What follows belongs to an exercise in optimizing a design on an open flow for small area; a production flow would make more cautious choices. Function was checked by simulation only, so behaviour that the tests miss may differ from the original. The series may have gaps, and a smaller design here may also do less where the tests do not look. In runs 6 to 8 the design's own scripts or RTL, not TritonCTS, make the clock network. The clock input has no modelled driver; a real chip could not lean on it and would need a root buffer or a full tree.

$ cat flow/design.v
`timescale 1ns / 1ps
module Rx (
    input  logic        clk_fpga,   
    input  logic        reset,      
    input  logic        RxD,       
    output logic [7:0]  RxData,
    output logic        data_valid      
);
    parameter int clk_freq    = 100_000_000;
    parameter int baud_rate   = 115200;
    parameter int div_sample  = 4;    
    parameter int div_counter = clk_freq / (baud_rate * div_sample);
    parameter int mid_sample  = div_sample / 2;
    parameter int div_bit     = 10;   
    typedef enum logic {IDLE=0, RECEIVING=1} state_t;
    state_t state, nextstate;
    logic [3:0]  bit_counter;         
    logic [1:0]  sample_counter;      
    logic [13:0] baudrate_counter;    
    logic [9:0]  rxshift_reg;         
    logic shift;
    logic clear_bitcounter, inc_bitcounter;
    logic clear_samplecounter, inc_samplecounter;
    assign RxData = rxshift_reg[8:1];    
    always_ff @(posedge clk_fpga or posedge reset) begin
        if (reset) begin
            state            <= IDLE;
            bit_counter      <= '0;
            sample_counter   <= '0;
            baudrate_counter <= '0;
            rxshift_reg      <= '0;
            data_valid       <= 1'b0;
        end else begin
            data_valid <= 1'b0;     
            baudrate_counter <= baudrate_counter + 1;
            if (baudrate_counter >= div_counter - 1) begin
                baudrate_counter <= 0;
                state <= nextstate;
                if (shift)
                    rxshift_reg <= {RxD, rxshift_reg[9:1]};
                if (clear_samplecounter)
                    sample_counter <= 0;
                else if (inc_samplecounter)
                    sample_counter <= sample_counter + 1;
                if (clear_bitcounter)
                    bit_counter <= 0;
                else if (inc_bitcounter)
                    bit_counter <= bit_counter + 1;
                if (state == RECEIVING &&
                    bit_counter == div_bit - 1 &&
                    sample_counter == div_sample - 1) begin
                    data_valid <= 1'b1;
                end
            end
        end
    end
    always_comb begin
        shift               = 1'b0;
        clear_samplecounter = 1'b0;
        inc_samplecounter   = 1'b0;
        clear_bitcounter    = 1'b0;
        inc_bitcounter      = 1'b0;
        nextstate           = state;
        case (state)
            IDLE: begin
                if (!RxD) begin
                    nextstate           = RECEIVING;
                    clear_bitcounter    = 1'b1;
                    clear_samplecounter = 1'b1;
                end
            end
            RECEIVING: begin
                nextstate = RECEIVING;
                if (sample_counter == mid_sample - 1)
                    shift = 1'b1;
                if (sample_counter == div_sample - 1) begin
                    inc_bitcounter     = 1'b1;
                    clear_samplecounter= 1'b1;
                    if (bit_counter == div_bit - 1)
                        nextstate = IDLE;
                end else begin
                    inc_samplecounter = 1'b1;
                end
            end
            default: nextstate = IDLE;
        endcase
    end
endmodule
module Tx #(
    parameter integer CLOCK_FREQ = 100_000_000,
    parameter integer BAUD_RATE  = 115200
) (
    input  logic        clk,
    input  logic        reset,
    input  logic        ready,       
    input  logic [7:0]  tx_data,
    output logic        TxD,
    output logic        tdre         
);
    localparam integer CYCLES_PER_BIT = (CLOCK_FREQ + BAUD_RATE - 1) / BAUD_RATE;  
    localparam integer BAUD_MAX       = (CYCLES_PER_BIT > 0) ? (CYCLES_PER_BIT - 1) : 0;
    localparam integer BAUD_CNT_WIDTH = $clog2(BAUD_MAX + 1);
    typedef enum logic [1:0] {
        S_MARK,    
        S_START,   
        S_DATA,    
        S_STOP     
    } state_t;
    state_t state, next_state;
    logic [7:0] txbuff;
    logic [2:0] bit_count;
    logic [BAUD_CNT_WIDTH-1:0] baud_count;
    logic ready_sync;
    always_ff @(posedge clk or posedge reset) begin
        if (reset)
            ready_sync <= 1'b0;
        else
            ready_sync <= ready;
    end
    always_ff @(posedge clk or posedge reset) begin
        if (reset)
            state <= S_MARK;
        else
            state <= next_state;
    end
    always_comb begin
        next_state = state;
        case (state)
            S_MARK: begin
                if (ready_sync && tdre)
                    next_state = S_START;
            end
            S_START: begin
                if (baud_count == BAUD_MAX)
                    next_state = S_DATA;
            end
            S_DATA: begin
                if ((baud_count == BAUD_MAX) && (bit_count == 3'd7))
                    next_state = S_STOP;
            end
            S_STOP: begin
                if (baud_count == BAUD_MAX)
                    next_state = S_MARK;
            end
            default: next_state = S_MARK;
        endcase
    end
    always_ff @(posedge clk or posedge reset) begin
        if (reset) begin
            TxD        <= 1'b1;
            tdre       <= 1'b1;
            baud_count <= '0;
            bit_count  <= '0;
            txbuff     <= '0;
        end else begin
            case (state)
                S_MARK: begin
                    TxD        <= 1'b1;
                    baud_count <= '0;
                    bit_count  <= '0;
                    if (ready_sync && tdre) begin
                        txbuff <= tx_data;   
                        tdre   <= 1'b0;      
                    end else begin
                        tdre   <= 1'b1;      
                    end
                end
                S_START: begin
                    TxD <= 1'b0;  
                    if (baud_count == BAUD_MAX) begin
                        baud_count <= '0;
                    end else begin
                        baud_count <= baud_count + 1;
                    end
                end
                S_DATA: begin
                    TxD <= txbuff[0];  
                    if (baud_count == BAUD_MAX) begin
                        baud_count <= '0;
                        txbuff    <= {1'b0, txbuff[7:1]};
                        bit_count <= bit_count + 1;
                    end else begin
                        baud_count <= baud_count + 1;
                    end
                end
                S_STOP: begin
                    TxD <= 1'b1;  
                    if (baud_count == BAUD_MAX) begin
                        baud_count <= '0;
                        tdre       <= 1'b1;  
                    end else begin
                        baud_count <= baud_count + 1;
                    end
                end
                default: begin
                    TxD        <= 1'b1;
                    tdre       <= 1'b1;
                    baud_count <= '0;
                    bit_count  <= '0;
                end
            endcase
        end
    end
endmodule
`timescale 1ns / 1ps
module command_parser (
    input  logic clk,
    input  logic reset,
    input  logic [7:0] rx_byte,
    input  logic       rx_valid,
    input  logic       cmd_ack,
    output logic       cmd_ready,
    output logic       seq_sel,    
    output logic [7:0] n_value
);
    typedef enum logic [2:0] {
        S_WAIT_LETTER,
        S_WAIT_COMMA,
        S_WAIT_NUM1,
        S_WAIT_LF,
        S_DONE
    } pstate_t;
    pstate_t state;
    logic [7:0] tens;
    logic       got_two_digits;
    assign cmd_ready = (state == S_DONE);
    always_ff @(posedge clk or posedge reset) begin
        if (reset) begin
            state          <= S_WAIT_LETTER;
            seq_sel        <= 1'b0;
            n_value        <= 8'd0;
            tens           <= 8'd0;
            got_two_digits <= 1'b0;
        end else begin
            if (cmd_ack && state == S_DONE) begin
                state <= S_WAIT_LETTER;
            end else if (rx_valid) begin
                unique case (state)
                    S_WAIT_LETTER: begin
                        if (rx_byte == "P") begin
                            seq_sel <= 1'b0;
                            state   <= S_WAIT_COMMA;
                        end else if (rx_byte == "M") begin
                            seq_sel <= 1'b1;
                            state   <= S_WAIT_COMMA;
                        end else begin
                            state <= S_WAIT_LETTER;  
                        end
                    end
                    S_WAIT_COMMA: begin
                        if (rx_byte == ",")
                            state <= S_WAIT_NUM1;
                        else
                            state <= S_WAIT_LETTER;  
                    end
                    S_WAIT_NUM1: begin
                        if (rx_byte >= "0" && rx_byte <= "9") begin
                            tens           <= rx_byte - "0";
                            got_two_digits <= 1'b0;
                            state          <= S_WAIT_LF;
                        end else begin
                            state <= S_WAIT_LETTER;
                        end
                    end
                    S_WAIT_LF: begin
                        if (rx_byte >= "0" && rx_byte <= "9") begin
                            n_value        <= (tens * 10) + (rx_byte - "0");
                            got_two_digits <= 1'b1;
                        end else if (rx_byte == "\n" || rx_byte == 8'h0D) begin
                            if (!got_two_digits)
                                n_value <= tens;
                            state <= S_DONE;
                        end
                    end
                    S_DONE: begin
                        state <= S_DONE;
                    end
                    default: state <= S_WAIT_LETTER;
                endcase
            end
        end
    end
endmodule
`timescale 1ns / 1ps
module padovan_unit (
    input  logic        clk,
    input  logic        reset,
    input  logic        start,
    input  logic [7:0]  n,
    output logic [31:0] result,
    output logic        done
);
    typedef enum logic [1:0] {IDLE, INIT, LOOP, FINISH} state_t;
    state_t state;
    logic [31:0] p0, p1, p2;
    logic [7:0]  i;
    always_ff @(posedge clk or posedge reset) begin
        if (reset) begin
            state  <= IDLE;
            result <= 32'd0;
            done   <= 1'b0;
        end else begin
            done <= 1'b0;
            case (state)
                IDLE: begin
                    if (start)
                        state <= INIT;
                end
                INIT: begin
                    p0 <= 32'd1;
                    p1 <= 32'd1;
                    p2 <= 32'd1;
                    i  <= 8'd3;
                    if (n == 0 || n == 1 || n == 2) begin
                        result <= 32'd1;
                        state  <= FINISH;
                    end else begin
                        state <= LOOP;
                    end
                end
                LOOP: begin
                    if (i <= n) begin
                        logic [31:0] new_p;
                        new_p = p0 + p1;
                        p0 <= p1;
                        p1 <= p2;
                        p2 <= new_p;
                        i  <= i + 1;
                        if (i == n) begin
                            result <= new_p;
                            state  <= FINISH;
                        end
                    end
                end
                FINISH: begin
                    done  <= 1'b1;
                    state <= IDLE;
                end
            endcase
        end
    end
endmodule
`timescale 1ns / 1ps
module moser_unit (
    input  logic        clk,
    input  logic        reset,
    input  logic        start,
    input  logic [7:0]  n,
    output logic [31:0] result,
    output logic        done
);
    typedef enum logic [1:0] {IDLE, RUN, FINISH} state_t;
    state_t state;
    logic [7:0]  n_work;
    logic [31:0] acc;
    logic [2:0]  pos;
    always_ff @(posedge clk or posedge reset) begin
        if (reset) begin
            state  <= IDLE;
            result <= 32'd0;
            done   <= 1'b0;
        end else begin
            done <= 1'b0;
            case (state)
                IDLE: begin
                    if (start) begin
                        if (n == 0) begin
                            result <= 32'd0;
                            state  <= FINISH;
                        end else begin
                            n_work <= n;
                            acc    <= 32'd0;
                            pos    <= 3'd0;
                            state  <= RUN;
                        end
                    end
                end
                RUN: begin
                    if (n_work != 0) begin
                        acc    <= acc | ({31'd0, n_work[0]} << {pos, 1'b0});
                        pos    <= pos + 3'd1;
                        n_work <= n_work >> 1;
                    end else begin
                        result <= acc;
                        state  <= FINISH;
                    end
                end
                FINISH: begin
                    done  <= 1'b1;
                    state <= IDLE;
                end
            endcase
        end
    end
endmodule
`timescale 1ns / 1ps
module top_cmd_uart #(
    parameter integer CLOCK_FREQ = 100_000_000,
    parameter integer BAUD_RATE  = 115200
)(
    input  logic       clk,
    input  logic       reset,
    input  logic       RxD,
    output logic       TxD,
    output logic [7:0] led
);
    logic [7:0] rx_byte;
    logic       rx_valid;
    Rx #(
        .clk_freq  (CLOCK_FREQ),
        .baud_rate (BAUD_RATE)
    ) u_rx (
        .clk_fpga   (clk),
        .reset      (reset),
        .RxD        (RxD),
        .RxData     (rx_byte),
        .data_valid (rx_valid)
    );
    logic [7:0] tx_data;
    logic       tx_start;
    logic       tx_free;
    Tx #(
        .CLOCK_FREQ (CLOCK_FREQ),
        .BAUD_RATE  (BAUD_RATE)
    ) u_tx (
        .clk    (clk),
        .reset  (reset),
        .ready  (tx_start),
        .tx_data(tx_data),
        .TxD    (TxD),
        .tdre   (tx_free)
    );
    logic       cmd_ready;
    logic       seq_sel;      
    logic [7:0] n_value;
    logic       cmd_ack;
    command_parser u_parser (
        .clk      (clk),
        .reset    (reset),
        .rx_byte  (rx_byte),
        .rx_valid (rx_valid),
        .cmd_ack  (cmd_ack),
        .cmd_ready(cmd_ready),
        .seq_sel  (seq_sel),
        .n_value  (n_value)
    );
    logic        pad_start, pad_done;
    logic [31:0] pad_res;
    padovan_unit u_pad (
        .clk    (clk),
        .reset  (reset),
        .start  (pad_start),
        .n      (n_value),
        .result (pad_res),
        .done   (pad_done)
    );
    logic        mos_start, mos_done;
    logic [31:0] mos_res;
    moser_unit u_mos (
        .clk    (clk),
        .reset  (reset),
        .start  (mos_start),
        .n      (n_value),
        .result (mos_res),
        .done   (mos_done)
    );
    typedef enum logic [2:0] {
        S_WAIT_CMD,
        S_START_CALC,
        S_WAIT_CALC,
        S_SEND_B0,
        S_SEND_B1,
        S_SEND_B2,
        S_SEND_B3
    } main_state_t;
    main_state_t state;
    logic [31:0] result_reg;
    logic        tx_wait;    
    assign cmd_ack = (state == S_START_CALC);
    assign pad_start = (state == S_START_CALC) && (cmd_ready) && (seq_sel == 1'b0);
    assign mos_start = (state == S_START_CALC) && (cmd_ready) && (seq_sel == 1'b1);
    assign led = rx_byte;
    always_ff @(posedge clk or posedge reset) begin
        if (reset) begin
            state    <= S_WAIT_CMD;
            tx_data  <= 8'd0;
            tx_start <= 1'b0;
            result_reg <= 32'd0;
            tx_wait  <= 1'b0;
        end else begin
            tx_start <= 1'b0;  
            if (tx_wait && !tx_free)
                tx_wait <= 1'b0;
            case (state)
                S_WAIT_CMD: begin
                    if (cmd_ready) begin
                        state <= S_START_CALC;
                    end
                end
                S_START_CALC: begin
                    state <= S_WAIT_CALC;
                end
                S_WAIT_CALC: begin
                    if (!seq_sel && pad_done) begin
                        result_reg <= pad_res;
                        state      <= S_SEND_B0;
                    end else if (seq_sel && mos_done) begin
                        result_reg <= mos_res;
                        state      <= S_SEND_B0;
                    end
                end
                S_SEND_B0: begin
                    if (tx_free && !tx_wait) begin
                        tx_data  <= result_reg[31:24];
                        tx_start <= 1'b1;
                        tx_wait  <= 1'b1;
                        state    <= S_SEND_B1;
                    end
                end
                S_SEND_B1: begin
                    if (tx_free && !tx_wait) begin
                        tx_data  <= result_reg[23:16];
                        tx_start <= 1'b1;
                        tx_wait  <= 1'b1;
                        state    <= S_SEND_B2;
                    end
                end
                S_SEND_B2: begin
                    if (tx_free && !tx_wait) begin
                        tx_data  <= result_reg[15:8];
                        tx_start <= 1'b1;
                        tx_wait  <= 1'b1;
                        state    <= S_SEND_B3;
                    end
                end
                S_SEND_B3: begin
                    if (tx_free && !tx_wait) begin
                        tx_data  <= result_reg[7:0];
                        tx_start <= 1'b1;
                        tx_wait  <= 1'b1;
                        state    <= S_WAIT_CMD;  
                    end
                end
                default: state <= S_WAIT_CMD;
            endcase
        end
    end
endmodule
$ cat flow/run.sh
#!/bin/bash
# synth_recipe.tcl (not shown) runs the flow's synth.tcl, then flattens the netlist and writes it again
# the make line also repeats each setting of config.mk as NAME=value (left out here)
make -C /OpenROAD-flow-scripts/flow DESIGN_CONFIG=/design/flow/config.mk WORK_HOME=/design/flow/orfs CLKGATE_MAP_FILE= SYNTH_SCRIPT=/design/flow/synth_recipe.tcl finish
$ cat flow/config.mk
export PLATFORM = sky130hd
export DESIGN_NAME = top_cmd_uart
export DESIGN_NICKNAME = top_cmd_uart
export VERILOG_FILES = /design/flow/design.v
export SDC_FILE = /design/flow/constraint.sdc
export NUM_CORES = 4
export LEC_CHECK = 0
export CAP_MARGIN = 20
export CORE_MARGIN = 2
export CORE_UTILIZATION = 40
export SLEW_MARGIN = 20
$ cat flow/constraint.sdc
create_clock -name core_clock -period 10.0 [get_ports {clk}]
set_input_delay 2.0000 -clock core_clock [delete_from_list [all_inputs] [get_ports {clk}]]
set_output_delay 2.0000 -clock core_clock [all_outputs]
set_load 0.01 [all_outputs]
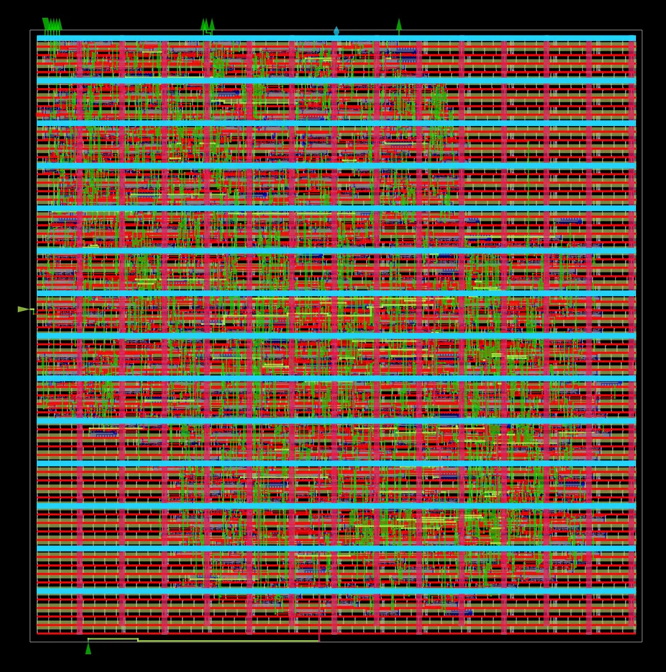
Run 1: full-chip view from the flow's report step
post-route cell area: 16300 sq um
fin cells: 1830
final core utilization: 44.8%
Die ar.: 38300 sq um
Ports: 12

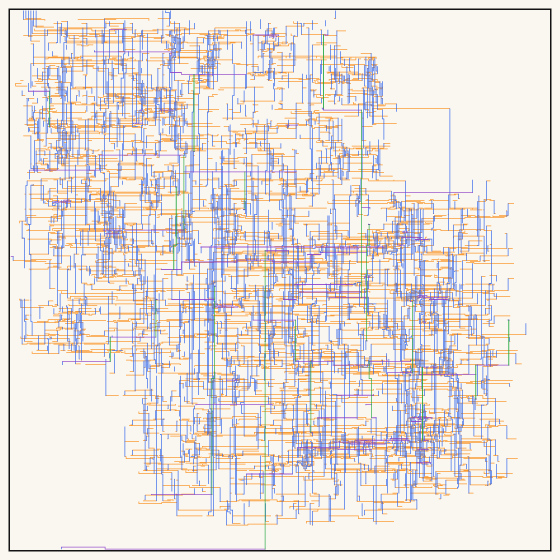
Run 1: routed metal, one color a layer
met3 -> purple  # wire length 994 um
met2 -> blue  # wire length 13100 um
met1 -> orange  # wire length 14500 um
met4 -> green  # wire length 600 um

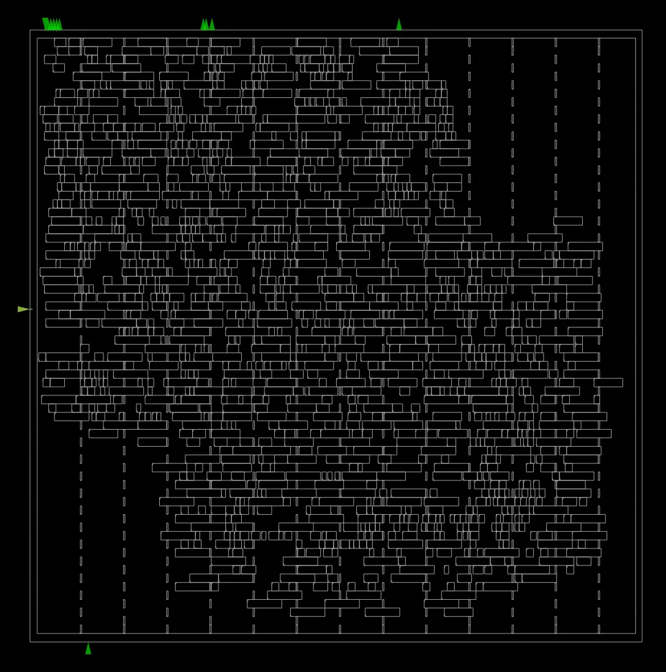
Run 1: placed standard cells
# Taps: 468
core area: 36400 sq um
FFs & Latches: 292
fraction of area in registers: 48.5%

-- run 1: final cells by class --
type                            count  area, sq um
Timing Repair Buffer               21          189
Sequential cell                   292         7930
Clock buffer                       48          945
Multi-Input combinational cell    937         6350
Inverter                           52          200
Clock inverter                     12          134
Tap cell                          468          586
Fill cell                        3409        20100
-- run 1: per-layer routing --
metal / wire, um / part of all wire (%) / vias to the layer above
met5: 0 / 0 / -
met1: 14500 / 50 / 4700
met2: 13100 / 45 / 150
met3: 993 / 3.4 / 46
li1: - / - / 4736
met4: 600 / 2.1 / 0
-- run 1: worst max-delay path by stage --
stage	endpoint	slack, ns
5_1_grt	u_pad.p2[27]$_DFFE_PP_	5.88
3_5_place_dp	u_pad.p1[16]$_SDFFCE_PN0P_	5.50
4_1_cts	u_pad.p2[8]$_DFFE_PP_	6.04
2_1_floorplan	u_mos.acc[0]$_SDFFCE_PN0P_	3.16
6_report	u_pad.p2[27]$_DFFE_PP_	6.04
3_3_place_gp	u_pad.p0[28]$_SDFFCE_PN0P_	5.52
-- run 1: through the flow --
step           setup WS [ns]  hold WS (ns)  utilization (%)
2_1_floorplan           3.16         0.331                -
3_3_place_gp            5.52         0.335             41.8
3_5_place_dp            5.50         0.337             41.8
4_1_cts                 6.04         0.350             44.8
5_1_grt                 5.88         0.370             44.8
6_report                6.04         0.347             44.8
-- run 1: logic make-up after synthesis --
kind of cell	count (synthesis)
AO/OA/AOI/OAI	300
other	1
multiplexers	63
adder cells (fa/ha/maj)	89
AND/OR/NAND/NOR	422
XOR/XNOR	57
flip-flops	292
buffers and inverters	114
==> summary.md, run 1 <==
| Metric | Value |
|---|---|
| Outcome | `timing/DRC/antenna clean` |
| Hold endpoint | `u_tx.ready_sync$_DFF_PP0_` |
| Clock sink count | `292` |
| Synth Area in Adders | `7.73%` |
| Hold Violations, Final | `0` |
| Hold_buf cts | `0` |
| Synth Area in XOR/XNOR | `3.40%` |
| Max-cap violation count | `0` |
| Register area share after synthesis | `53.9%` |
| GRT overflow | `0` |
| Fin crit period | `3.96 ns` |
| DRT iter0 DRCs | `704` |
| Top Usage Layer GRT | `met2` |
| Worst Setup SP | `reset` |
| Total setup buffers inserted after CTS | `0` |
| Met3 Use GR | `2.49%` |
| Largest net degree at the start of global routing | `88` |
| Share of cells above drive strength 1 | `9.10%` |
| Reg2reg end | `u_pad.p2[27]$_DFFE_PP_` |
| Complex-gate fraction of the synthesized area | `13.2%` |
| Slew headroom | `27.6%` |
| Chip width | `196 um` |
| Slew Viols, Final | `0` |
| Synth-to-layout area growth | `11.0%` |
| Routability cong. | `0.788` |
| CTS clock-pin slew for the worst setup and hold paths | `0.06 ns` |
| First-pass GRT wire length | `50000 um` |
| Setup TNS | `0 ns` |
| M2 GR Usage | `24.9%` |
| Die Span Y | `196 um` |
| Antenna violations before repair | `0` |
| Most frequent cells in the layout | `167 x dfrtp_1, 123 x edfxtp_1, 116 x nor2_1` |
| Slowest cell on crit path | `buf_4` |
| Number of global-route vias before repair | `9612` |
| Port-buffer cells | `11` |
| Hold Crit Class | `register to register` |
| Ys async rst share | `57.9%` |
| Drt pass-1 iters | `5` |
| CTS Buf Count | `34` |
| CP dominant cell by count | `buf_4` |
| Worst Hold Launch | `tx_start$_DFF_PP0_` |
| Synth Warn # | `6` |
| Count leader, synth | `dfrtp_1` |
| Startpoint Class | `input pin` |
| CP top delay family | `buffers and inverters` |
| Mapped Area | `14700 sq um` |
| Skew-Pair Late Insertion Delay | `0.53 ns` |
| Worst Path Arrival | `4.09 ns` |
| Buffers and inverters on the worst path | `3` |
| Critical Path RT | `10.13 ns` |
| Top cells by area, synth | `dfrtp_1 28%, edfxtp_1 25%, ha_1 7.3%` |
| Hold Path Depth | `0` |
| Slew @ Worst Pin | `1.08 ns` |
| ANT cells | `0` |
| Clock H-tree levels | `2` |
| Crit path largest cell delay | `0.78 ns` |
| Total Wirelength | `29200 um` |
| Clock root cell | `clkbuf_16` |
| EDFF count, synth | `123` |
| Reg2reg path depth | `8` |
| Initial core utilization | `40.4%` |
| Synth area leader | `dfrtp_1` |
| Final setup fails | `0` |
| WP depth | `4` |
| Netlist cell types | `68` |
| WL/cell | `16.0 um` |
| Clk_skew | `0.0269 ns` |
| Crit-path cells | `clkdlybuf4s50_1 -> nor3b_4 -> buf_4 -> buf_4` |
| Placed insts | `1770` |
| Post-synthesis mux area share | `4.66%` |
| Nets | `1430` |
| M1 GR Usage | `23.1%` |
| Maximum fanout along the worst path | `68` |
| Reg2reg start | `u_pad.i[5]$_SDFFCE_PN0P_` |
| Largest family of logic cells by synthesized area | `simple AND/OR/NAND/NOR gates` |
| Synth Flop Type | `dfrtp_1` |
| CTS tree | `done` |
| Simple-gate area share of the yosys netlist | `13.9%` |
| Commonest non-fill, non-tap cell in the layout | `dfrtp_1` |
| Critical path class | `input pin to register` |
| Placed cell area | `15200 sq um` |
| RSZ-0062 raised after global routing | `false` |
| Core Rows | `70` |
| Flops & latches, synth | `292` |
| Total track usage | `15.9%` |
| Post-CTS Resized | `0` |
| Clk buf depth | `3` |
| Fin crit share | `39.6%` |
| Via-to-Cell Ratio | `5.26` |
| DRC | `0` |
| Routed Antenna Nets | `0` |
| Mean Syn Cell Area | `11.0 sq um` |
| Cells after synthesis | `1338` |
| Peak Freq | `252 MHz` |
| Post-synth top area share | `28.4%` |
| Routed vias | `9632` |
| Critical Path Sink Type | `register` |
| Top post-synthesis cells by count | `167 x dfrtp_1, 123 x edfxtp_1, 116 x nor2_1` |
| R2r setup slk | `6.72 ns` |
| Final HPWL DP | `19300 um` |
Run 1, ports around the boundary:
Pins as bars across the die edge, other pins in gray.
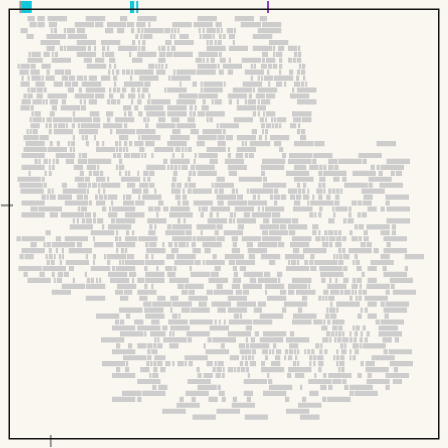

--- run 2 (changed files replaced; the others as in run 1) ---
==> flow/design.v <==
`timescale 1ns / 1ps
module top_cmd_uart #(
    parameter integer CLOCK_FREQ = 100_000_000,
    parameter integer BAUD_RATE  = 115200
)(
    input  logic       clk,
    input  logic       reset,
    input  logic       RxD,
    output logic       TxD,
    output logic [7:0] led
);
    logic       rx_m, tx_m;       
    logic [9:0] tmr;
    logic [3:0] slot;             
    logic [1:0] bcnt;             
    logic       idle;
    logic       tick;
    assign idle = !rx_m && !tx_m;
    assign tick = tmr[9] & tmr[8] & tmr[6] & tmr[5] &
                  (tx_m ? tmr[2] : (tmr[1] & tmr[0]));
    localparam logic [2:0] PS_LETTER = 3'd0, PS_COMMA = 3'd1, PS_FIRST = 3'd2,
                           PS_REST0 = 3'd4, PS_REST1 = 3'd5;
    logic [2:0] ps;
    logic       sel;              
    logic [3:0] dt, du;           
    logic       byte_end;         
    logic       is_digit, is_eol, cmd_end;
    assign byte_end = rx_m && tick && (slot == 4'd0);
    assign is_digit = (led[7:4] == 4'h3) && (led[3:0] <= 4'd9);
    assign is_eol   = (led == 8'h0A) || (led == 8'h0D);
    assign cmd_end  = byte_end && ps[2] && is_eol;
    logic [4:0]  ph;
    logic [95:0] ring;
    logic        cy;              
    logic        iterw;           
    logic        stop;
    logic        padit, odd, cur_c, opx, opy, sum, fb;
    assign stop  = (dt == 4'd0) && (sel ? (du == 4'd0) : (du <= 4'd2));
    assign padit = iterw && !sel;
    assign odd   = ph[0];
    assign opx   = tx_m && (padit ? ring[0] : (ring[64] | (sel & odd)));
    assign opy   = padit && ring[32];
    assign cur_c = (ph == 5'd0) ? (tx_m ? (iterw & sel) : !sel) : cy;
    assign sum   = opx ^ opy ^ cur_c;
    assign fb    = sum & !(sel & odd);
    always_ff @(posedge clk) begin
        ring <= {fb, ring[95:1]};
        cy   <= (opx & opy) | (cur_c & (opx ^ opy));
        if (ph == 5'd31) begin
            iterw <= tx_m && !stop;
        end
    end
    always_ff @(posedge clk or posedge reset) begin
        if (reset) ph <= 5'd0;
        else       ph <= ph + 5'd1;
    end
    logic nb;
    always_ff @(posedge clk) begin
        if (slot[3]) begin
            if (ph == {bcnt, slot[2:0]}) nb <= ring[64];
        end else begin
            nb <= (slot != 4'd7);
        end
    end
    always_ff @(posedge clk or posedge reset) begin
        if (reset)          TxD <= 1'b1;
        else if (!tx_m)     TxD <= 1'b1;
        else if (tick)      TxD <= nb;
    end
    always_ff @(posedge clk) begin
        if (idle) begin
            tmr  <= 10'd433;
            slot <= 4'd7;
        end else if (tick) begin
            tmr  <= 10'd0;
            slot <= (slot == 4'd0) ? 4'd4 : slot + 4'd1;
        end else begin
            tmr  <= tmr + 10'd1;
        end
        if (cmd_end)
            bcnt <= 2'd3;
        else if (tx_m && tick && slot == 4'd0)
            bcnt <= bcnt - 2'd1;
    end
    always_ff @(posedge clk or posedge reset) begin
        if (reset) begin
            rx_m <= 1'b0;
            tx_m <= 1'b0;
        end else begin
            if (idle && !RxD)
                rx_m <= 1'b1;
            if (byte_end)
                rx_m <= 1'b0;
            if (cmd_end)
                tx_m <= 1'b1;
            else if (tx_m && tick && slot == 4'd0 && bcnt == 2'd0)
                tx_m <= 1'b0;
        end
    end
    always_ff @(posedge clk or posedge reset) begin
        if (reset)
            led <= 8'd0;
        else if (rx_m && tick && slot[3])
            led <= {RxD, led[7:1]};
    end
    always_ff @(posedge clk or posedge reset) begin
        if (reset) begin
            ps <= PS_LETTER;
        end else if (byte_end) begin
            case (ps)
                PS_LETTER: if (led == "P" || led == "M") ps <= PS_COMMA;
                PS_COMMA:  ps <= (led == ",") ? PS_FIRST : PS_LETTER;
                PS_FIRST:  ps <= is_digit ? PS_REST0 : PS_LETTER;
                PS_REST0: begin
                    if (is_digit)    ps <= PS_REST1;
                    else if (is_eol) ps <= PS_LETTER;
                end
                PS_REST1: if (is_eol) ps <= PS_LETTER;
                default:  ps <= PS_LETTER;
            endcase
        end
    end
    always_ff @(posedge clk) begin
        if (byte_end) begin
            if (ps == PS_LETTER && led == "P") sel <= 1'b0;
            if (ps == PS_LETTER && led == "M") sel <= 1'b1;
            if (ps == PS_FIRST && is_digit) begin
                dt <= 4'd0;
                du <= led[3:0];
            end
            if (ps == PS_REST0 && is_digit) begin
                dt <= du;
                du <= led[3:0];
            end
            if (ps == PS_REST1 && is_digit)
                du <= led[3:0];
        end else if (ph == 5'd31 && tx_m && !stop) begin
            if (du == 4'd0) begin
                du <= 4'd9;
                dt <= dt - 4'd1;
            end else begin
                du <= du - 4'd1;
            end
        end
    end
endmodule
==> flow/config.mk <==
export PLATFORM = sky130hd
export DESIGN_NAME = top_cmd_uart
export DESIGN_NICKNAME = top_cmd_uart
export VERILOG_FILES = /design/flow/design.v
export SDC_FILE = /design/flow/constraint.sdc
export NUM_CORES = 4
export LEC_CHECK = 0
export CAP_MARGIN = 20
export CORE_MARGIN = 2
export CORE_UTILIZATION = 40
export CTS_BUF_LIST = sky130_fd_sc_hd__clkbuf_8
export CTS_CLUSTER_DIAMETER = 200
export CTS_CLUSTER_SIZE = 50
export SLEW_MARGIN = 20
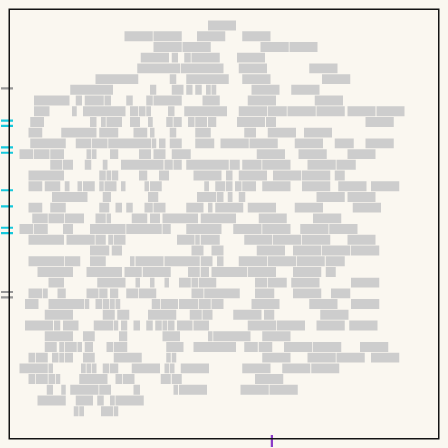
Run 2: ports around the boundary
Pins as bars across the die edge, other pins in gray.
`TxD` -> purple  # pins 1, direction output, edge bottom
`led` -> cyan  # pins 8, direction output, edge left
all pins by edge = 11 left, 1 bottom

==> summary.md, run 2 <==
| Metric | Value |
|---|---|
| Clock root cell | `clkbuf_8` |
| Clock H-tree levels | `4` |
| Critical Path RT | `8.00 ns` |
| Max-cap violation count | `0` |
| RSZ-0062 raised after global routing | `false` |
| Core area | `10700 sq um` |
| Hold_buf cts | `0` |
| Synth area leader | `dfxtp_1` |
| Count leader, synth | `dfxtp_1` |
| Clk_skew | `0.0105 ns` |
| Drt pass-1 iters | `4` |
| Final setup fails | `0` |
| WL/cell | `12.4 um` |
| Outcome | `timing/DRC/antenna clean` |
| Register area share after synthesis | `70.0%` |
| Total track usage | `12.5%` |
| Slowest cell on crit path | `clkdlybuf4s50_1` |
| Netlist cell types | `49` |
| Slew @ Worst Pin | `0.944 ns` |
| Met3 Use GR | `4.96%` |
| Antenna violations before repair | `0` |
| Fin crit share | `35.0%` |
| Commonest non-fill, non-tap cell in the layout | `dfxtp_1` |
| Ys async rst share | `13.3%` |
| Peak Freq | `285 MHz` |
| Worst Path Arrival | `1.50 ns` |
| Port-buffer cells | `11` |
| Initial core utilization | `40.8%` |
| Synth-to-layout area growth | `14.0%` |
| Pre-CTS setup slack | `6.94 ns` |
| Hold Crit Class | `register to register` |
| Max FFs per register | `96` |
| Crit-path cells | `clkdlybuf4s50_1` |
| Ports | `12` |
| CTS Buf Count | `17` |
| First-pass GRT wire length | `11300 um` |
| Largest Register | `ring` |
| Clk buf depth | `2` |
| DRT iter0 DRCs | `85` |
| Hold Violations, Final | `0` |
| Slew headroom | `36.9%` |
| Final HPWL DP | `3990 um` |
| Critical path class | `register to output pin` |
| Post-CTS Resized | `0` |
| CP top delay family | `buffers and inverters` |
| Mapped Area | `4380 sq um` |
| Total Wirelength | `6430 um` |
| Crit path largest cell delay | `0.59 ns` |
| ANT cells | `0` |
| Synth Warn # | `1` |
| Top cells by area, synth | `dfxtp_1 52%, dfrtp_1 10%, edfxtp_1 7.5%` |
| Top Usage Layer GRT | `met1` |
| Mean Syn Cell Area | `12.8 sq um` |
| Setup ws final | `6.50 ns` |
| Buffers and inverters on the worst path | `1` |
| CTS clock-pin slew for the worst setup and hold paths | `0.08 ns` |
| Post-synth top area share | `51.6%` |
| Cells after synthesis | `343` |
| Synth Flop Type | `dfxtp_1` |
| Chip width | `109 um` |
| Routed vias | `2414` |
| Via-to-Cell Ratio | `4.67` |
| Core Rows | `38` |
| EDFF count, synth | `11` |
| Most frequent cells in the layout | `113 x dfxtp_1, 20 x nor2_1, 18 x dfrtp_1` |
| Largest regs | `ring: 96 flops, tmr: 10 flops, led: 8 flops` |
| Total setup buffers inserted after CTS | `0` |
| Routed Antenna Nets | `0` |
| Fin crit period | `3.50 ns` |
| Top post-synthesis cells by count | `113 x dfxtp_1, 20 x nor2_1, 18 x dfrtp_1` |
| Nets | `377` |
| Share of cells above drive strength 1 | `13.3%` |
| Skew-Pair Late Insertion Delay | `0.42 ns` |
| Largest net degree at the start of global routing | `26` |
| GRT overflow | `0` |
| Clock sink count | `143` |
| Routability cong. | `0.767` |
| Maximum fanout along the worst path | `7` |
| Critical Path Sink Type | `output pin` |
| Number of global-route vias before repair | `2383` |
| CTS tree | `done` |
| Flops & latches, synth | `143` |
| M2 GR Usage | `17.2%` |
| Slew Viols, Final | `0` |
| Setup TNS | `0 ns` |
| M1 GR Usage | `17.4%` |
| Startpoint Class | `register` |
| DRC | `0` |
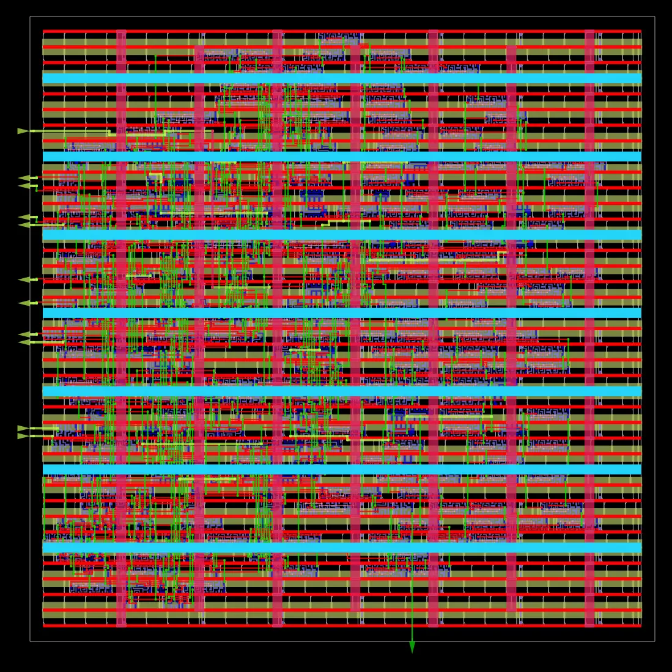
Run 2: full-chip view from the flow's report step
Die Span Y: 109 um
fin cells: 517
post-route cell area: 5000 sq um
Die ar.: 11800 sq um

==> run 2: cell types whose count changed in the layout (fill, tap and decap cells not counted), moves of 64 or more <==
cell	before	now
nor2_1	116	20
nand2_1	115	15
and2_1	77	2
a21oi_1	81	17
dfxtp_1	0	113
ha_1	85	8
dfrtp_1	167	18
edfxtp_1	123	11
==> run 2: final timing paths <==
path                       cells past startpoint                 end               start  slack, ns
max reg2reg                                    5  led[5]$_DFFE_PP0P_   tmr[0]$_SDFF_PP1_       7.42
max in group asynchronous                      2     ph[2]$_DFF_PP0_               reset       7.54
min in group asynchronous                      2    rx_m$_DFFE_PP0P_               reset       1.99
min reg2reg                                    0     ring[2]$_DFF_P_     ring[3]$_DFF_P_       0.32
min                                            0     ring[2]$_DFF_P_     ring[3]$_DFF_P_       0.32
max                                            1              led[5]  led[5]$_DFFE_PP0P_       6.50
==> run 2: cells by family (layout without fill, tap and decap cells) <==
family | count (synthesis) | in the layout | share of synthesized area (%)
AOI/OAI and AO/OA | 48 | 48 | 6.94
xor gates and xnor gates | 20 | 20 | 4.00
adders and majority gates | 9 | 9 | 2.74
buffers and inverters | 26 | 60 | 2.31
DFF | 143 | 143 | 70.0
muxes | 14 | 14 | 3.48
and+or+nand+nor | 83 | 83 | 10.5
==> run 2: final cells by class <==
| type | instances | area (sq um) |
|---|---|---|
| Clock inverter | 14 | 126 |
| Tap cell | 140 | 175 |
| Fill cell | 1020 | 5750 |
| Timing Repair Buffer | 12 | 118 |
| Clock buffer | 17 | 234 |
| Sequential cell | 143 | 3070 |
| Multi-Input combinational cell | 174 | 1210 |
| Inverter | 17 | 63.8 |
==> run 2: stage by stage <==
step | util, % | instance area (sq um) | std cells | hold WS [ns]
final | 46.5 | 5000 | 517 | 0.321
after floorplan | - | 4380 | 343 | 0.310
after global placement | 43.2 | 4640 | 486 | 0.311
after global routing | 46.5 | 5000 | 517 | 0.327
after detailed placement | 43.2 | 4640 | 486 | 0.312
after CTS | 46.5 | 5000 | 517 | 0.319
==> run 2: routing by layer <==
metal	vias up	share of wire [%]
met2	36	44
met4	0	0.42
met1	1148	53
li1	1228	-
met5	-	0
met3	2	3.2
Run 2, register map, names as in the netlist:
Scale bar: 20 um. Other sequential cells in the stronger gray, the rest of the logic in the fainter gray.
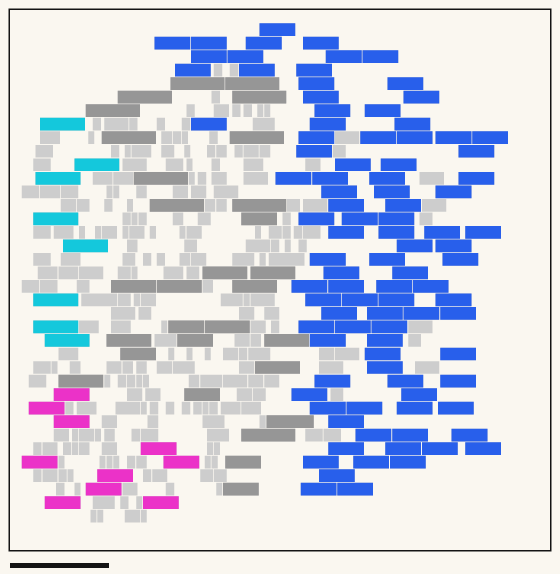

==> run 2 -> run 3 <==
--- a/flow/config.mk
+++ b/flow/config.mk
@@ -8,7 +8,4 @@
 export CAP_MARGIN = 20
 export CORE_MARGIN = 2
 export CORE_UTILIZATION = 40
-export CTS_BUF_LIST = sky130_fd_sc_hd__clkbuf_8
-export CTS_CLUSTER_DIAMETER = 200
-export CTS_CLUSTER_SIZE = 50
 export SLEW_MARGIN = 20
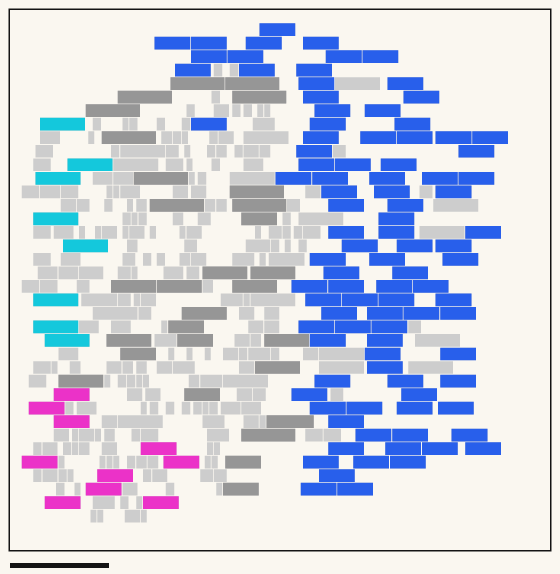
Run 3: register map, names as in the netlist
Scale bar: 20 um. Other sequential cells in the stronger gray, the rest of the logic in the fainter gray.
`ring` -> blue  # placed flops 96
`tmr` -> magenta  # placed flops 10, where bottom left
`led` -> cyan  # placed flops 8
not colored = 29

==> summary.md, run 3 <==
| Metric | Value |
|---|---|
| Outcome | `timing/DRC/antenna clean` |
| Critical path class | `register to output pin` |
| Hold Path Depth | `0` |
| Core area | `10700 sq um` |
| Chip width | `109 um` |
| Core Rows | `38` |
| Slowest cell on crit path | `clkdlybuf4s50_1` |
| WL/cell | `12.6 um` |
| CTS clock-pin slew for the worst setup and hold paths | `0.06 ns` |
| Slew @ Worst Pin | `0.968 ns` |
| DRC | `0` |
| Synth area leader | `dfxtp_1` |
| FF+latch area | `3070 sq um` |
| Fin crit share | `35.9%` |
| DRT iter0 DRCs | `113` |
| Startpoint Class | `register` |
| Die ar. | `11800 sq um` |
| CTS Buf Count | `17` |
| Critical Path Sink Type | `output pin` |
| Max FFs per register | `96` |
| R2r setup slk | `7.40 ns` |
| Clock sink count | `143` |
| Largest Register | `ring` |
| Count leader, synth | `dfxtp_1` |
| Synth Warn # | `1` |
| Routed Antenna Nets | `0` |
| Mapped Area | `4380 sq um` |
| Hold_buf cts | `0` |
| Placed cell area | `4640 sq um` |
| Hold Crit Class | `register to register` |
| GRT overflow | `0` |
| Reg2reg end | `led[5]$_DFFE_PP0P_` |
| Final setup fails | `0` |
| Min Hold Slack | `0.322 ns` |
| Post-route cell area | `5180 sq um` |
| Fin crit period | `3.59 ns` |
| Critical Path RT | `8.00 ns` |
| Top post-synthesis cells by count | `113 x dfxtp_1, 20 x nor2_1, 18 x dfrtp_1` |
| Clock root cell | `clkbuf_8` |
| Fin cells | `517` |
| Total Wirelength | `6510 um` |
| Hold Violations, Final | `0` |
| Maximum fanout along the worst path | `7` |
| Post-synth top area share | `51.6%` |
| Post-CTS Resized | `0` |
| Synth Flop Type | `dfxtp_1` |
| Placed insts | `486` |
| Mean Syn Cell Area | `12.8 sq um` |
| Die Span Y | `109 um` |
| Number of global-route vias before repair | `2418` |
| Via-to-Cell Ratio | `4.68` |
| Netlist cell types | `49` |
| Register area share after synthesis | `70.0%` |
| Reg2reg start | `tmr[0]$_SDFF_PP1_` |
| Total track usage | `12.8%` |
| Hold endpoint | `ring[28]$_DFF_P_` |
| Initial core utilization | `40.8%` |
| Slew headroom | `35.2%` |
| RSZ-0062 raised after global routing | `false` |
| Commonest non-fill, non-tap cell in the layout | `dfxtp_1` |
| Nets | `377` |
| Largest net degree at the start of global routing | `26` |
| Max-cap violation count | `0` |
| Area of the multi-input gates | `1210 sq um` |
| Routability cong. | `0.767` |
| Routed vias | `2422` |
| CTS tree | `done` |
| Buffers and inverters on the worst path | `1` |
| Cells after synthesis | `343` |
| ANT cells | `0` |
| Most frequent cells in the layout | `113 x dfxtp_1, 20 x nor2_1, 18 x dfrtp_1` |
| Skew-Pair Late Insertion Delay | `0.51 ns` |
| Reg2reg path depth | `5` |
| Flops & latches, synth | `143` |
| Clk_skew | `0.00805 ns` |
| Synth-to-layout area growth | `18.2%` |
| Final HPWL DP | `3990 um` |
| Crit path largest cell delay | `0.59 ns` |
| EDFF count, synth | `11` |
| CP top delay family | `buffers and inverters` |
| WP depth | `1` |
| Drt pass-1 iters | `4` |
| Worst Path Arrival | `1.59 ns` |
| Worst Hold Launch | `ring[29]$_DFF_P_` |
| Clock H-tree levels | `4` |
| Clk buf depth | `2` |
| Largest regs | `ring: 96 flops, tmr: 10 flops, led: 8 flops` |
| Antenna violations before repair | `0` |
| Ys async rst share | `13.3%` |
| Setup TNS | `0 ns` |
| Total setup buffers inserted after CTS | `0` |
| Peak Freq | `279 MHz` |
| Port-buffer cells | `11` |
| Crit-path cells | `clkdlybuf4s50_1` |
| Top cells by area, synth | `dfxtp_1 52%, dfrtp_1 10%, edfxtp_1 7.5%` |
| First-pass GRT wire length | `11600 um` |
| Ports | `12` |
| Share of cells above drive strength 1 | `13.3%` |
| Slew Viols, Final | `0` |
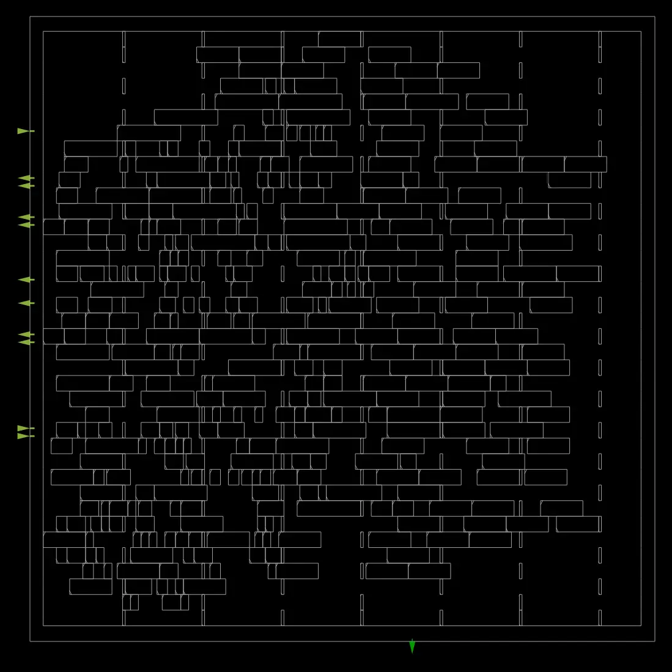
Run 3: placed standard cells
number of fill cells in the layout: 987
FFs & Latches: 143
final core utilization: 48.2%
# Taps: 140

-- run 3: cell counts after synthesis --
No cell type changed its count.
-- run 3: area by class of cell --
type / count / share of cell area, %
repair buffers: 12 / 2.27
well taps: 140 / 3.38
multi-input cells: 174 / 23.4
clock inverters: 14 / 2.44
inverters: 17 / 1.23
flip-flops and latches: 143 / 59.3
clock buffers: 17 / 8.00
-- run 3: layer usage --
layer | up-vias | GRT usage, % | share of wire (%)
met3 | 12 | 5.14 | 4.2
met1 | 1144 | 17.6 | 51
met2 | 37 | 17.8 | 43
met5 | - | 0 | 0
li1 | 1229 | - | -
met4 | 0 | 5.31 | 1.3
-- run 3: cell families (layout without fill, tap and decap cells) --
family / after synthesis / in the layout / share of synthesized area, %
AO/OA/AOI/OAI: 48 / 48 / 6.94
XOR/XNOR: 20 / 20 / 4.00
adder cells (fa/ha/maj): 9 / 9 / 2.74
buffers and inverters: 26 / 60 / 2.31
flip-flops: 143 / 143 / 70.0
multiplexers: 14 / 14 / 3.48
AND/OR/NAND/NOR: 83 / 83 / 10.5
-- run 3: worst max-delay path by stage --
stage / from / endpoint / slack, ns
2_1_floorplan: TxD$_DFFE_PP1P_ / TxD / 7.47
3_3_place_gp: led[5]$_DFFE_PP0P_ / led[5] / 6.94
3_5_place_dp: led[5]$_DFFE_PP0P_ / led[5] / 6.94
4_1_cts: led[5]$_DFFE_PP0P_ / led[5] / 6.38
5_1_grt: led[1]$_DFFE_PP0P_ / led[1] / 6.33
6_report: led[5]$_DFFE_PP0P_ / led[5] / 6.41
-- run 3: per-stage QoR --
stage	setup WS, ns
5_1_grt	6.33
4_1_cts	6.38
2_1_floorplan	7.47
3_3_place_gp	6.94
3_5_place_dp	6.94
6_report	6.41
Run 3, ports around the boundary:
Pins as bars across the die edge, other pins in gray.
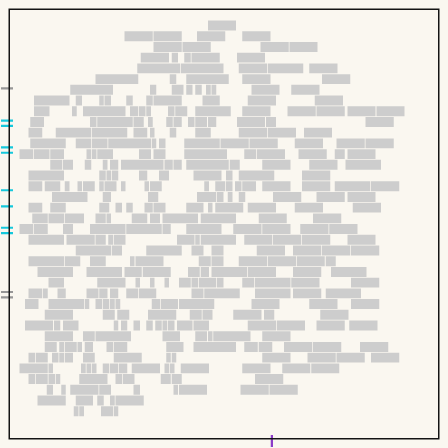

==> run 4: a larger rewrite; changed files in full <==
removed: flow/run.sh
==> flow/design.v <==
`timescale 1ns / 1ps
module top_cmd_uart #(
    parameter integer CLOCK_FREQ = 100_000_000,
    parameter integer BAUD_RATE  = 115200
)(
    input  logic       clk,
    input  logic       reset,
    input  logic       RxD,
    output logic       TxD,
    output logic [7:0] led
);
    localparam logic [2:0] PS_LETTER = 3'd0, PS_COMMA = 3'd1, PS_FIRST = 3'd2,
                           PS_REST0 = 3'd4, PS_REST1 = 3'd5, PS_ANSWER = 3'd3;
    logic [2:0] ps;
    logic       sel;              
    logic [3:0] dt, du;           
    logic       rx_m;             
    logic       tx_m;             
    logic       idle;
    assign tx_m = (ps == PS_ANSWER);
    assign idle = !rx_m && !tx_m;
    localparam logic [9:0] T_END  = 10'b0100100000;   
    localparam logic [9:0] T_LOAD = 10'b0010111001;   
    localparam logic [9:0] T_HALF = 10'b0010111101;   
    logic [9:0] tmr;
    logic       tick;
    assign tick = (tmr == T_END);
    logic [3:0] s;
    logic [1:0] b;
    logic       s0;
    assign s0 = (s == 4'd0);
    always_ff @(posedge clk) begin
        if (idle) begin
            tmr    <= T_HALF;
            {b, s} <= {2'd3, 4'd7};
        end else if (tick) begin
            tmr    <= T_LOAD;
            if (s0) s <= 4'd4;
            else    {b, s} <= {b, s} + 6'd1;
        end else begin
            tmr    <= {tmr[8:0], tmr[9] ~^ tmr[6]};
        end
    end
    logic byte_end;               
    assign byte_end = rx_m && tick && s0;
    always_ff @(posedge clk or posedge reset) begin
        if (reset)                 rx_m <= 1'b0;
        else if (idle && !RxD)     rx_m <= 1'b1;
        else if (byte_end)         rx_m <= 1'b0;
    end
    always_ff @(posedge clk or posedge reset) begin
        if (reset)                       led <= 8'd0;
        else if (rx_m && tick && s[3])   led <= {RxD, led[7:1]};
    end
    logic is_digit, is_eol, digit_in;
    assign is_digit = (led[7:4] == 4'h3) && (led[3:0] <= 4'd9);
    assign is_eol   = (led == 8'h0A) || (led == 8'h0D);
    assign digit_in = byte_end && is_digit;
    always_ff @(posedge clk or posedge reset) begin
        if (reset) begin
            ps <= PS_LETTER;
        end else if (tx_m) begin
            if (tick && s0 && b == 2'd0) ps <= PS_LETTER;
        end else if (byte_end) begin
            case (ps)
                PS_LETTER: if (led == "P" || led == "M") ps <= PS_COMMA;
                PS_COMMA:  ps <= (led == ",") ? PS_FIRST : PS_LETTER;
                PS_FIRST:  ps <= is_digit ? PS_REST0 : PS_LETTER;
                PS_REST0: begin
                    if (is_digit)    ps <= PS_REST1;
                    else if (is_eol) ps <= PS_ANSWER;
                end
                PS_REST1: if (is_eol) ps <= PS_ANSWER;
                default:  ps <= PS_LETTER;
            endcase
        end
    end
    always_ff @(posedge clk) begin
        if (byte_end && ps == PS_LETTER && led == "P") sel <= 1'b0;
        if (byte_end && ps == PS_LETTER && led == "M") sel <= 1'b1;
    end
    logic [4:0]  ph;
    logic [95:0] ring;
    logic        cy;              
    logic        iterw;           
    logic        stop, ph0, ph31, dec;
    logic        padit, odd, cur_c, opx, opy, sum, fb;
    assign ph0   = (ph == 5'd0);
    assign ph31  = (ph == 5'd31);
    assign stop  = (dt == 4'd0) && (sel ? (du == 4'd0) : (du <= 4'd2));
    assign dec   = ph31 && tx_m && !stop;
    assign padit = iterw && !sel;
    assign odd   = ph[0];
    assign opx   = tx_m && (padit ? ring[0] : (ring[64] | (sel & odd)));
    assign opy   = padit && ring[32];
    assign cur_c = ph0 ? (tx_m ? (iterw & sel) : !sel) : cy;
    assign sum   = opx ^ opy ^ cur_c;
    assign fb    = sum & !(sel & odd);
    always_ff @(posedge clk) begin
        ring <= {fb, ring[95:1]};
        cy   <= (opx & opy) | (cur_c & (opx ^ opy));
        if (ph31) iterw <= tx_m && !stop;
    end
    always_ff @(posedge clk or posedge reset) begin
        if (reset) ph <= 5'd0;
        else       ph <= ph + 5'd1;
    end
    always_ff @(posedge clk or posedge reset) begin
        if (reset)                               dt <= 4'd0;
        else if (digit_in && ps == PS_REST0)     dt <= du;
        else if (dec && du == 4'd0)              dt <= dt - 4'd1;
    end
    always_ff @(posedge clk) begin
        if (digit_in)     du <= led[3:0];
        else if (dec)     du <= (du == 4'd0) ? 4'd9 : du - 4'd1;
    end
    logic nb;
    always_ff @(posedge clk) begin
        if (s[3]) begin
            if (ph == {~b, s[2:0]}) nb <= ring[64];
        end else begin
            nb <= (s != 4'd7);
        end
    end
    always_ff @(posedge clk) begin
        if (!tx_m)      TxD <= 1'b1;
        else if (tick)  TxD <= nb;
    end
endmodule
==> flow/flow/run.sh <==
#!/bin/bash
# The standard layout, except that clock tree synthesis inserts no dummy
# loads (the tree is small and needs no load balancing).
set -euo pipefail
export CTS_ARGS="-sink_clustering_enable -repair_clock_nets -buf_list sky130_fd_sc_hd__clkbuf_8 -dont_use_dummy_load"
bash standard.sh finish > standard.log 2>&1
==> flow/standard.sh <==
#!/bin/bash
# synth_recipe.tcl (not shown) runs the flow's synth.tcl, then flattens the netlist and writes it again
# the make line also repeats each setting of config.mk as NAME=value (left out here)
make -C /OpenROAD-flow-scripts/flow DESIGN_CONFIG=/design/flow/config.mk WORK_HOME=/design/flow/orfs CLKGATE_MAP_FILE= SYNTH_SCRIPT=/design/flow/synth_recipe.tcl "${@:-finish}"
==> flow/config.mk <==
export PLATFORM = sky130hd
export DESIGN_NAME = top_cmd_uart
export DESIGN_NICKNAME = top_cmd_uart
export VERILOG_FILES = /design/flow/design.v
export SDC_FILE = /design/flow/constraint.sdc
export NUM_CORES = 4
export LEC_CHECK = 0
export CAP_MARGIN = 20
export CORE_MARGIN = 2
export CORE_UTILIZATION = 40
export CTS_BUF_LIST = sky130_fd_sc_hd__clkbuf_8
export SLEW_MARGIN = 20
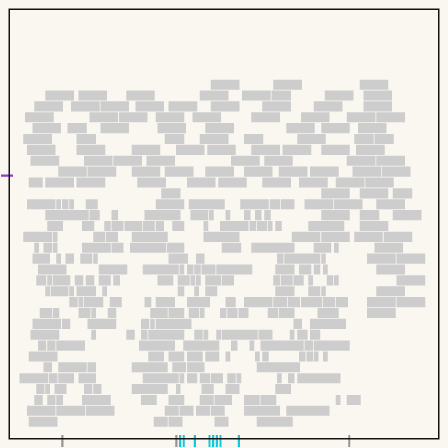
Run 4: ports around the boundary
Pins as bars across the die edge, other pins in gray.
`led` -> cyan  # pins 8, direction output, edge bottom
`TxD` -> purple  # pins 1, direction output, edge left
all pins by edge = 11 bottom, 1 left
Die Span Y: 107 um
chip width: 107 um
Port-buffer cells: 11

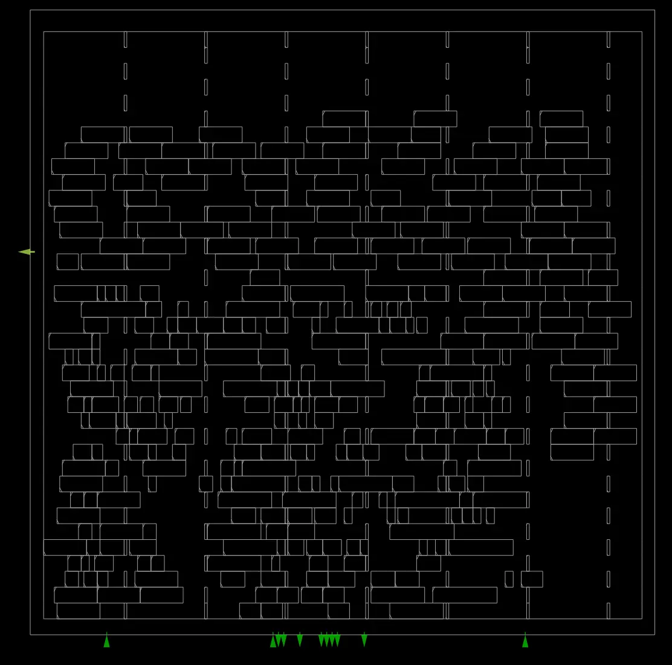
Run 4: placed standard cells
core area: 10300 sq um
fin cells: 475

==> summary.md, run 4 <==
| Metric | Value |
|---|---|
| Fin crit period | `3.48 ns` |
| Die ar. | `11500 sq um` |
| Synth-to-layout area growth | `11.0%` |
| First-pass GRT wire length | `10100 um` |
| Peak Freq | `287 MHz` |
| Metal2 WL | `2460 um` |
| Largest regs | `ring: 96 flops, tmr: 10 flops, led: 8 flops` |
| Routed Antenna Nets | `0` |
| Cells after synthesis | `320` |
| Area of the multi-input gates | `1150 sq um` |
| Slew headroom | `44.7%` |
| Final core utilization | `45.7%` |
| Number of fill cells in the layout | `924` |
| Nets | `351` |
| Met3 WL | `177 um` |
| DRC | `0` |
| Flops & latches, synth | `142` |
| Clock H-tree levels | `4` |
| Synth Flop Type | `dfxtp_1` |
| Total track usage | `11.5%` |
| Share of cells above drive strength 1 | `13.3%` |
| Antenna violations before repair | `0` |
| Hold_buf cts | `0` |
| GRT overflow | `0` |
| Register area share after synthesis | `70.8%` |
| Setup TNS | `0 ns` |
| CP top delay family | `buffers and inverters` |
| Clock root cell | `clkbuf_8` |
| Outcome | `timing/DRC/antenna clean` |
| Routability cong. | `0.732` |
| Max-cap violation count | `0` |
| Critical Path Sink Type | `output pin` |
| Clock sink count | `142` |
| Initial core utilization | `41.2%` |
| Commonest non-fill, non-tap cell in the layout | `dfxtp_1` |
| ANT cells | `0` |
| Clk_skew | `0.0231 ns` |
| Core Rows | `37` |
| Most frequent cells in the layout | `115 x dfxtp_1, 21 x nand2_1, 21 x dfrtp_1` |
| Crit-path cells | `clkdlybuf4s50_1` |
| Fin crit share | `34.8%` |
| DRT iter0 DRCs | `120` |
| Hold Crit Class | `register to register` |
| Placed cell area | `4490 sq um` |
| Skew-Pair Late Insertion Delay | `0.40 ns` |
| Maximum fanout along the worst path | `9` |
| Hold Violations, Final | `0` |
| Mean Syn Cell Area | `13.3 sq um` |
| Drt pass-1 iters | `4` |
| Total Wirelength | `5890 um` |
| EDFF count, synth | `6` |
| Final setup fails | `0` |
| FF+latch area | `3010 sq um` |
| Ports | `12` |
| Critical Path RT | `8.00 ns` |
| Routed vias | `2207` |
| Largest net degree at the start of global routing | `22` |
| Top post-synthesis cells by count | `115 x dfxtp_1, 21 x dfrtp_1, 21 x nand2_1` |
| Final HPWL DP | `3810 um` |
| Ys async rst share | `14.8%` |
| Synth Warn # | `1` |
| DRT met1 WL | `3200 um` |
| Top sig layer | `met4` |
| Buffers and inverters on the worst path | `1` |
| CTS Buf Count | `17` |
| Post-synth top area share | `54.2%` |
| Count leader, synth | `dfxtp_1` |
| Via-to-Cell Ratio | `4.65` |
| Total setup buffers inserted after CTS | `0` |
| Post-route cell area | `4720 sq um` |
| Mapped Area | `4250 sq um` |
| CTS clock-pin slew for the worst setup and hold paths | `0.07 ns` |
| Worst Path Arrival | `1.48 ns` |
| Netlist cell types | `56` |
| Crit path largest cell delay | `0.59 ns` |
| CTS tree | `done` |
| RSZ-0062 raised after global routing | `false` |
| Largest Register | `ring` |
| Clk buf depth | `2` |
| Synth area leader | `dfxtp_1` |
| Top cells by area, synth | `dfxtp_1 54%, dfrtp_1 12%, edfxtp_1 4.2%` |
| Max FFs per register | `96` |
| Number of global-route vias before repair | `2171` |
| Startpoint Class | `register` |
| WL/cell | `12.4 um` |
| Slowest cell on crit path | `clkdlybuf4s50_1` |
| Critical path class | `register to output pin` |
| Slew @ Worst Pin | `0.828 ns` |
| Slew Viols, Final | `0` |
| Post-CTS Resized | `0` |
[run 4: changes by cell type after synthesis, moves of 5 or more]
cell	delta
nor2_1	-9
edfxtp_1	-5
and3_1	+5
a21oi_1	-11
xnor2_1	-10
nand2_1	+6
inv_1	-5
[run 4: layout make-up]
class	count	area share, %
Tap cell	136	3.61
Timing Repair Buffer	11	2.33
Sequential cell	142	63.7
Clock buffer	17	4.96
Multi-Input combinational cell	157	24.4
Inverter	12	0.954
[run 4: path summary, 6_finish.rpt]
check / slack, ns / cells past startpoint / endpoint / start
setup / recovery: 6.52 / 1 / led[1] / led[1]$_DFFE_PP0P_
hold / removal: 0.31 / 0 / ring[2]$_DFF_P_ / ring[3]$_DFF_P_
setup reg to reg: 7.88 / 5 / ps[0]$_DFFE_PP0P_ / ps[2]$_DFFE_PP0P_
hold reg to reg: 0.31 / 0 / ring[2]$_DFF_P_ / ring[3]$_DFF_P_
max in group asynchronous: 7.39 / 2 / ps[2]$_DFFE_PP0P_ / reset
min in group asynchronous: 2.07 / 2 / led[2]$_DFFE_PP0P_ / reset
[run 4: per-layer routing]
metal  GRT usage (%)  vias up
met1            16.0     1059
met5               0        -
met4            5.29        0
li1                -     1122
met2            15.6       22
met3            4.56        4
[run 4: stage by stage]
| step | hold WS (ns) | worst slack (ns) | cells |
|---|---|---|---|
| after floorplan | 0.310 | 7.54 | 320 |
| after global placement | 0.311 | 6.92 | 458 |
| after detailed placement | 0.312 | 6.91 | 458 |
| after CTS | 0.309 | 6.49 | 475 |
| after global routing | 0.327 | 6.41 | 475 |
| final | 0.306 | 6.52 | 475 |
[run 4: kinds of logic (layout without fill, tap and decap cells)]
group,after synthesis,count (layout),synth area share [%]
compound gates,31,31,4.83
xor+xnor,14,14,2.88
fa+ha+maj,8,8,2.47
buf+inv,21,40,2.12
flops,142,142,70.8
mux,16,16,4.33
simple gates,88,88,12.6
[run 4: worst register-to-register path: stages (launching register included)]
cell     delay [ns]
dfrtp_1        0.45
and3b_1        0.50
or2_1          0.37
and4_1         0.27
o41ai_2        0.12
mux2_2         0.29
Run 4, routed metal, one color a layer:
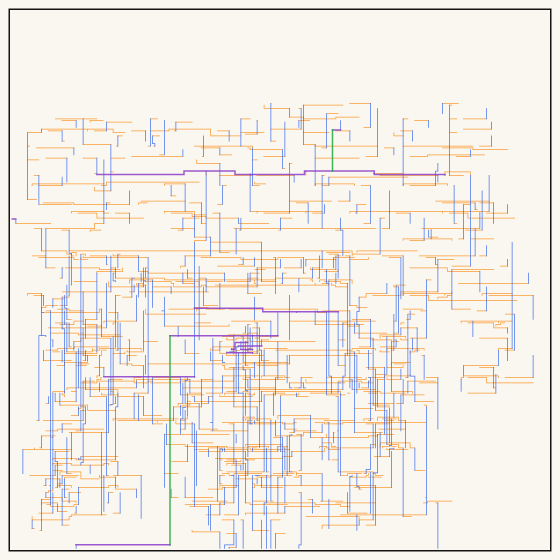

==> run 4 -> run 5 <==
==> flow/flow/run.sh (replaced) <==
#!/bin/bash
# The standard layout with two changes:
#  - synthesis maps the combinational logic with an area-oriented ABC script
#    (the registers are the standard synthesis's);
#  - clock tree synthesis inserts no dummy loads.
set -euo pipefail
here=$PWD
cat flow/abc_wrap.tcl synth_recipe.tcl > synth_area.tcl
sed "s#SYNTH_SCRIPT=[^ ]*#SYNTH_SCRIPT=$here/synth_area.tcl#" standard.sh > standard_area.sh
export AREA_ABC_SCRIPT=$here/flow/area.abc
export CTS_ARGS="-sink_clustering_enable -repair_clock_nets -buf_list sky130_fd_sc_hd__clkbuf_8 -dont_use_dummy_load"
bash standard_area.sh finish > standard.log 2>&1
==> flow/flow/abc_wrap.tcl (new file) <==
# Prepended to the standard flow's synthesis script: the final ABC mapping of the
# combinational logic uses an area-oriented script (flow/area.abc) instead of
# ORFS's delay-oriented one. Registers are mapped before this step and are
# left as the standard synthesis makes them.
proc abc {args} {
  set i [lsearch $args -script]
  if {$i >= 0 && [info exists ::env(AREA_ABC_SCRIPT)]} {
    lset args [expr {$i + 1}] $::env(AREA_ABC_SCRIPT)
  }
  yosys abc {*}$args
}
==> flow/flow/area.abc (new file) <==
strash
&get -n
&deepsyn -T 20
&put
dch -f
amap
topo
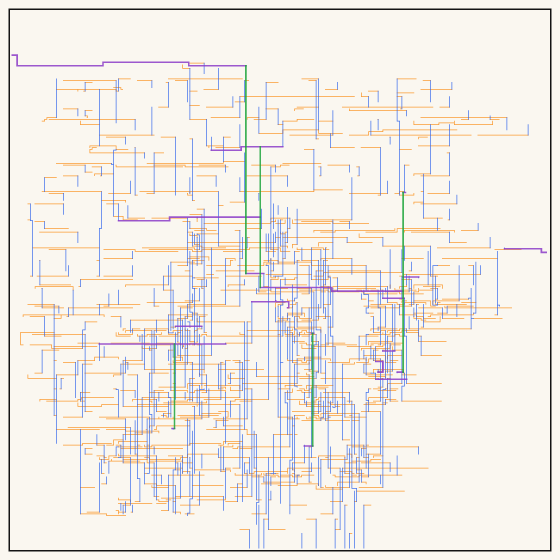
Run 5: routed metal, one color a layer
Total Wirelength: 6040 um
total track usage: 12.6%
routed vias: 2339
WL/cell: 12.3 um

==> summary.md, run 5 <==
| Metric | Value |
|---|---|
| Outcome | `timing/DRC/antenna clean` |
| CTS tree | `done` |
| Worst Path Arrival | `4.10 ns` |
| Fin crit period | `3.78 ns` |
| Core area | `9770 sq um` |
| Post-CTS Resized | `0` |
| Mean Syn Cell Area | `12.1 sq um` |
| Max FFs per register | `96` |
| Ys async rst share | `14.8%` |
| Final HPWL DP | `3940 um` |
| Initial core utilization | `41.1%` |
| Startpoint Class | `register` |
| Cells after synthesis | `331` |
| CTS clock-pin slew for the worst setup and hold paths | `0.08 ns` |
| Reg2reg end | `ps[1]$_DFFE_PP0P_` |
| Hold Violations, Final | `0` |
| Largest net degree at the start of global routing | `22` |
| Fin crit share | `37.8%` |
| Clock sink count | `142` |
| Synth Warn # | `1` |
| Number of global-route vias before repair | `2271` |
| First-pass GRT wire length | `10700 um` |
| Largest Register | `ring` |
| DRC | `0` |
| Die ar. | `10900 sq um` |
| Critical Path RT | `10.32 ns` |
| Share of cells above drive strength 1 | `4.74%` |
| Antenna violations before repair | `0` |
| Skew-Pair Late Insertion Delay | `0.42 ns` |
| Crit-path cells | `clkinv_1 -> or4_1 -> nor3_1 -> clkinv_1 -> nor2_1 -> nand2_1 -> a21oi_1 -> clkinv_1 -> a2111oi_0 -> or3_1 -> o21ai_0 -> o21ai_0` |
| Total setup buffers inserted after CTS | `0` |
| Final setup fails | `0` |
| Top cells by area, synth | `dfxtp_1 57%, dfrtp_1 13%, edfxtp_1 4.5%` |
| Top Usage Layer GRT | `met2` |
| Hold Path Depth | `0` |
| Critical path class | `register to register` |
| Mapped Area | `4020 sq um` |
| Nets | `371` |
| CP dominant cell by count | `clkinv_1` |
| Largest regs | `ring: 96 flops, tmr: 10 flops, led: 8 flops` |
| Routed Antenna Nets | `0` |
| Register area share after synthesis | `74.8%` |
| Min Hold Slack | `0.305 ns` |
| Hold endpoint | `ring[64]$_DFF_P_` |
| Clk_skew | `0.0259 ns` |
| Hold_buf cts | `0` |
| Synth-to-layout area growth | `12.7%` |
| Flops & latches, synth | `142` |
| Clock root cell | `clkbuf_8` |
| Clk buf depth | `2` |
| Port-buffer cells | `11` |
| Slowest cell on crit path | `nor3_1` |
| RSZ-0062 raised after global routing | `false` |
| Max-cap violation count | `0` |
| Ports | `12` |
| Reg2reg path depth | `12` |
| M2 GR Usage | `18.2%` |
| Worst Hold Launch | `ring[65]$_DFF_P_` |
| Count leader, synth | `dfxtp_1` |
| Crit path largest cell delay | `0.72 ns` |
| Drt pass-1 iters | `4` |
| Synth Flop Type | `dfxtp_1` |
| Met3 Use GR | `5.01%` |
| Setup TNS | `0 ns` |
| Critical Path Sink Type | `register` |
| Peak Freq | `264 MHz` |
| M1 GR Usage | `16.2%` |
| Core Rows | `36` |
| Most frequent cells in the layout | `115 x dfxtp_1, 38 x clkinv_1, 27 x nor2_1` |
| Worst Setup SP | `tmr[5]$_SDFF_PP1_` |
| Via-to-Cell Ratio | `4.75` |
| Slew Viols, Final | `0` |
| R2r setup slk | `6.22 ns` |
| DRT iter0 DRCs | `78` |
| Maximum fanout along the worst path | `10` |
| ANT cells | `0` |
| Hold Crit Class | `register to register` |
| Post-synth top area share | `57.3%` |
| GRT overflow | `0` |
| EDFF count, synth | `6` |
| Netlist cell types | `33` |
| Top post-synthesis cells by count | `115 x dfxtp_1, 38 x clkinv_1, 27 x nor2_1` |
| Slew headroom | `38.9%` |
| Commonest non-fill, non-tap cell in the layout | `dfxtp_1` |
| CTS Buf Count | `17` |
| Reg2reg start | `tmr[5]$_SDFF_PP1_` |
| Slew @ Worst Pin | `0.909 ns` |
| Routability cong. | `0.812` |
| Clock H-tree levels | `4` |
| Synth area leader | `dfxtp_1` |
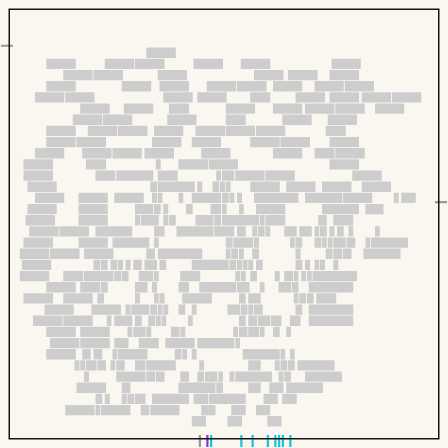
Run 5: ports around the boundary
Pins as bars across the die edge, other pins in gray.
chip width: 104 um
Die Span Y: 104 um

run 5: changes by cell type in the layout (fill, tap and decap cells not counted), sizes merged, moves of 6 or more:
cell and delta:
nor3 +6, nor2 +16, inv -12, clkinv +38, mux2 -13, and3 -6
a21oi +9, xor2 -9
run 5: final cells by class:
| class | count | area (sq um) |
|---|---|---|
| Clock buffer | 17 | 234 |
| Fill cell | 896 | 5240 |
| Tap cell | 133 | 166 |
| Timing Repair Buffer | 11 | 110 |
| Inverter | 38 | 143 |
| Sequential cell | 142 | 3010 |
| Multi-Input combinational cell | 151 | 870 |
run 5: critical path, delay by kind of cell, from the launching register on:
family / cells / cell delay [ns]
AO/OA/AOI/OAI: 4 / 0.97
buffers and inverters: 3 / 0.62
flip-flops: 1 / 0.32
AND/OR/NAND/NOR: 5 / 1.79
run 5: stage by stage:
step | utilization, % | std cells | setup slack, ns | area, sq um
global route | 46.4 | 492 | 5.91 | 4530
global placement | 44.0 | 475 | 6.57 | 4300
CTS | 46.4 | 492 | 6.33 | 4530
finish | 46.4 | 492 | 6.22 | 4530
floorplan | - | 331 | 7.01 | 4020
detailed placement | 44.0 | 475 | 6.37 | 4300
run 5: worst max-delay path by stage:
stage	endpoint	slack, ns
floorplan	ps[1]$_DFFE_PP0P_	7.01
global placement	ps[1]$_DFFE_PP0P_	6.57
CTS	ps[1]$_DFFE_PP0P_	6.33
detailed placement	ps[1]$_DFFE_PP0P_	6.37
global route	ps[1]$_DFFE_PP0P_	5.91
finish	ps[1]$_DFFE_PP0P_	6.22
run 5: metal layers:
layer / up-vias / routed length [um]
met5: - / 0
li1: 1177 / -
met4: 0 / 140
met3: 13 / 192
met2: 29 / 2610
met1: 1120 / 3090
run 5: cell families after synthesis:
logic type / count (synthesis) / share of synthesized area (%)
compound gates: 61 / 9.84
fa+ha+maj: 7 / 2.37
buf+inv: 38 / 3.55
flops: 142 / 74.8
simple gates: 83 / 9.43
Run 5, register map, names as in the netlist:
Scale bar: 20 um. Other sequential cells in the stronger gray, the rest of the logic in the fainter gray.
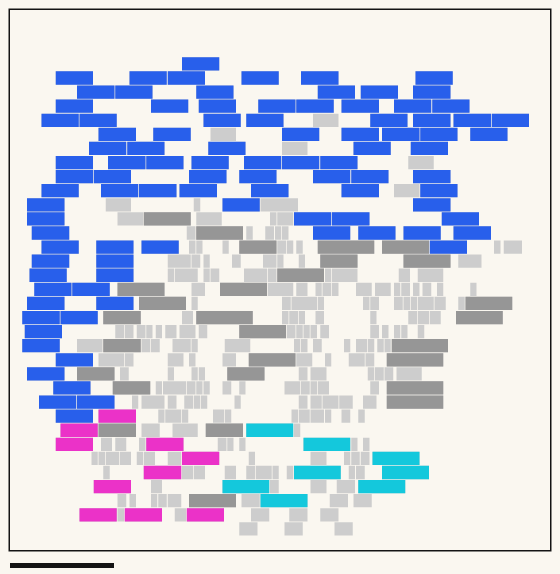

==> run 5 -> run 6 <==
==> flow/flow/run.sh (replaced) <==
#!/bin/bash
# The standard layout with these changes:
#  - synthesis maps the combinational logic with an area-oriented ABC script
#    (the registers are the standard synthesis's);
#  - the port buffers are sky130_fd_sc_hd__buf_1;
#  - the clock tree is built by flow/manual_cts.tcl: eight clkbuf_8 leaf
#    buffers, each driving one cluster of registers, fed by one clkbuf_16.
set -euo pipefail
here=$PWD
cat flow/abc_wrap.tcl synth_recipe.tcl > synth_area.tcl
sed "s#SYNTH_SCRIPT=[^ ]*#SYNTH_SCRIPT=$here/synth_area.tcl#" standard.sh > standard_area.sh
export AREA_ABC_SCRIPT=$here/flow/area.abc
export BUFFER_PORTS_ARGS="-buffer_cell sky130_fd_sc_hd__buf_1"
export PRE_CTS_TCL=$here/flow/manual_cts.tcl
bash standard_area.sh finish > standard.log 2>&1
==> flow/flow/manual_cts.tcl (new file) <==
# Manual clock tree: the sinks of the clock net are split into NCL clusters by
# location (k-means), and each cluster gets one clock buffer driven straight
# from the clock port.
proc manual_clock_tree {ncl master_name {root_name ""}} {
  set block [ord::get_db_block]
  set db [ord::get_db]
  set master [$db findMaster $master_name]
  set clknet [$block findNet clk]
  set sinks {}
  foreach it [$clknet getITerms] {
    set inst [$it getInst]
    set bb [$inst getBBox]
    lappend sinks [list $it [expr ([$bb xMin]+[$bb xMax])/2.0] [expr ([$bb yMin]+[$bb yMax])/2.0]]
  }
  set n [llength $sinks]
  # initial centers: sinks sorted by x, picked evenly
  set sorted [lsort -real -index 1 $sinks]
  set cx {}; set cy {}
  for {set k 0} {$k < $ncl} {incr k} {
    set s [lindex $sorted [expr int(($k + 0.5) * $n / $ncl)]]
    lappend cx [lindex $s 1]; lappend cy [lindex $s 2]
  }
  for {set iter 0} {$iter < 50} {incr iter} {
    set sx [lrepeat $ncl 0.0]; set sy [lrepeat $ncl 0.0]; set cnt [lrepeat $ncl 0]
    # capacity-limited assignment: closest (sink, cluster) pairs first
    set cap [expr int(ceil(double($n) / $ncl))]
    set pairs {}
    set i 0
    foreach s $sinks {
      for {set k 0} {$k < $ncl} {incr k} {
        lappend pairs [list [expr abs([lindex $s 1]-[lindex $cx $k]) + abs([lindex $s 2]-[lindex $cy $k])] $i $k]
      }
      incr i
    }
    set assign [lrepeat $n -1]
    foreach p [lsort -real -index 0 $pairs] {
      lassign $p d i k
      if {[lindex $assign $i] < 0 && [lindex $cnt $k] < $cap} {
        lset assign $i $k
        lset cnt $k [expr [lindex $cnt $k] + 1]
      }
    }
    set i 0
    foreach s $sinks {
      set k [lindex $assign $i]
      lset sx $k [expr [lindex $sx $k] + [lindex $s 1]]
      lset sy $k [expr [lindex $sy $k] + [lindex $s 2]]
      incr i
    }
    for {set k 0} {$k < $ncl} {incr k} {
      if {[lindex $cnt $k] > 0} {
        lset cx $k [expr [lindex $sx $k] / [lindex $cnt $k]]
        lset cy $k [expr [lindex $sy $k] / [lindex $cnt $k]]
      }
    }
  }
  puts "manual_clock_tree: cluster sizes $cnt"
  $clknet setSigType CLOCK
  set src $clknet
  if {$root_name != ""} {
    set rinst [odb::dbInst_create $block [$db findMaster $root_name] "clkbuf_manual_root"]
    set rnet [odb::dbNet_create $block "clknet_manual_root"]
    $rnet setSigType CLOCK
    [$rinst findITerm A] connect $clknet
    [$rinst findITerm X] connect $rnet
    set mx 0.0; set my 0.0
    for {set k 0} {$k < $ncl} {incr k} {set mx [expr $mx + [lindex $cx $k]/$ncl]; set my [expr $my + [lindex $cy $k]/$ncl]}
    $rinst setLocation [expr int($mx)] [expr int($my)]
    $rinst setPlacementStatus PLACED
    set src $rnet
  }
  for {set k 0} {$k < $ncl} {incr k} {
    set inst [odb::dbInst_create $block $master "clkbuf_manual_$k"]
    set net [odb::dbNet_create $block "clknet_manual_$k"]
    $net setSigType CLOCK
    [$inst findITerm A] connect $src
    [$inst findITerm X] connect $net
    $inst setLocation [expr int([lindex $cx $k])] [expr int([lindex $cy $k])]
    $inst setPlacementStatus PLACED
    set nets($k) $net
  }
  set i 0
  foreach s $sinks {
    set it [lindex $s 0]
    $it disconnect
    $it connect $nets([lindex $assign $i])
    incr i
  }
}

# Build the tree, then skip TritonCTS: cts.tcl goes on with its usual
# timing repair and placement legalisation.
manual_clock_tree 8 sky130_fd_sc_hd__clkbuf_8 sky130_fd_sc_hd__clkbuf_16
set_propagated_clock [all_clocks]
rename clock_tree_synthesis orfs_unused_clock_tree_synthesis
proc clock_tree_synthesis {args} {
  puts "clock tree built by flow/manual_cts.tcl"
}
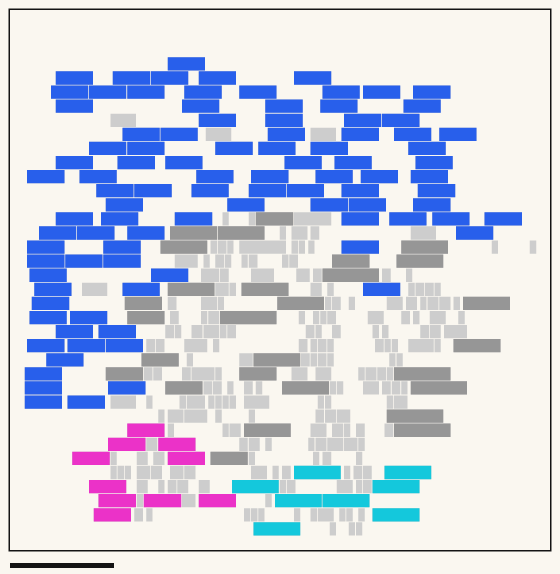
Run 6: register map, names as in the netlist
Scale bar: 20 um. Other sequential cells in the stronger gray, the rest of the logic in the fainter gray.
final core utilization: 44.6%
fraction of area in registers: 68.9%
FF+latch area: 3010 sq um

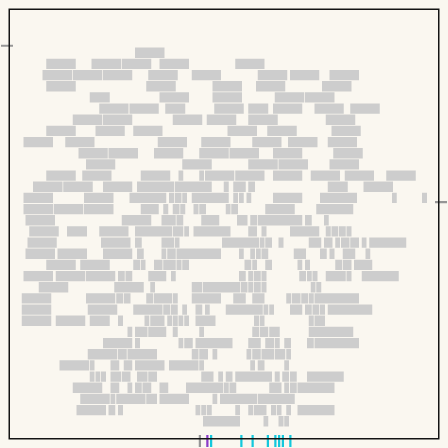
Run 6: ports around the boundary
Pins as bars across the die edge, other pins in gray.
`TxD` -> purple  # pins 1, direction output, edge bottom
`led` -> cyan  # pins 8, direction output, edge bottom
all pins by edge = 10 bottom, 1 left, 1 right

==> summary.md, run 6 <==
| Metric | Value |
|---|---|
| Initial core utilization | `41.1%` |
| Critical path class | `register to register` |
| Largest regs | `ring: 96 flops, tmr: 10 flops, led: 8 flops` |
| Antenna violations before repair | `0` |
| Synth Area in Adders | `2.37%` |
| Hold Violations, Final | `0` |
| Slew headroom | `41.6%` |
| Setup TNS | `0 ns` |
| Nets | `363` |
| Slew @ Worst Pin | `0.869 ns` |
| R2r setup slk | `6.30 ns` |
| Worst Path Arrival | `3.96 ns` |
| Die ar. | `10900 sq um` |
| Most frequent cells in the layout | `115 x dfxtp_1, 38 x clkinv_1, 27 x nor2_1` |
| Fin crit share | `37.0%` |
| Complex-gate fraction of the synthesized area | `9.84%` |
| Simple-gate area share of the yosys netlist | `9.43%` |
| Fin crit period | `3.70 ns` |
| Flops & latches, synth | `142` |
| Mean Syn Cell Area | `12.1 sq um` |
| Slowest cell on crit path | `nor3_1` |
| WL/cell | `12.1 um` |
| Critical Path Sink Type | `register` |
| Top post-synthesis cells by count | `115 x dfxtp_1, 38 x clkinv_1, 27 x nor2_1` |
| Synth area leader | `dfxtp_1` |
| Number of fill cells in the layout | `916` |
| ANT cells | `0` |
| Mapped Area | `4020 sq um` |
| Share of cells above drive strength 1 | `2.56%` |
| DRT iter0 DRCs | `71` |
| Critical Path RT | `10.27 ns` |
| Hold Crit Class | `register to register` |
| Ports | `12` |
| Startpoint Class | `register` |
| Final setup fails | `0` |
| Final HPWL DP | `4020 um` |
| Maximum fanout along the worst path | `10` |
| Setup ws final | `6.30 ns` |
| Largest family of logic cells by synthesized area | `compound AO/OA/AOI/OAI gates` |
| Routed vias | `2265` |
| Register area share after synthesis | `74.8%` |
| Slew Viols, Final | `0` |
| Largest net degree at the start of global routing | `22` |
| Post-synthesis mux area share | `0%` |
| Crit path largest cell delay | `0.72 ns` |
| Count leader, synth | `dfxtp_1` |
| Clk_skew | `0.0190 ns` |
| Max FFs per register | `96` |
| Skew-Pair Late Insertion Delay | `0.34 ns` |
| Peak Freq | `271 MHz` |
| CTS clock-pin slew for the worst setup and hold paths | `0.11 ns` |
| RSZ-0062 raised after global routing | `false` |
| Total track usage | `11.1%` |
| Port-buffer cells | `11` |
| Synth Warn # | `1` |
| Total Wirelength | `5840 um` |
| DRC | `0` |
| Top cells by area, synth | `dfxtp_1 57%, dfrtp_1 13%, edfxtp_1 4.5%` |
| Drt pass-1 iters | `4` |
| Routed Antenna Nets | `0` |
| Hold_buf cts | `0` |
| Outcome | `timing/DRC/antenna clean` |
| Synth Area in XOR/XNOR | `0%` |
| Max-cap violation count | `0` |
| GRT overflow | `0` |
| EDFF count, synth | `6` |
| Core Rows | `36` |
| Pre-CTS setup slack | `6.37 ns` |
-- run 6: cell types whose count changed in the layout (fill, tap and decap cells not counted) --
cell,change
clkbuf_16,+1
clkdlybuf4s50_1,-11
clkbuf_8,-9
buf_1,+11
-- run 6: critical path: cells and delay by family (launching register included) --
| family | cells | cell delay, ns |
|---|---|---|
| and+or+nand+nor | 5 | 1.82 |
| AOI/OAI and AO/OA | 4 | 0.95 |
| buffers and inverters | 2 | 0.52 |
| DFF | 1 | 0.33 |
-- run 6: area by class of cell --
type	instances	area [sq um]	area share [%]
plain buffers	9	135	3.10
multi-input cells	151	870	19.9
flip-flops and latches	142	3010	68.9
repair buffers	11	41.3	0.946
inverters	38	143	3.27
well taps	133	166	3.81
-- run 6: worst paths after layout --
kind | from | end | cells after the start
min reg2reg | ring[66]$_DFF_P_ | ring[65]$_DFF_P_ | 0
min | ring[66]$_DFF_P_ | ring[65]$_DFF_P_ | 0
min in group asynchronous | reset | ph[4]$_DFF_PP0_ | 2
max | tmr[1]$_SDFF_PP0_ | ps[1]$_DFFE_PP0P_ | 11
max in group asynchronous | reset | ph[2]$_DFF_PP0_ | 2
max reg2reg | tmr[1]$_SDFF_PP0_ | ps[1]$_DFFE_PP0P_ | 11
-- run 6: through the flow --
step                hold slack, ns  cells  cell area (sq um)
floorplan                    0.310    331               4020
global placement             0.312    475               4230
detailed placement           0.312    475               4230
CTS                          0.324    484               4360
global route                 0.341    484               4360
finish                       0.324    484               4360
-- run 6: metal layers --
layer  wire [um]  track usage (%)  share of wire, %
met3         200             1.63               3.4
met2        2590             18.0                44
met1        2870             15.6                49
met4         186             3.19               3.2
met5           0                0                 0
-- run 6: kinds of logic (layout without fill, tap and decap cells) --
kind of cell             after synthesis  after routing
flip-flops                           142            142
adder cells (fa/ha/maj)                7              7
AO/OA/AOI/OAI                         61             61
buffers and inverters                 38             58
AND/OR/NAND/NOR                       83             83
Run 6, full-chip view from the flow's report step:
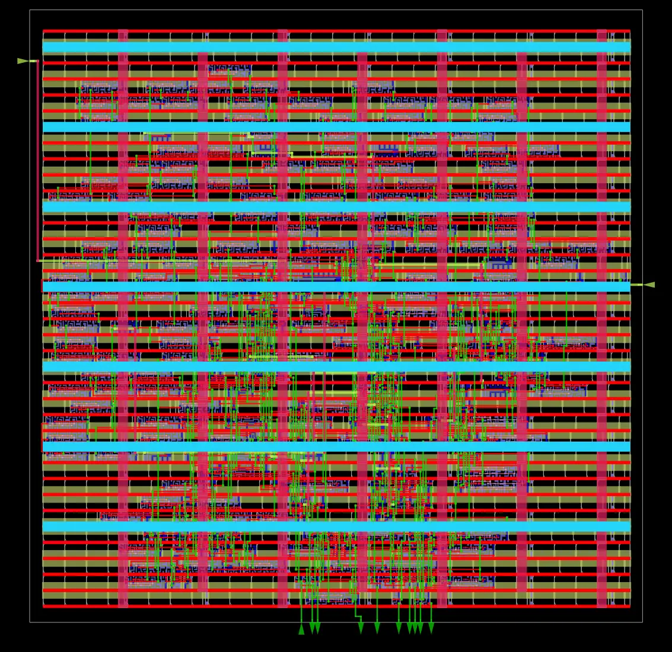

==> run 6 -> run 7 <==
--- a/flow/flow/run.sh
+++ b/flow/flow/run.sh
@@ -4,7 +4,7 @@
 #    (the registers are the standard synthesis's);
 #  - the port buffers are sky130_fd_sc_hd__buf_1;
 #  - the clock tree is built by flow/manual_cts.tcl: eight clkbuf_8 leaf
-#    buffers, each driving one cluster of registers, fed by one clkbuf_16.
+#    buffers, each driving one cluster of registers, fed by one clkbuf_4.
 set -euo pipefail
 here=$PWD
 cat flow/abc_wrap.tcl synth_recipe.tcl > synth_area.tcl
--- a/flow/flow/manual_cts.tcl
+++ b/flow/flow/manual_cts.tcl
@@ -90,7 +90,7 @@
 
 # Build the tree, then skip TritonCTS: cts.tcl goes on with its usual
 # timing repair and placement legalisation.
-manual_clock_tree 8 sky130_fd_sc_hd__clkbuf_8 sky130_fd_sc_hd__clkbuf_16
+manual_clock_tree 8 sky130_fd_sc_hd__clkbuf_8 sky130_fd_sc_hd__clkbuf_4
 set_propagated_clock [all_clocks]
 rename clock_tree_synthesis orfs_unused_clock_tree_synthesis
 proc clock_tree_synthesis {args} {
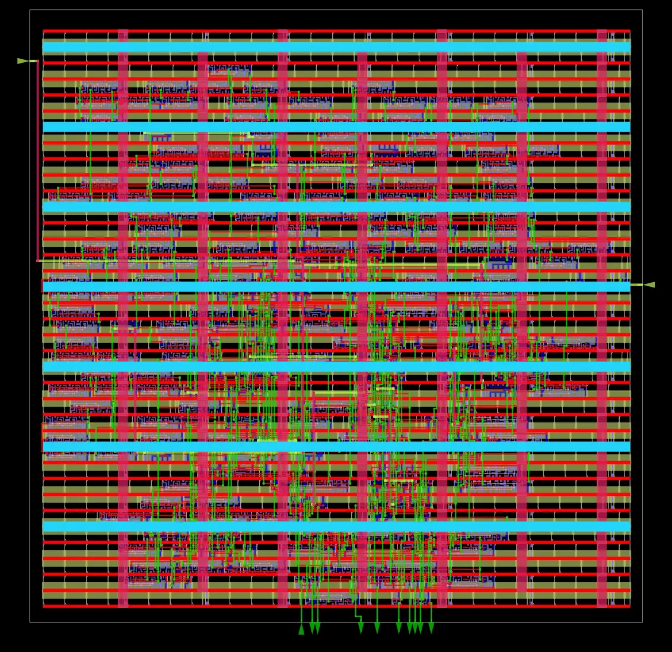
Run 7: full-chip view from the flow's report step
Core Rows: 36
post-route cell area: 4350 sq um

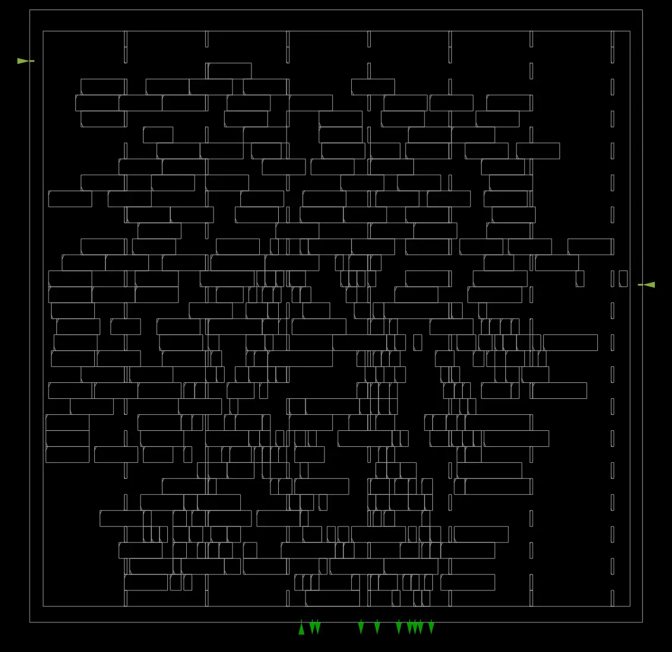
Run 7: placed standard cells
number of fill cells in the layout: 919
core area: 9770 sq um

==> summary.md, run 7 <==
| Metric | Value |
|---|---|
| Total Wirelength | `5840 um` |
| Register area share after synthesis | `74.8%` |
| Routed vias | `2257` |
| Crit path capture | `ps[1]$_DFFE_PP0P_` |
| Worst Setup SP | `tmr[1]$_SDFF_PP0_` |
| Reg2reg path depth | `11` |
| Critical path class | `register to register` |
| Drt pass-1 iters | `4` |
| DRT iter0 DRCs | `81` |
| First-pass GRT wire length | `10400 um` |
| Startpoint Class | `register` |
| Slew @ Worst Pin | `0.885 ns` |
| Share of cells above drive strength 1 | `2.56%` |
| Hold Violations, Final | `0` |
| R2r setup slk | `6.29 ns` |
| Skew-Pair Late Insertion Delay | `0.47 ns` |
| Nets | `363` |
| Peak Freq | `269 MHz` |
| Crit path largest cell delay | `0.73 ns` |
| Commonest non-fill, non-tap cell in the layout | `dfxtp_1` |
| Hold_buf cts | `0` |
| Number of global-route vias before repair | `2244` |
| Setup TNS | `0 ns` |
| Worst Path Arrival | `4.11 ns` |
| Synth area leader | `dfxtp_1` |
| RSZ-0062 raised after global routing | `false` |
| Max FFs per register | `96` |
| Count leader, synth | `dfxtp_1` |
| Chip width | `104 um` |
| Slew Viols, Final | `0` |
| Fin crit period | `3.71 ns` |
| Top cells by area, synth | `dfxtp_1 57%, dfrtp_1 13%, edfxtp_1 4.5%` |
| Die ar. | `10900 sq um` |
| Netlist cell types | `33` |
| Final core utilization | `44.5%` |
| Initial core utilization | `41.1%` |
| Ports | `12` |
| Hold Crit Class | `register to register` |
| Cells after synthesis | `331` |
| Routed Antenna Nets | `0` |
| Slew headroom | `40.5%` |
| Critical Path Sink Type | `register` |
| ANT cells | `0` |
| Largest net degree at the start of global routing | `22` |
| Routability cong. | `0.793` |
| Port-buffer cells | `11` |
| Die Span Y | `104 um` |
| Mean Syn Cell Area | `12.1 sq um` |
| EDFF count, synth | `6` |
| Placed insts | `475` |
| WL/cell | `12.1 um` |
| Clk_skew | `0.0195 ns` |
| CTS clock-pin slew for the worst setup and hold paths | `0.12 ns` |
| Ys async rst share | `14.8%` |
| Antenna violations before repair | `0` |
| Synth Warn # | `1` |
| Top post-synthesis cells by count | `115 x dfxtp_1, 38 x clkinv_1, 27 x nor2_1` |
| Fin crit share | `37.1%` |
| Largest regs | `ring: 96 flops, tmr: 10 flops, led: 8 flops` |
| Mapped Area | `4020 sq um` |
| Placed cell area | `4230 sq um` |
| Reg2reg end | `ps[1]$_DFFE_PP0P_` |
| Crit-path cells | `or4_1 -> nor3_1 -> clkinv_1 -> nor2_1 -> nand2_1 -> a21oi_1 -> clkinv_1 -> a2111oi_0 -> or3_1 -> o21ai_0 -> o21ai_0` |
| Final setup fails | `0` |
| Post-CTS Resized | `0` |
| Post-synth top area share | `57.3%` |
| Worst Hold Launch | `ring[66]$_DFF_P_` |
| Hold endpoint | `ring[65]$_DFF_P_` |
| Most frequent cells in the layout | `115 x dfxtp_1, 38 x clkinv_1, 27 x nor2_1` |
| Total track usage | `11.1%` |
| Hold Path Depth | `0` |
| Total setup buffers inserted after CTS | `0` |
| Outcome | `timing/DRC/antenna clean` |
| Maximum fanout along the worst path | `10` |
| Synth Flop Type | `dfxtp_1` |
| Reg2reg start | `tmr[1]$_SDFF_PP0_` |
| Synth-to-layout area growth | `8.09%` |
| Max-cap violation count | `0` |
| GRT overflow | `0` |
| Largest Register | `ring` |
| Slowest cell on crit path | `nor3_1` |
| DRC | `0` |
| Fin cells | `484` |
| Via-to-Cell Ratio | `4.66` |
| Flops & latches, synth | `142` |
| Critical Path RT | `10.39 ns` |
| Final HPWL DP | `4020 um` |
[run 7: metal layers]
layer	vias up	part of all wire [%]	GRT usage [%]
li1	1163	-	-
met5	-	0	0
met2	32	45	18.1
met1	1046	49	15.7
met4	0	2.9	2.90
met3	16	3.5	1.50
[run 7: final cells by class]
| cell class | instances | area (sq um) |
|---|---|---|
| repair buffers | 11 | 41.3 |
| well taps | 133 | 166 |
| multi-input cells | 151 | 870 |
| inverters | 38 | 143 |
| plain buffers | 9 | 118 |
| fillers | 919 | 5430 |
| flip-flops and latches | 142 | 3010 |
[run 7: cell families after synthesis]
| kind of cell | after synthesis | synth area share, % |
|---|---|---|
| and+or+nand+nor | 83 | 9.43 |
| buffers and inverters | 38 | 3.55 |
| AOI/OAI and AO/OA | 61 | 9.84 |
| adders and majority gates | 7 | 2.37 |
| DFF | 142 | 74.8 |
[run 7: metrics by stage]
| step | worst slack, ns | hold WS, ns |
|---|---|---|
| 2_1_floorplan | 7.01 | 0.310 |
| 3_3_place_gp | 6.56 | 0.312 |
| 3_5_place_dp | 6.37 | 0.312 |
| 4_1_cts | 6.32 | 0.324 |
| 5_1_grt | 5.65 | 0.341 |
| 6_report | 6.29 | 0.323 |
[run 7: worst max-delay path: cells and delay by family, from the launching register on]
kind                   cells  cell delay [ns]
AND/OR/NAND/NOR            5             1.84
AO/OA/AOI/OAI              4             0.95
buffers and inverters      2             0.52
flip-flops                 1             0.33
Run 7, register map, names as in the netlist:
Scale bar: 20 um. Other sequential cells in the stronger gray, the rest of the logic in the fainter gray.
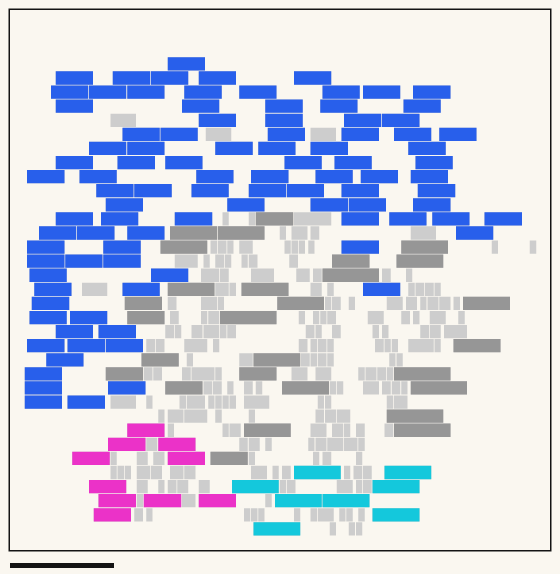

==> run 7 -> run 8 <==
--- a/flow/design.v
+++ b/flow/design.v
@@ -19,9 +19,9 @@
     logic       idle;
     assign tx_m = (ps == PS_ANSWER);
     assign idle = !rx_m && !tx_m;
-    localparam logic [9:0] T_END  = 10'b0100100000;   
-    localparam logic [9:0] T_LOAD = 10'b0010111001;   
-    localparam logic [9:0] T_HALF = 10'b0010111101;   
+    localparam logic [9:0] T_END  = ~10'b0100100000;   
+    localparam logic [9:0] T_LOAD = ~10'b0010111001;   
+    localparam logic [9:0] T_HALF = ~10'b0010111101;   
     logic [9:0] tmr;
     logic       tick;
     assign tick = (tmr == T_END);
@@ -38,7 +38,7 @@
             if (s0) s <= 4'd4;
             else    {b, s} <= {b, s} + 6'd1;
         end else begin
-            tmr    <= {tmr[8:0], tmr[9] ~^ tmr[6]};
+            tmr    <= {tmr[8:0], tmr[9] ^ tmr[6]};
         end
     end
     logic byte_end;               
@@ -76,8 +76,8 @@
         end
     end
     always_ff @(posedge clk) begin
-        if (byte_end && ps == PS_LETTER && led == "P") sel <= 1'b0;
-        if (byte_end && ps == PS_LETTER && led == "M") sel <= 1'b1;
+        if (byte_end && ps == PS_LETTER && (led == "P" || led == "M"))
+            sel <= led[0];
     end
     logic [4:0]  ph;
     logic [95:0] ring;
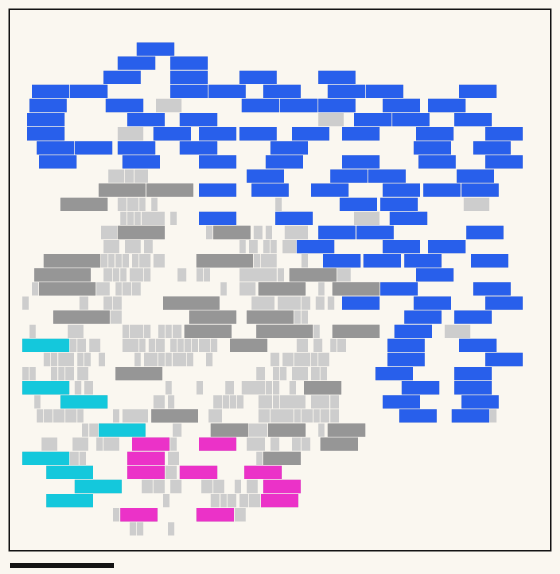
Run 8: register map, names as in the netlist
Scale bar: 20 um. Other sequential cells in the stronger gray, the rest of the logic in the fainter gray.
`ring` -> blue  # placed flops 96
`led` -> cyan  # placed flops 8, where bottom left
`tmr` -> magenta  # placed flops 10
not colored = 28
FF+latch area: 3020 sq um
fraction of area in registers: 69.6%

==> summary.md, run 8 <==
| Metric | Value |
|---|---|
| Clk_skew | `0.0109 ns` |
| First-pass GRT wire length | `10200 um` |
| Critical Path Sink Type | `register` |
| Min Hold Slack | `0.334 ns` |
| Port-buffer cells | `11` |
| Most frequent cells in the layout | `114 x dfxtp_1, 37 x clkinv_1, 28 x nor2_1` |
| Met3 Use GR | `1.38%` |
| EDFF count, synth | `7` |
| Number of global-route vias before repair | `2140` |
| Share of cells above drive strength 1 | `2.61%` |
| Die ar. | `10800 sq um` |
| Fin crit period | `3.15 ns` |
| GRT overflow | `0` |
| Pre-CTS setup slack | `6.87 ns` |
| Number of fill cells in the layout | `907` |
| Max-cap violation count | `0` |
| CTS clock-pin slew for the worst setup and hold paths | `0.11 ns` |
| Worst Path Arrival | `3.49 ns` |
| Routed Antenna Nets | `0` |
| Critical Path RT | `10.34 ns` |
| Crit-path cells | `nor2_1 -> nand3_1 -> nor3_1 -> nand4_1 -> clkinv_1 -> nand2_1 -> nor2_1 -> clkinv_1 -> nor3_1 -> clkinv_1 -> nand3_1 -> o221ai_1` |
| Chip width | `104 um` |
| Slew Viols, Final | `0` |
| Hold Crit Class | `register to register` |
| WL/cell | `12.0 um` |
| Crit path largest cell delay | `0.67 ns` |
| RSZ-0062 raised after global routing | `false` |
| Core area | `9730 sq um` |
| Setup TNS | `0 ns` |
| Flops & latches, synth | `142` |
| M1 GR Usage | `16.5%` |
| Slowest cell on crit path | `nor3_1` |
| Top Usage Layer GRT | `met2` |
| Netlist cell types | `36` |
| Post-synth top area share | `56.9%` |
| Cells after synthesis | `325` |
| Synth Warn # | `1` |
| Synth-to-layout area growth | `8.18%` |
| Skew-Pair Late Insertion Delay | `0.46 ns` |
| Initial core utilization | `41.2%` |
| Area of the multi-input gates | `851 sq um` |
| Final setup fails | `0` |
| Via-to-Cell Ratio | `4.67` |
| Outcome | `timing/DRC/antenna clean` |
| Top post-synthesis cells by count | `114 x dfxtp_1, 37 x clkinv_1, 28 x nor2_1` |
| DRT iter0 DRCs | `113` |
| Ys async rst share | `14.8%` |
| Peak Freq | `317 MHz` |
| Antenna violations before repair | `1` |
| Count leader, synth | `dfxtp_1` |
| Register area share after synthesis | `75.3%` |
| Core Rows | `36` |
| Nets | `357` |
| Synth Flop Type | `dfxtp_1` |
| Critical path class | `register to register` |
| CP dominant cell by count | `clkinv_1` |
| Routed vias | `2237` |
| Routability cong. | `0.802` |
| Startpoint Class | `register` |
| DRC | `0` |
| Fin crit share | `31.5%` |
| Drt pass-1 iters | `4` |
| Top cells by area, synth | `dfxtp_1 57%, dfrtp_1 13%, edfxtp_1 5.2%` |
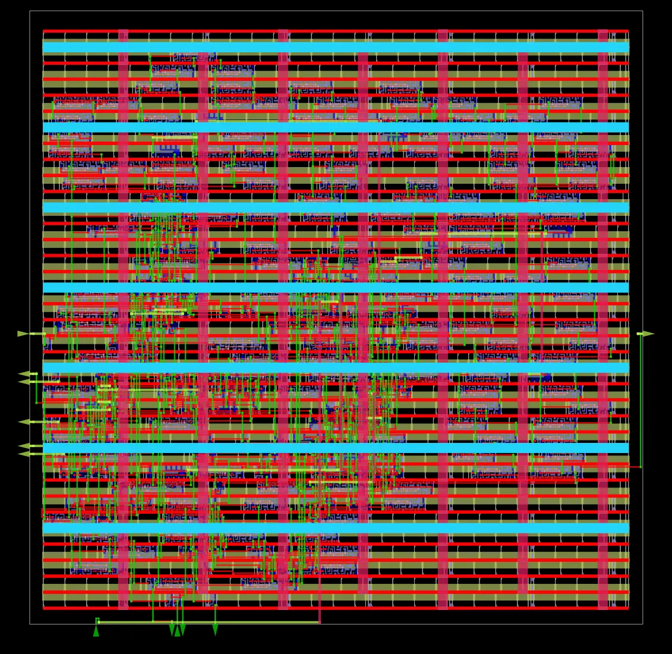
Run 8: full-chip view from the flow's report step
Die Span Y: 104 um
final core utilization: 44.6%
fin cells: 479

[run 8: critical path, delay by kind of cell (launching register included)]
kind	cells	cell delay, ns
buffers and inverters	3	0.59
DFF	1	0.33
AOI/OAI and AO/OA	1	0.11
and+or+nand+nor	8	1.99
[run 8: logic make-up (layout without fill, tap and decap cells)]
group | Yosys count | count (layout) | synth area share [%]
xor gates and xnor gates | 1 | 1 | 0.219
buffers and inverters | 37 | 57 | 3.47
AOI/OAI and AO/OA | 56 | 56 | 9.37
and+or+nand+nor | 82 | 82 | 9.27
other | 0 | 1 | 0
DFF | 142 | 142 | 75.3
adders and majority gates | 7 | 7 | 2.37
[run 8: routing by layer]
| layer | routed length [um] | vias up |
|---|---|---|
| met1 | 3010 | 1043 |
| met4 | 152 | 0 |
| li1 | - | 1147 |
| met2 | 2380 | 36 |
| met3 | 216 | 11 |
| met5 | 0 | - |
[run 8: final cells by class]
type	count	area share (%)
plain buffers	9	2.71
inverters	37	3.20
well taps	133	3.84
multi-input cells	146	19.6
flip-flops and latches	142	69.6
diodes	1	0.0577
repair buffers	11	0.952
[run 8: final timing paths]
kind / from / endpoint / cells past startpoint
max: tmr[8]$_SDFF_PP1_ / dt[2]$_DFFE_PP0P_ / 12
min: ring[52]$_DFF_P_ / ring[51]$_DFF_P_ / 0
max reg2reg: tmr[8]$_SDFF_PP1_ / dt[2]$_DFFE_PP0P_ / 12
min reg2reg: ring[52]$_DFF_P_ / ring[51]$_DFF_P_ / 0
max in group asynchronous: reset / ph[2]$_DFF_PP0_ / 2
min in group asynchronous: reset / ps[0]$_DFFE_PP0P_ / 2
[run 8: per-stage QoR]
stage,util (%),instance area (sq um),std cells
after floorplan,-,4010,325
after global placement,43.3,4220,469
after detailed placement,43.3,4220,469
after CTS,44.5,4330,478
after global routing,44.6,4340,479
final,44.6,4340,479

==> afterwards: timing with drivers on the ports <==
In the flow no input, the clock included, has a driving cell. The finished layouts below were timed again as built, in two steps.
Step 1, drivers: a clkbuf_16 drives clk and a buf_2 each remaining input, both assumed.
Step 2 times the ports against the registers' clock, not the clock port: input delays grow and output delays shrink by t, the midpoint of the rising clock arrivals with the driver on.
a / b / c = ideal / step 1 / step 2; a / b = the first two.
| run | t, ns | slack for setup (ns) | worst hold slack (ns) | worst register clock-pin slew, ns |
|---|---|---|---|---|
| run 1 | 0.564 | 6.037 / 6.061 / 5.497 | 0.347 / 0.347 / 0.347 | 0.06 / 0.06 |
| run 2 | 0.447 | 6.497 / 6.468 / 6.914 | 0.321 / 0.321 / 0.321 | 0.09 / 0.09 |
| run 3 | 0.536 | 6.409 / 6.380 / 6.916 | 0.322 / 0.322 / 0.322 | 0.07 / 0.07 |
| run 4 | 0.423 | 6.519 / 6.488 / 6.911 | 0.306 / 0.306 / 0.306 | 0.07 / 0.07 |
| run 5 | 0.436 | 6.219 / 6.219 / 6.219 | 0.305 / 0.305 / 0.305 | 0.08 / 0.08 |
| run 6 | 0.364 | 6.304 / 6.304 / 6.304 | 0.324 / 0.324 / 0.324 | 0.11 / 0.11 |
| run 7 | 0.482 | 6.286 / 6.286 / 6.286 | 0.323 / 0.323 / 0.323 | 0.12 / 0.12 |
| run 8 | 0.483 | 6.846 / 6.838 / 6.846 | 0.334 / 0.334 / 0.334 | 0.11 / 0.11 |
After both steps setup and hold are still met in every run listed. For run 1, which loses most, drivers alone change the setup slack by +0.024 ns; drivers and shift together by -0.540 ns.
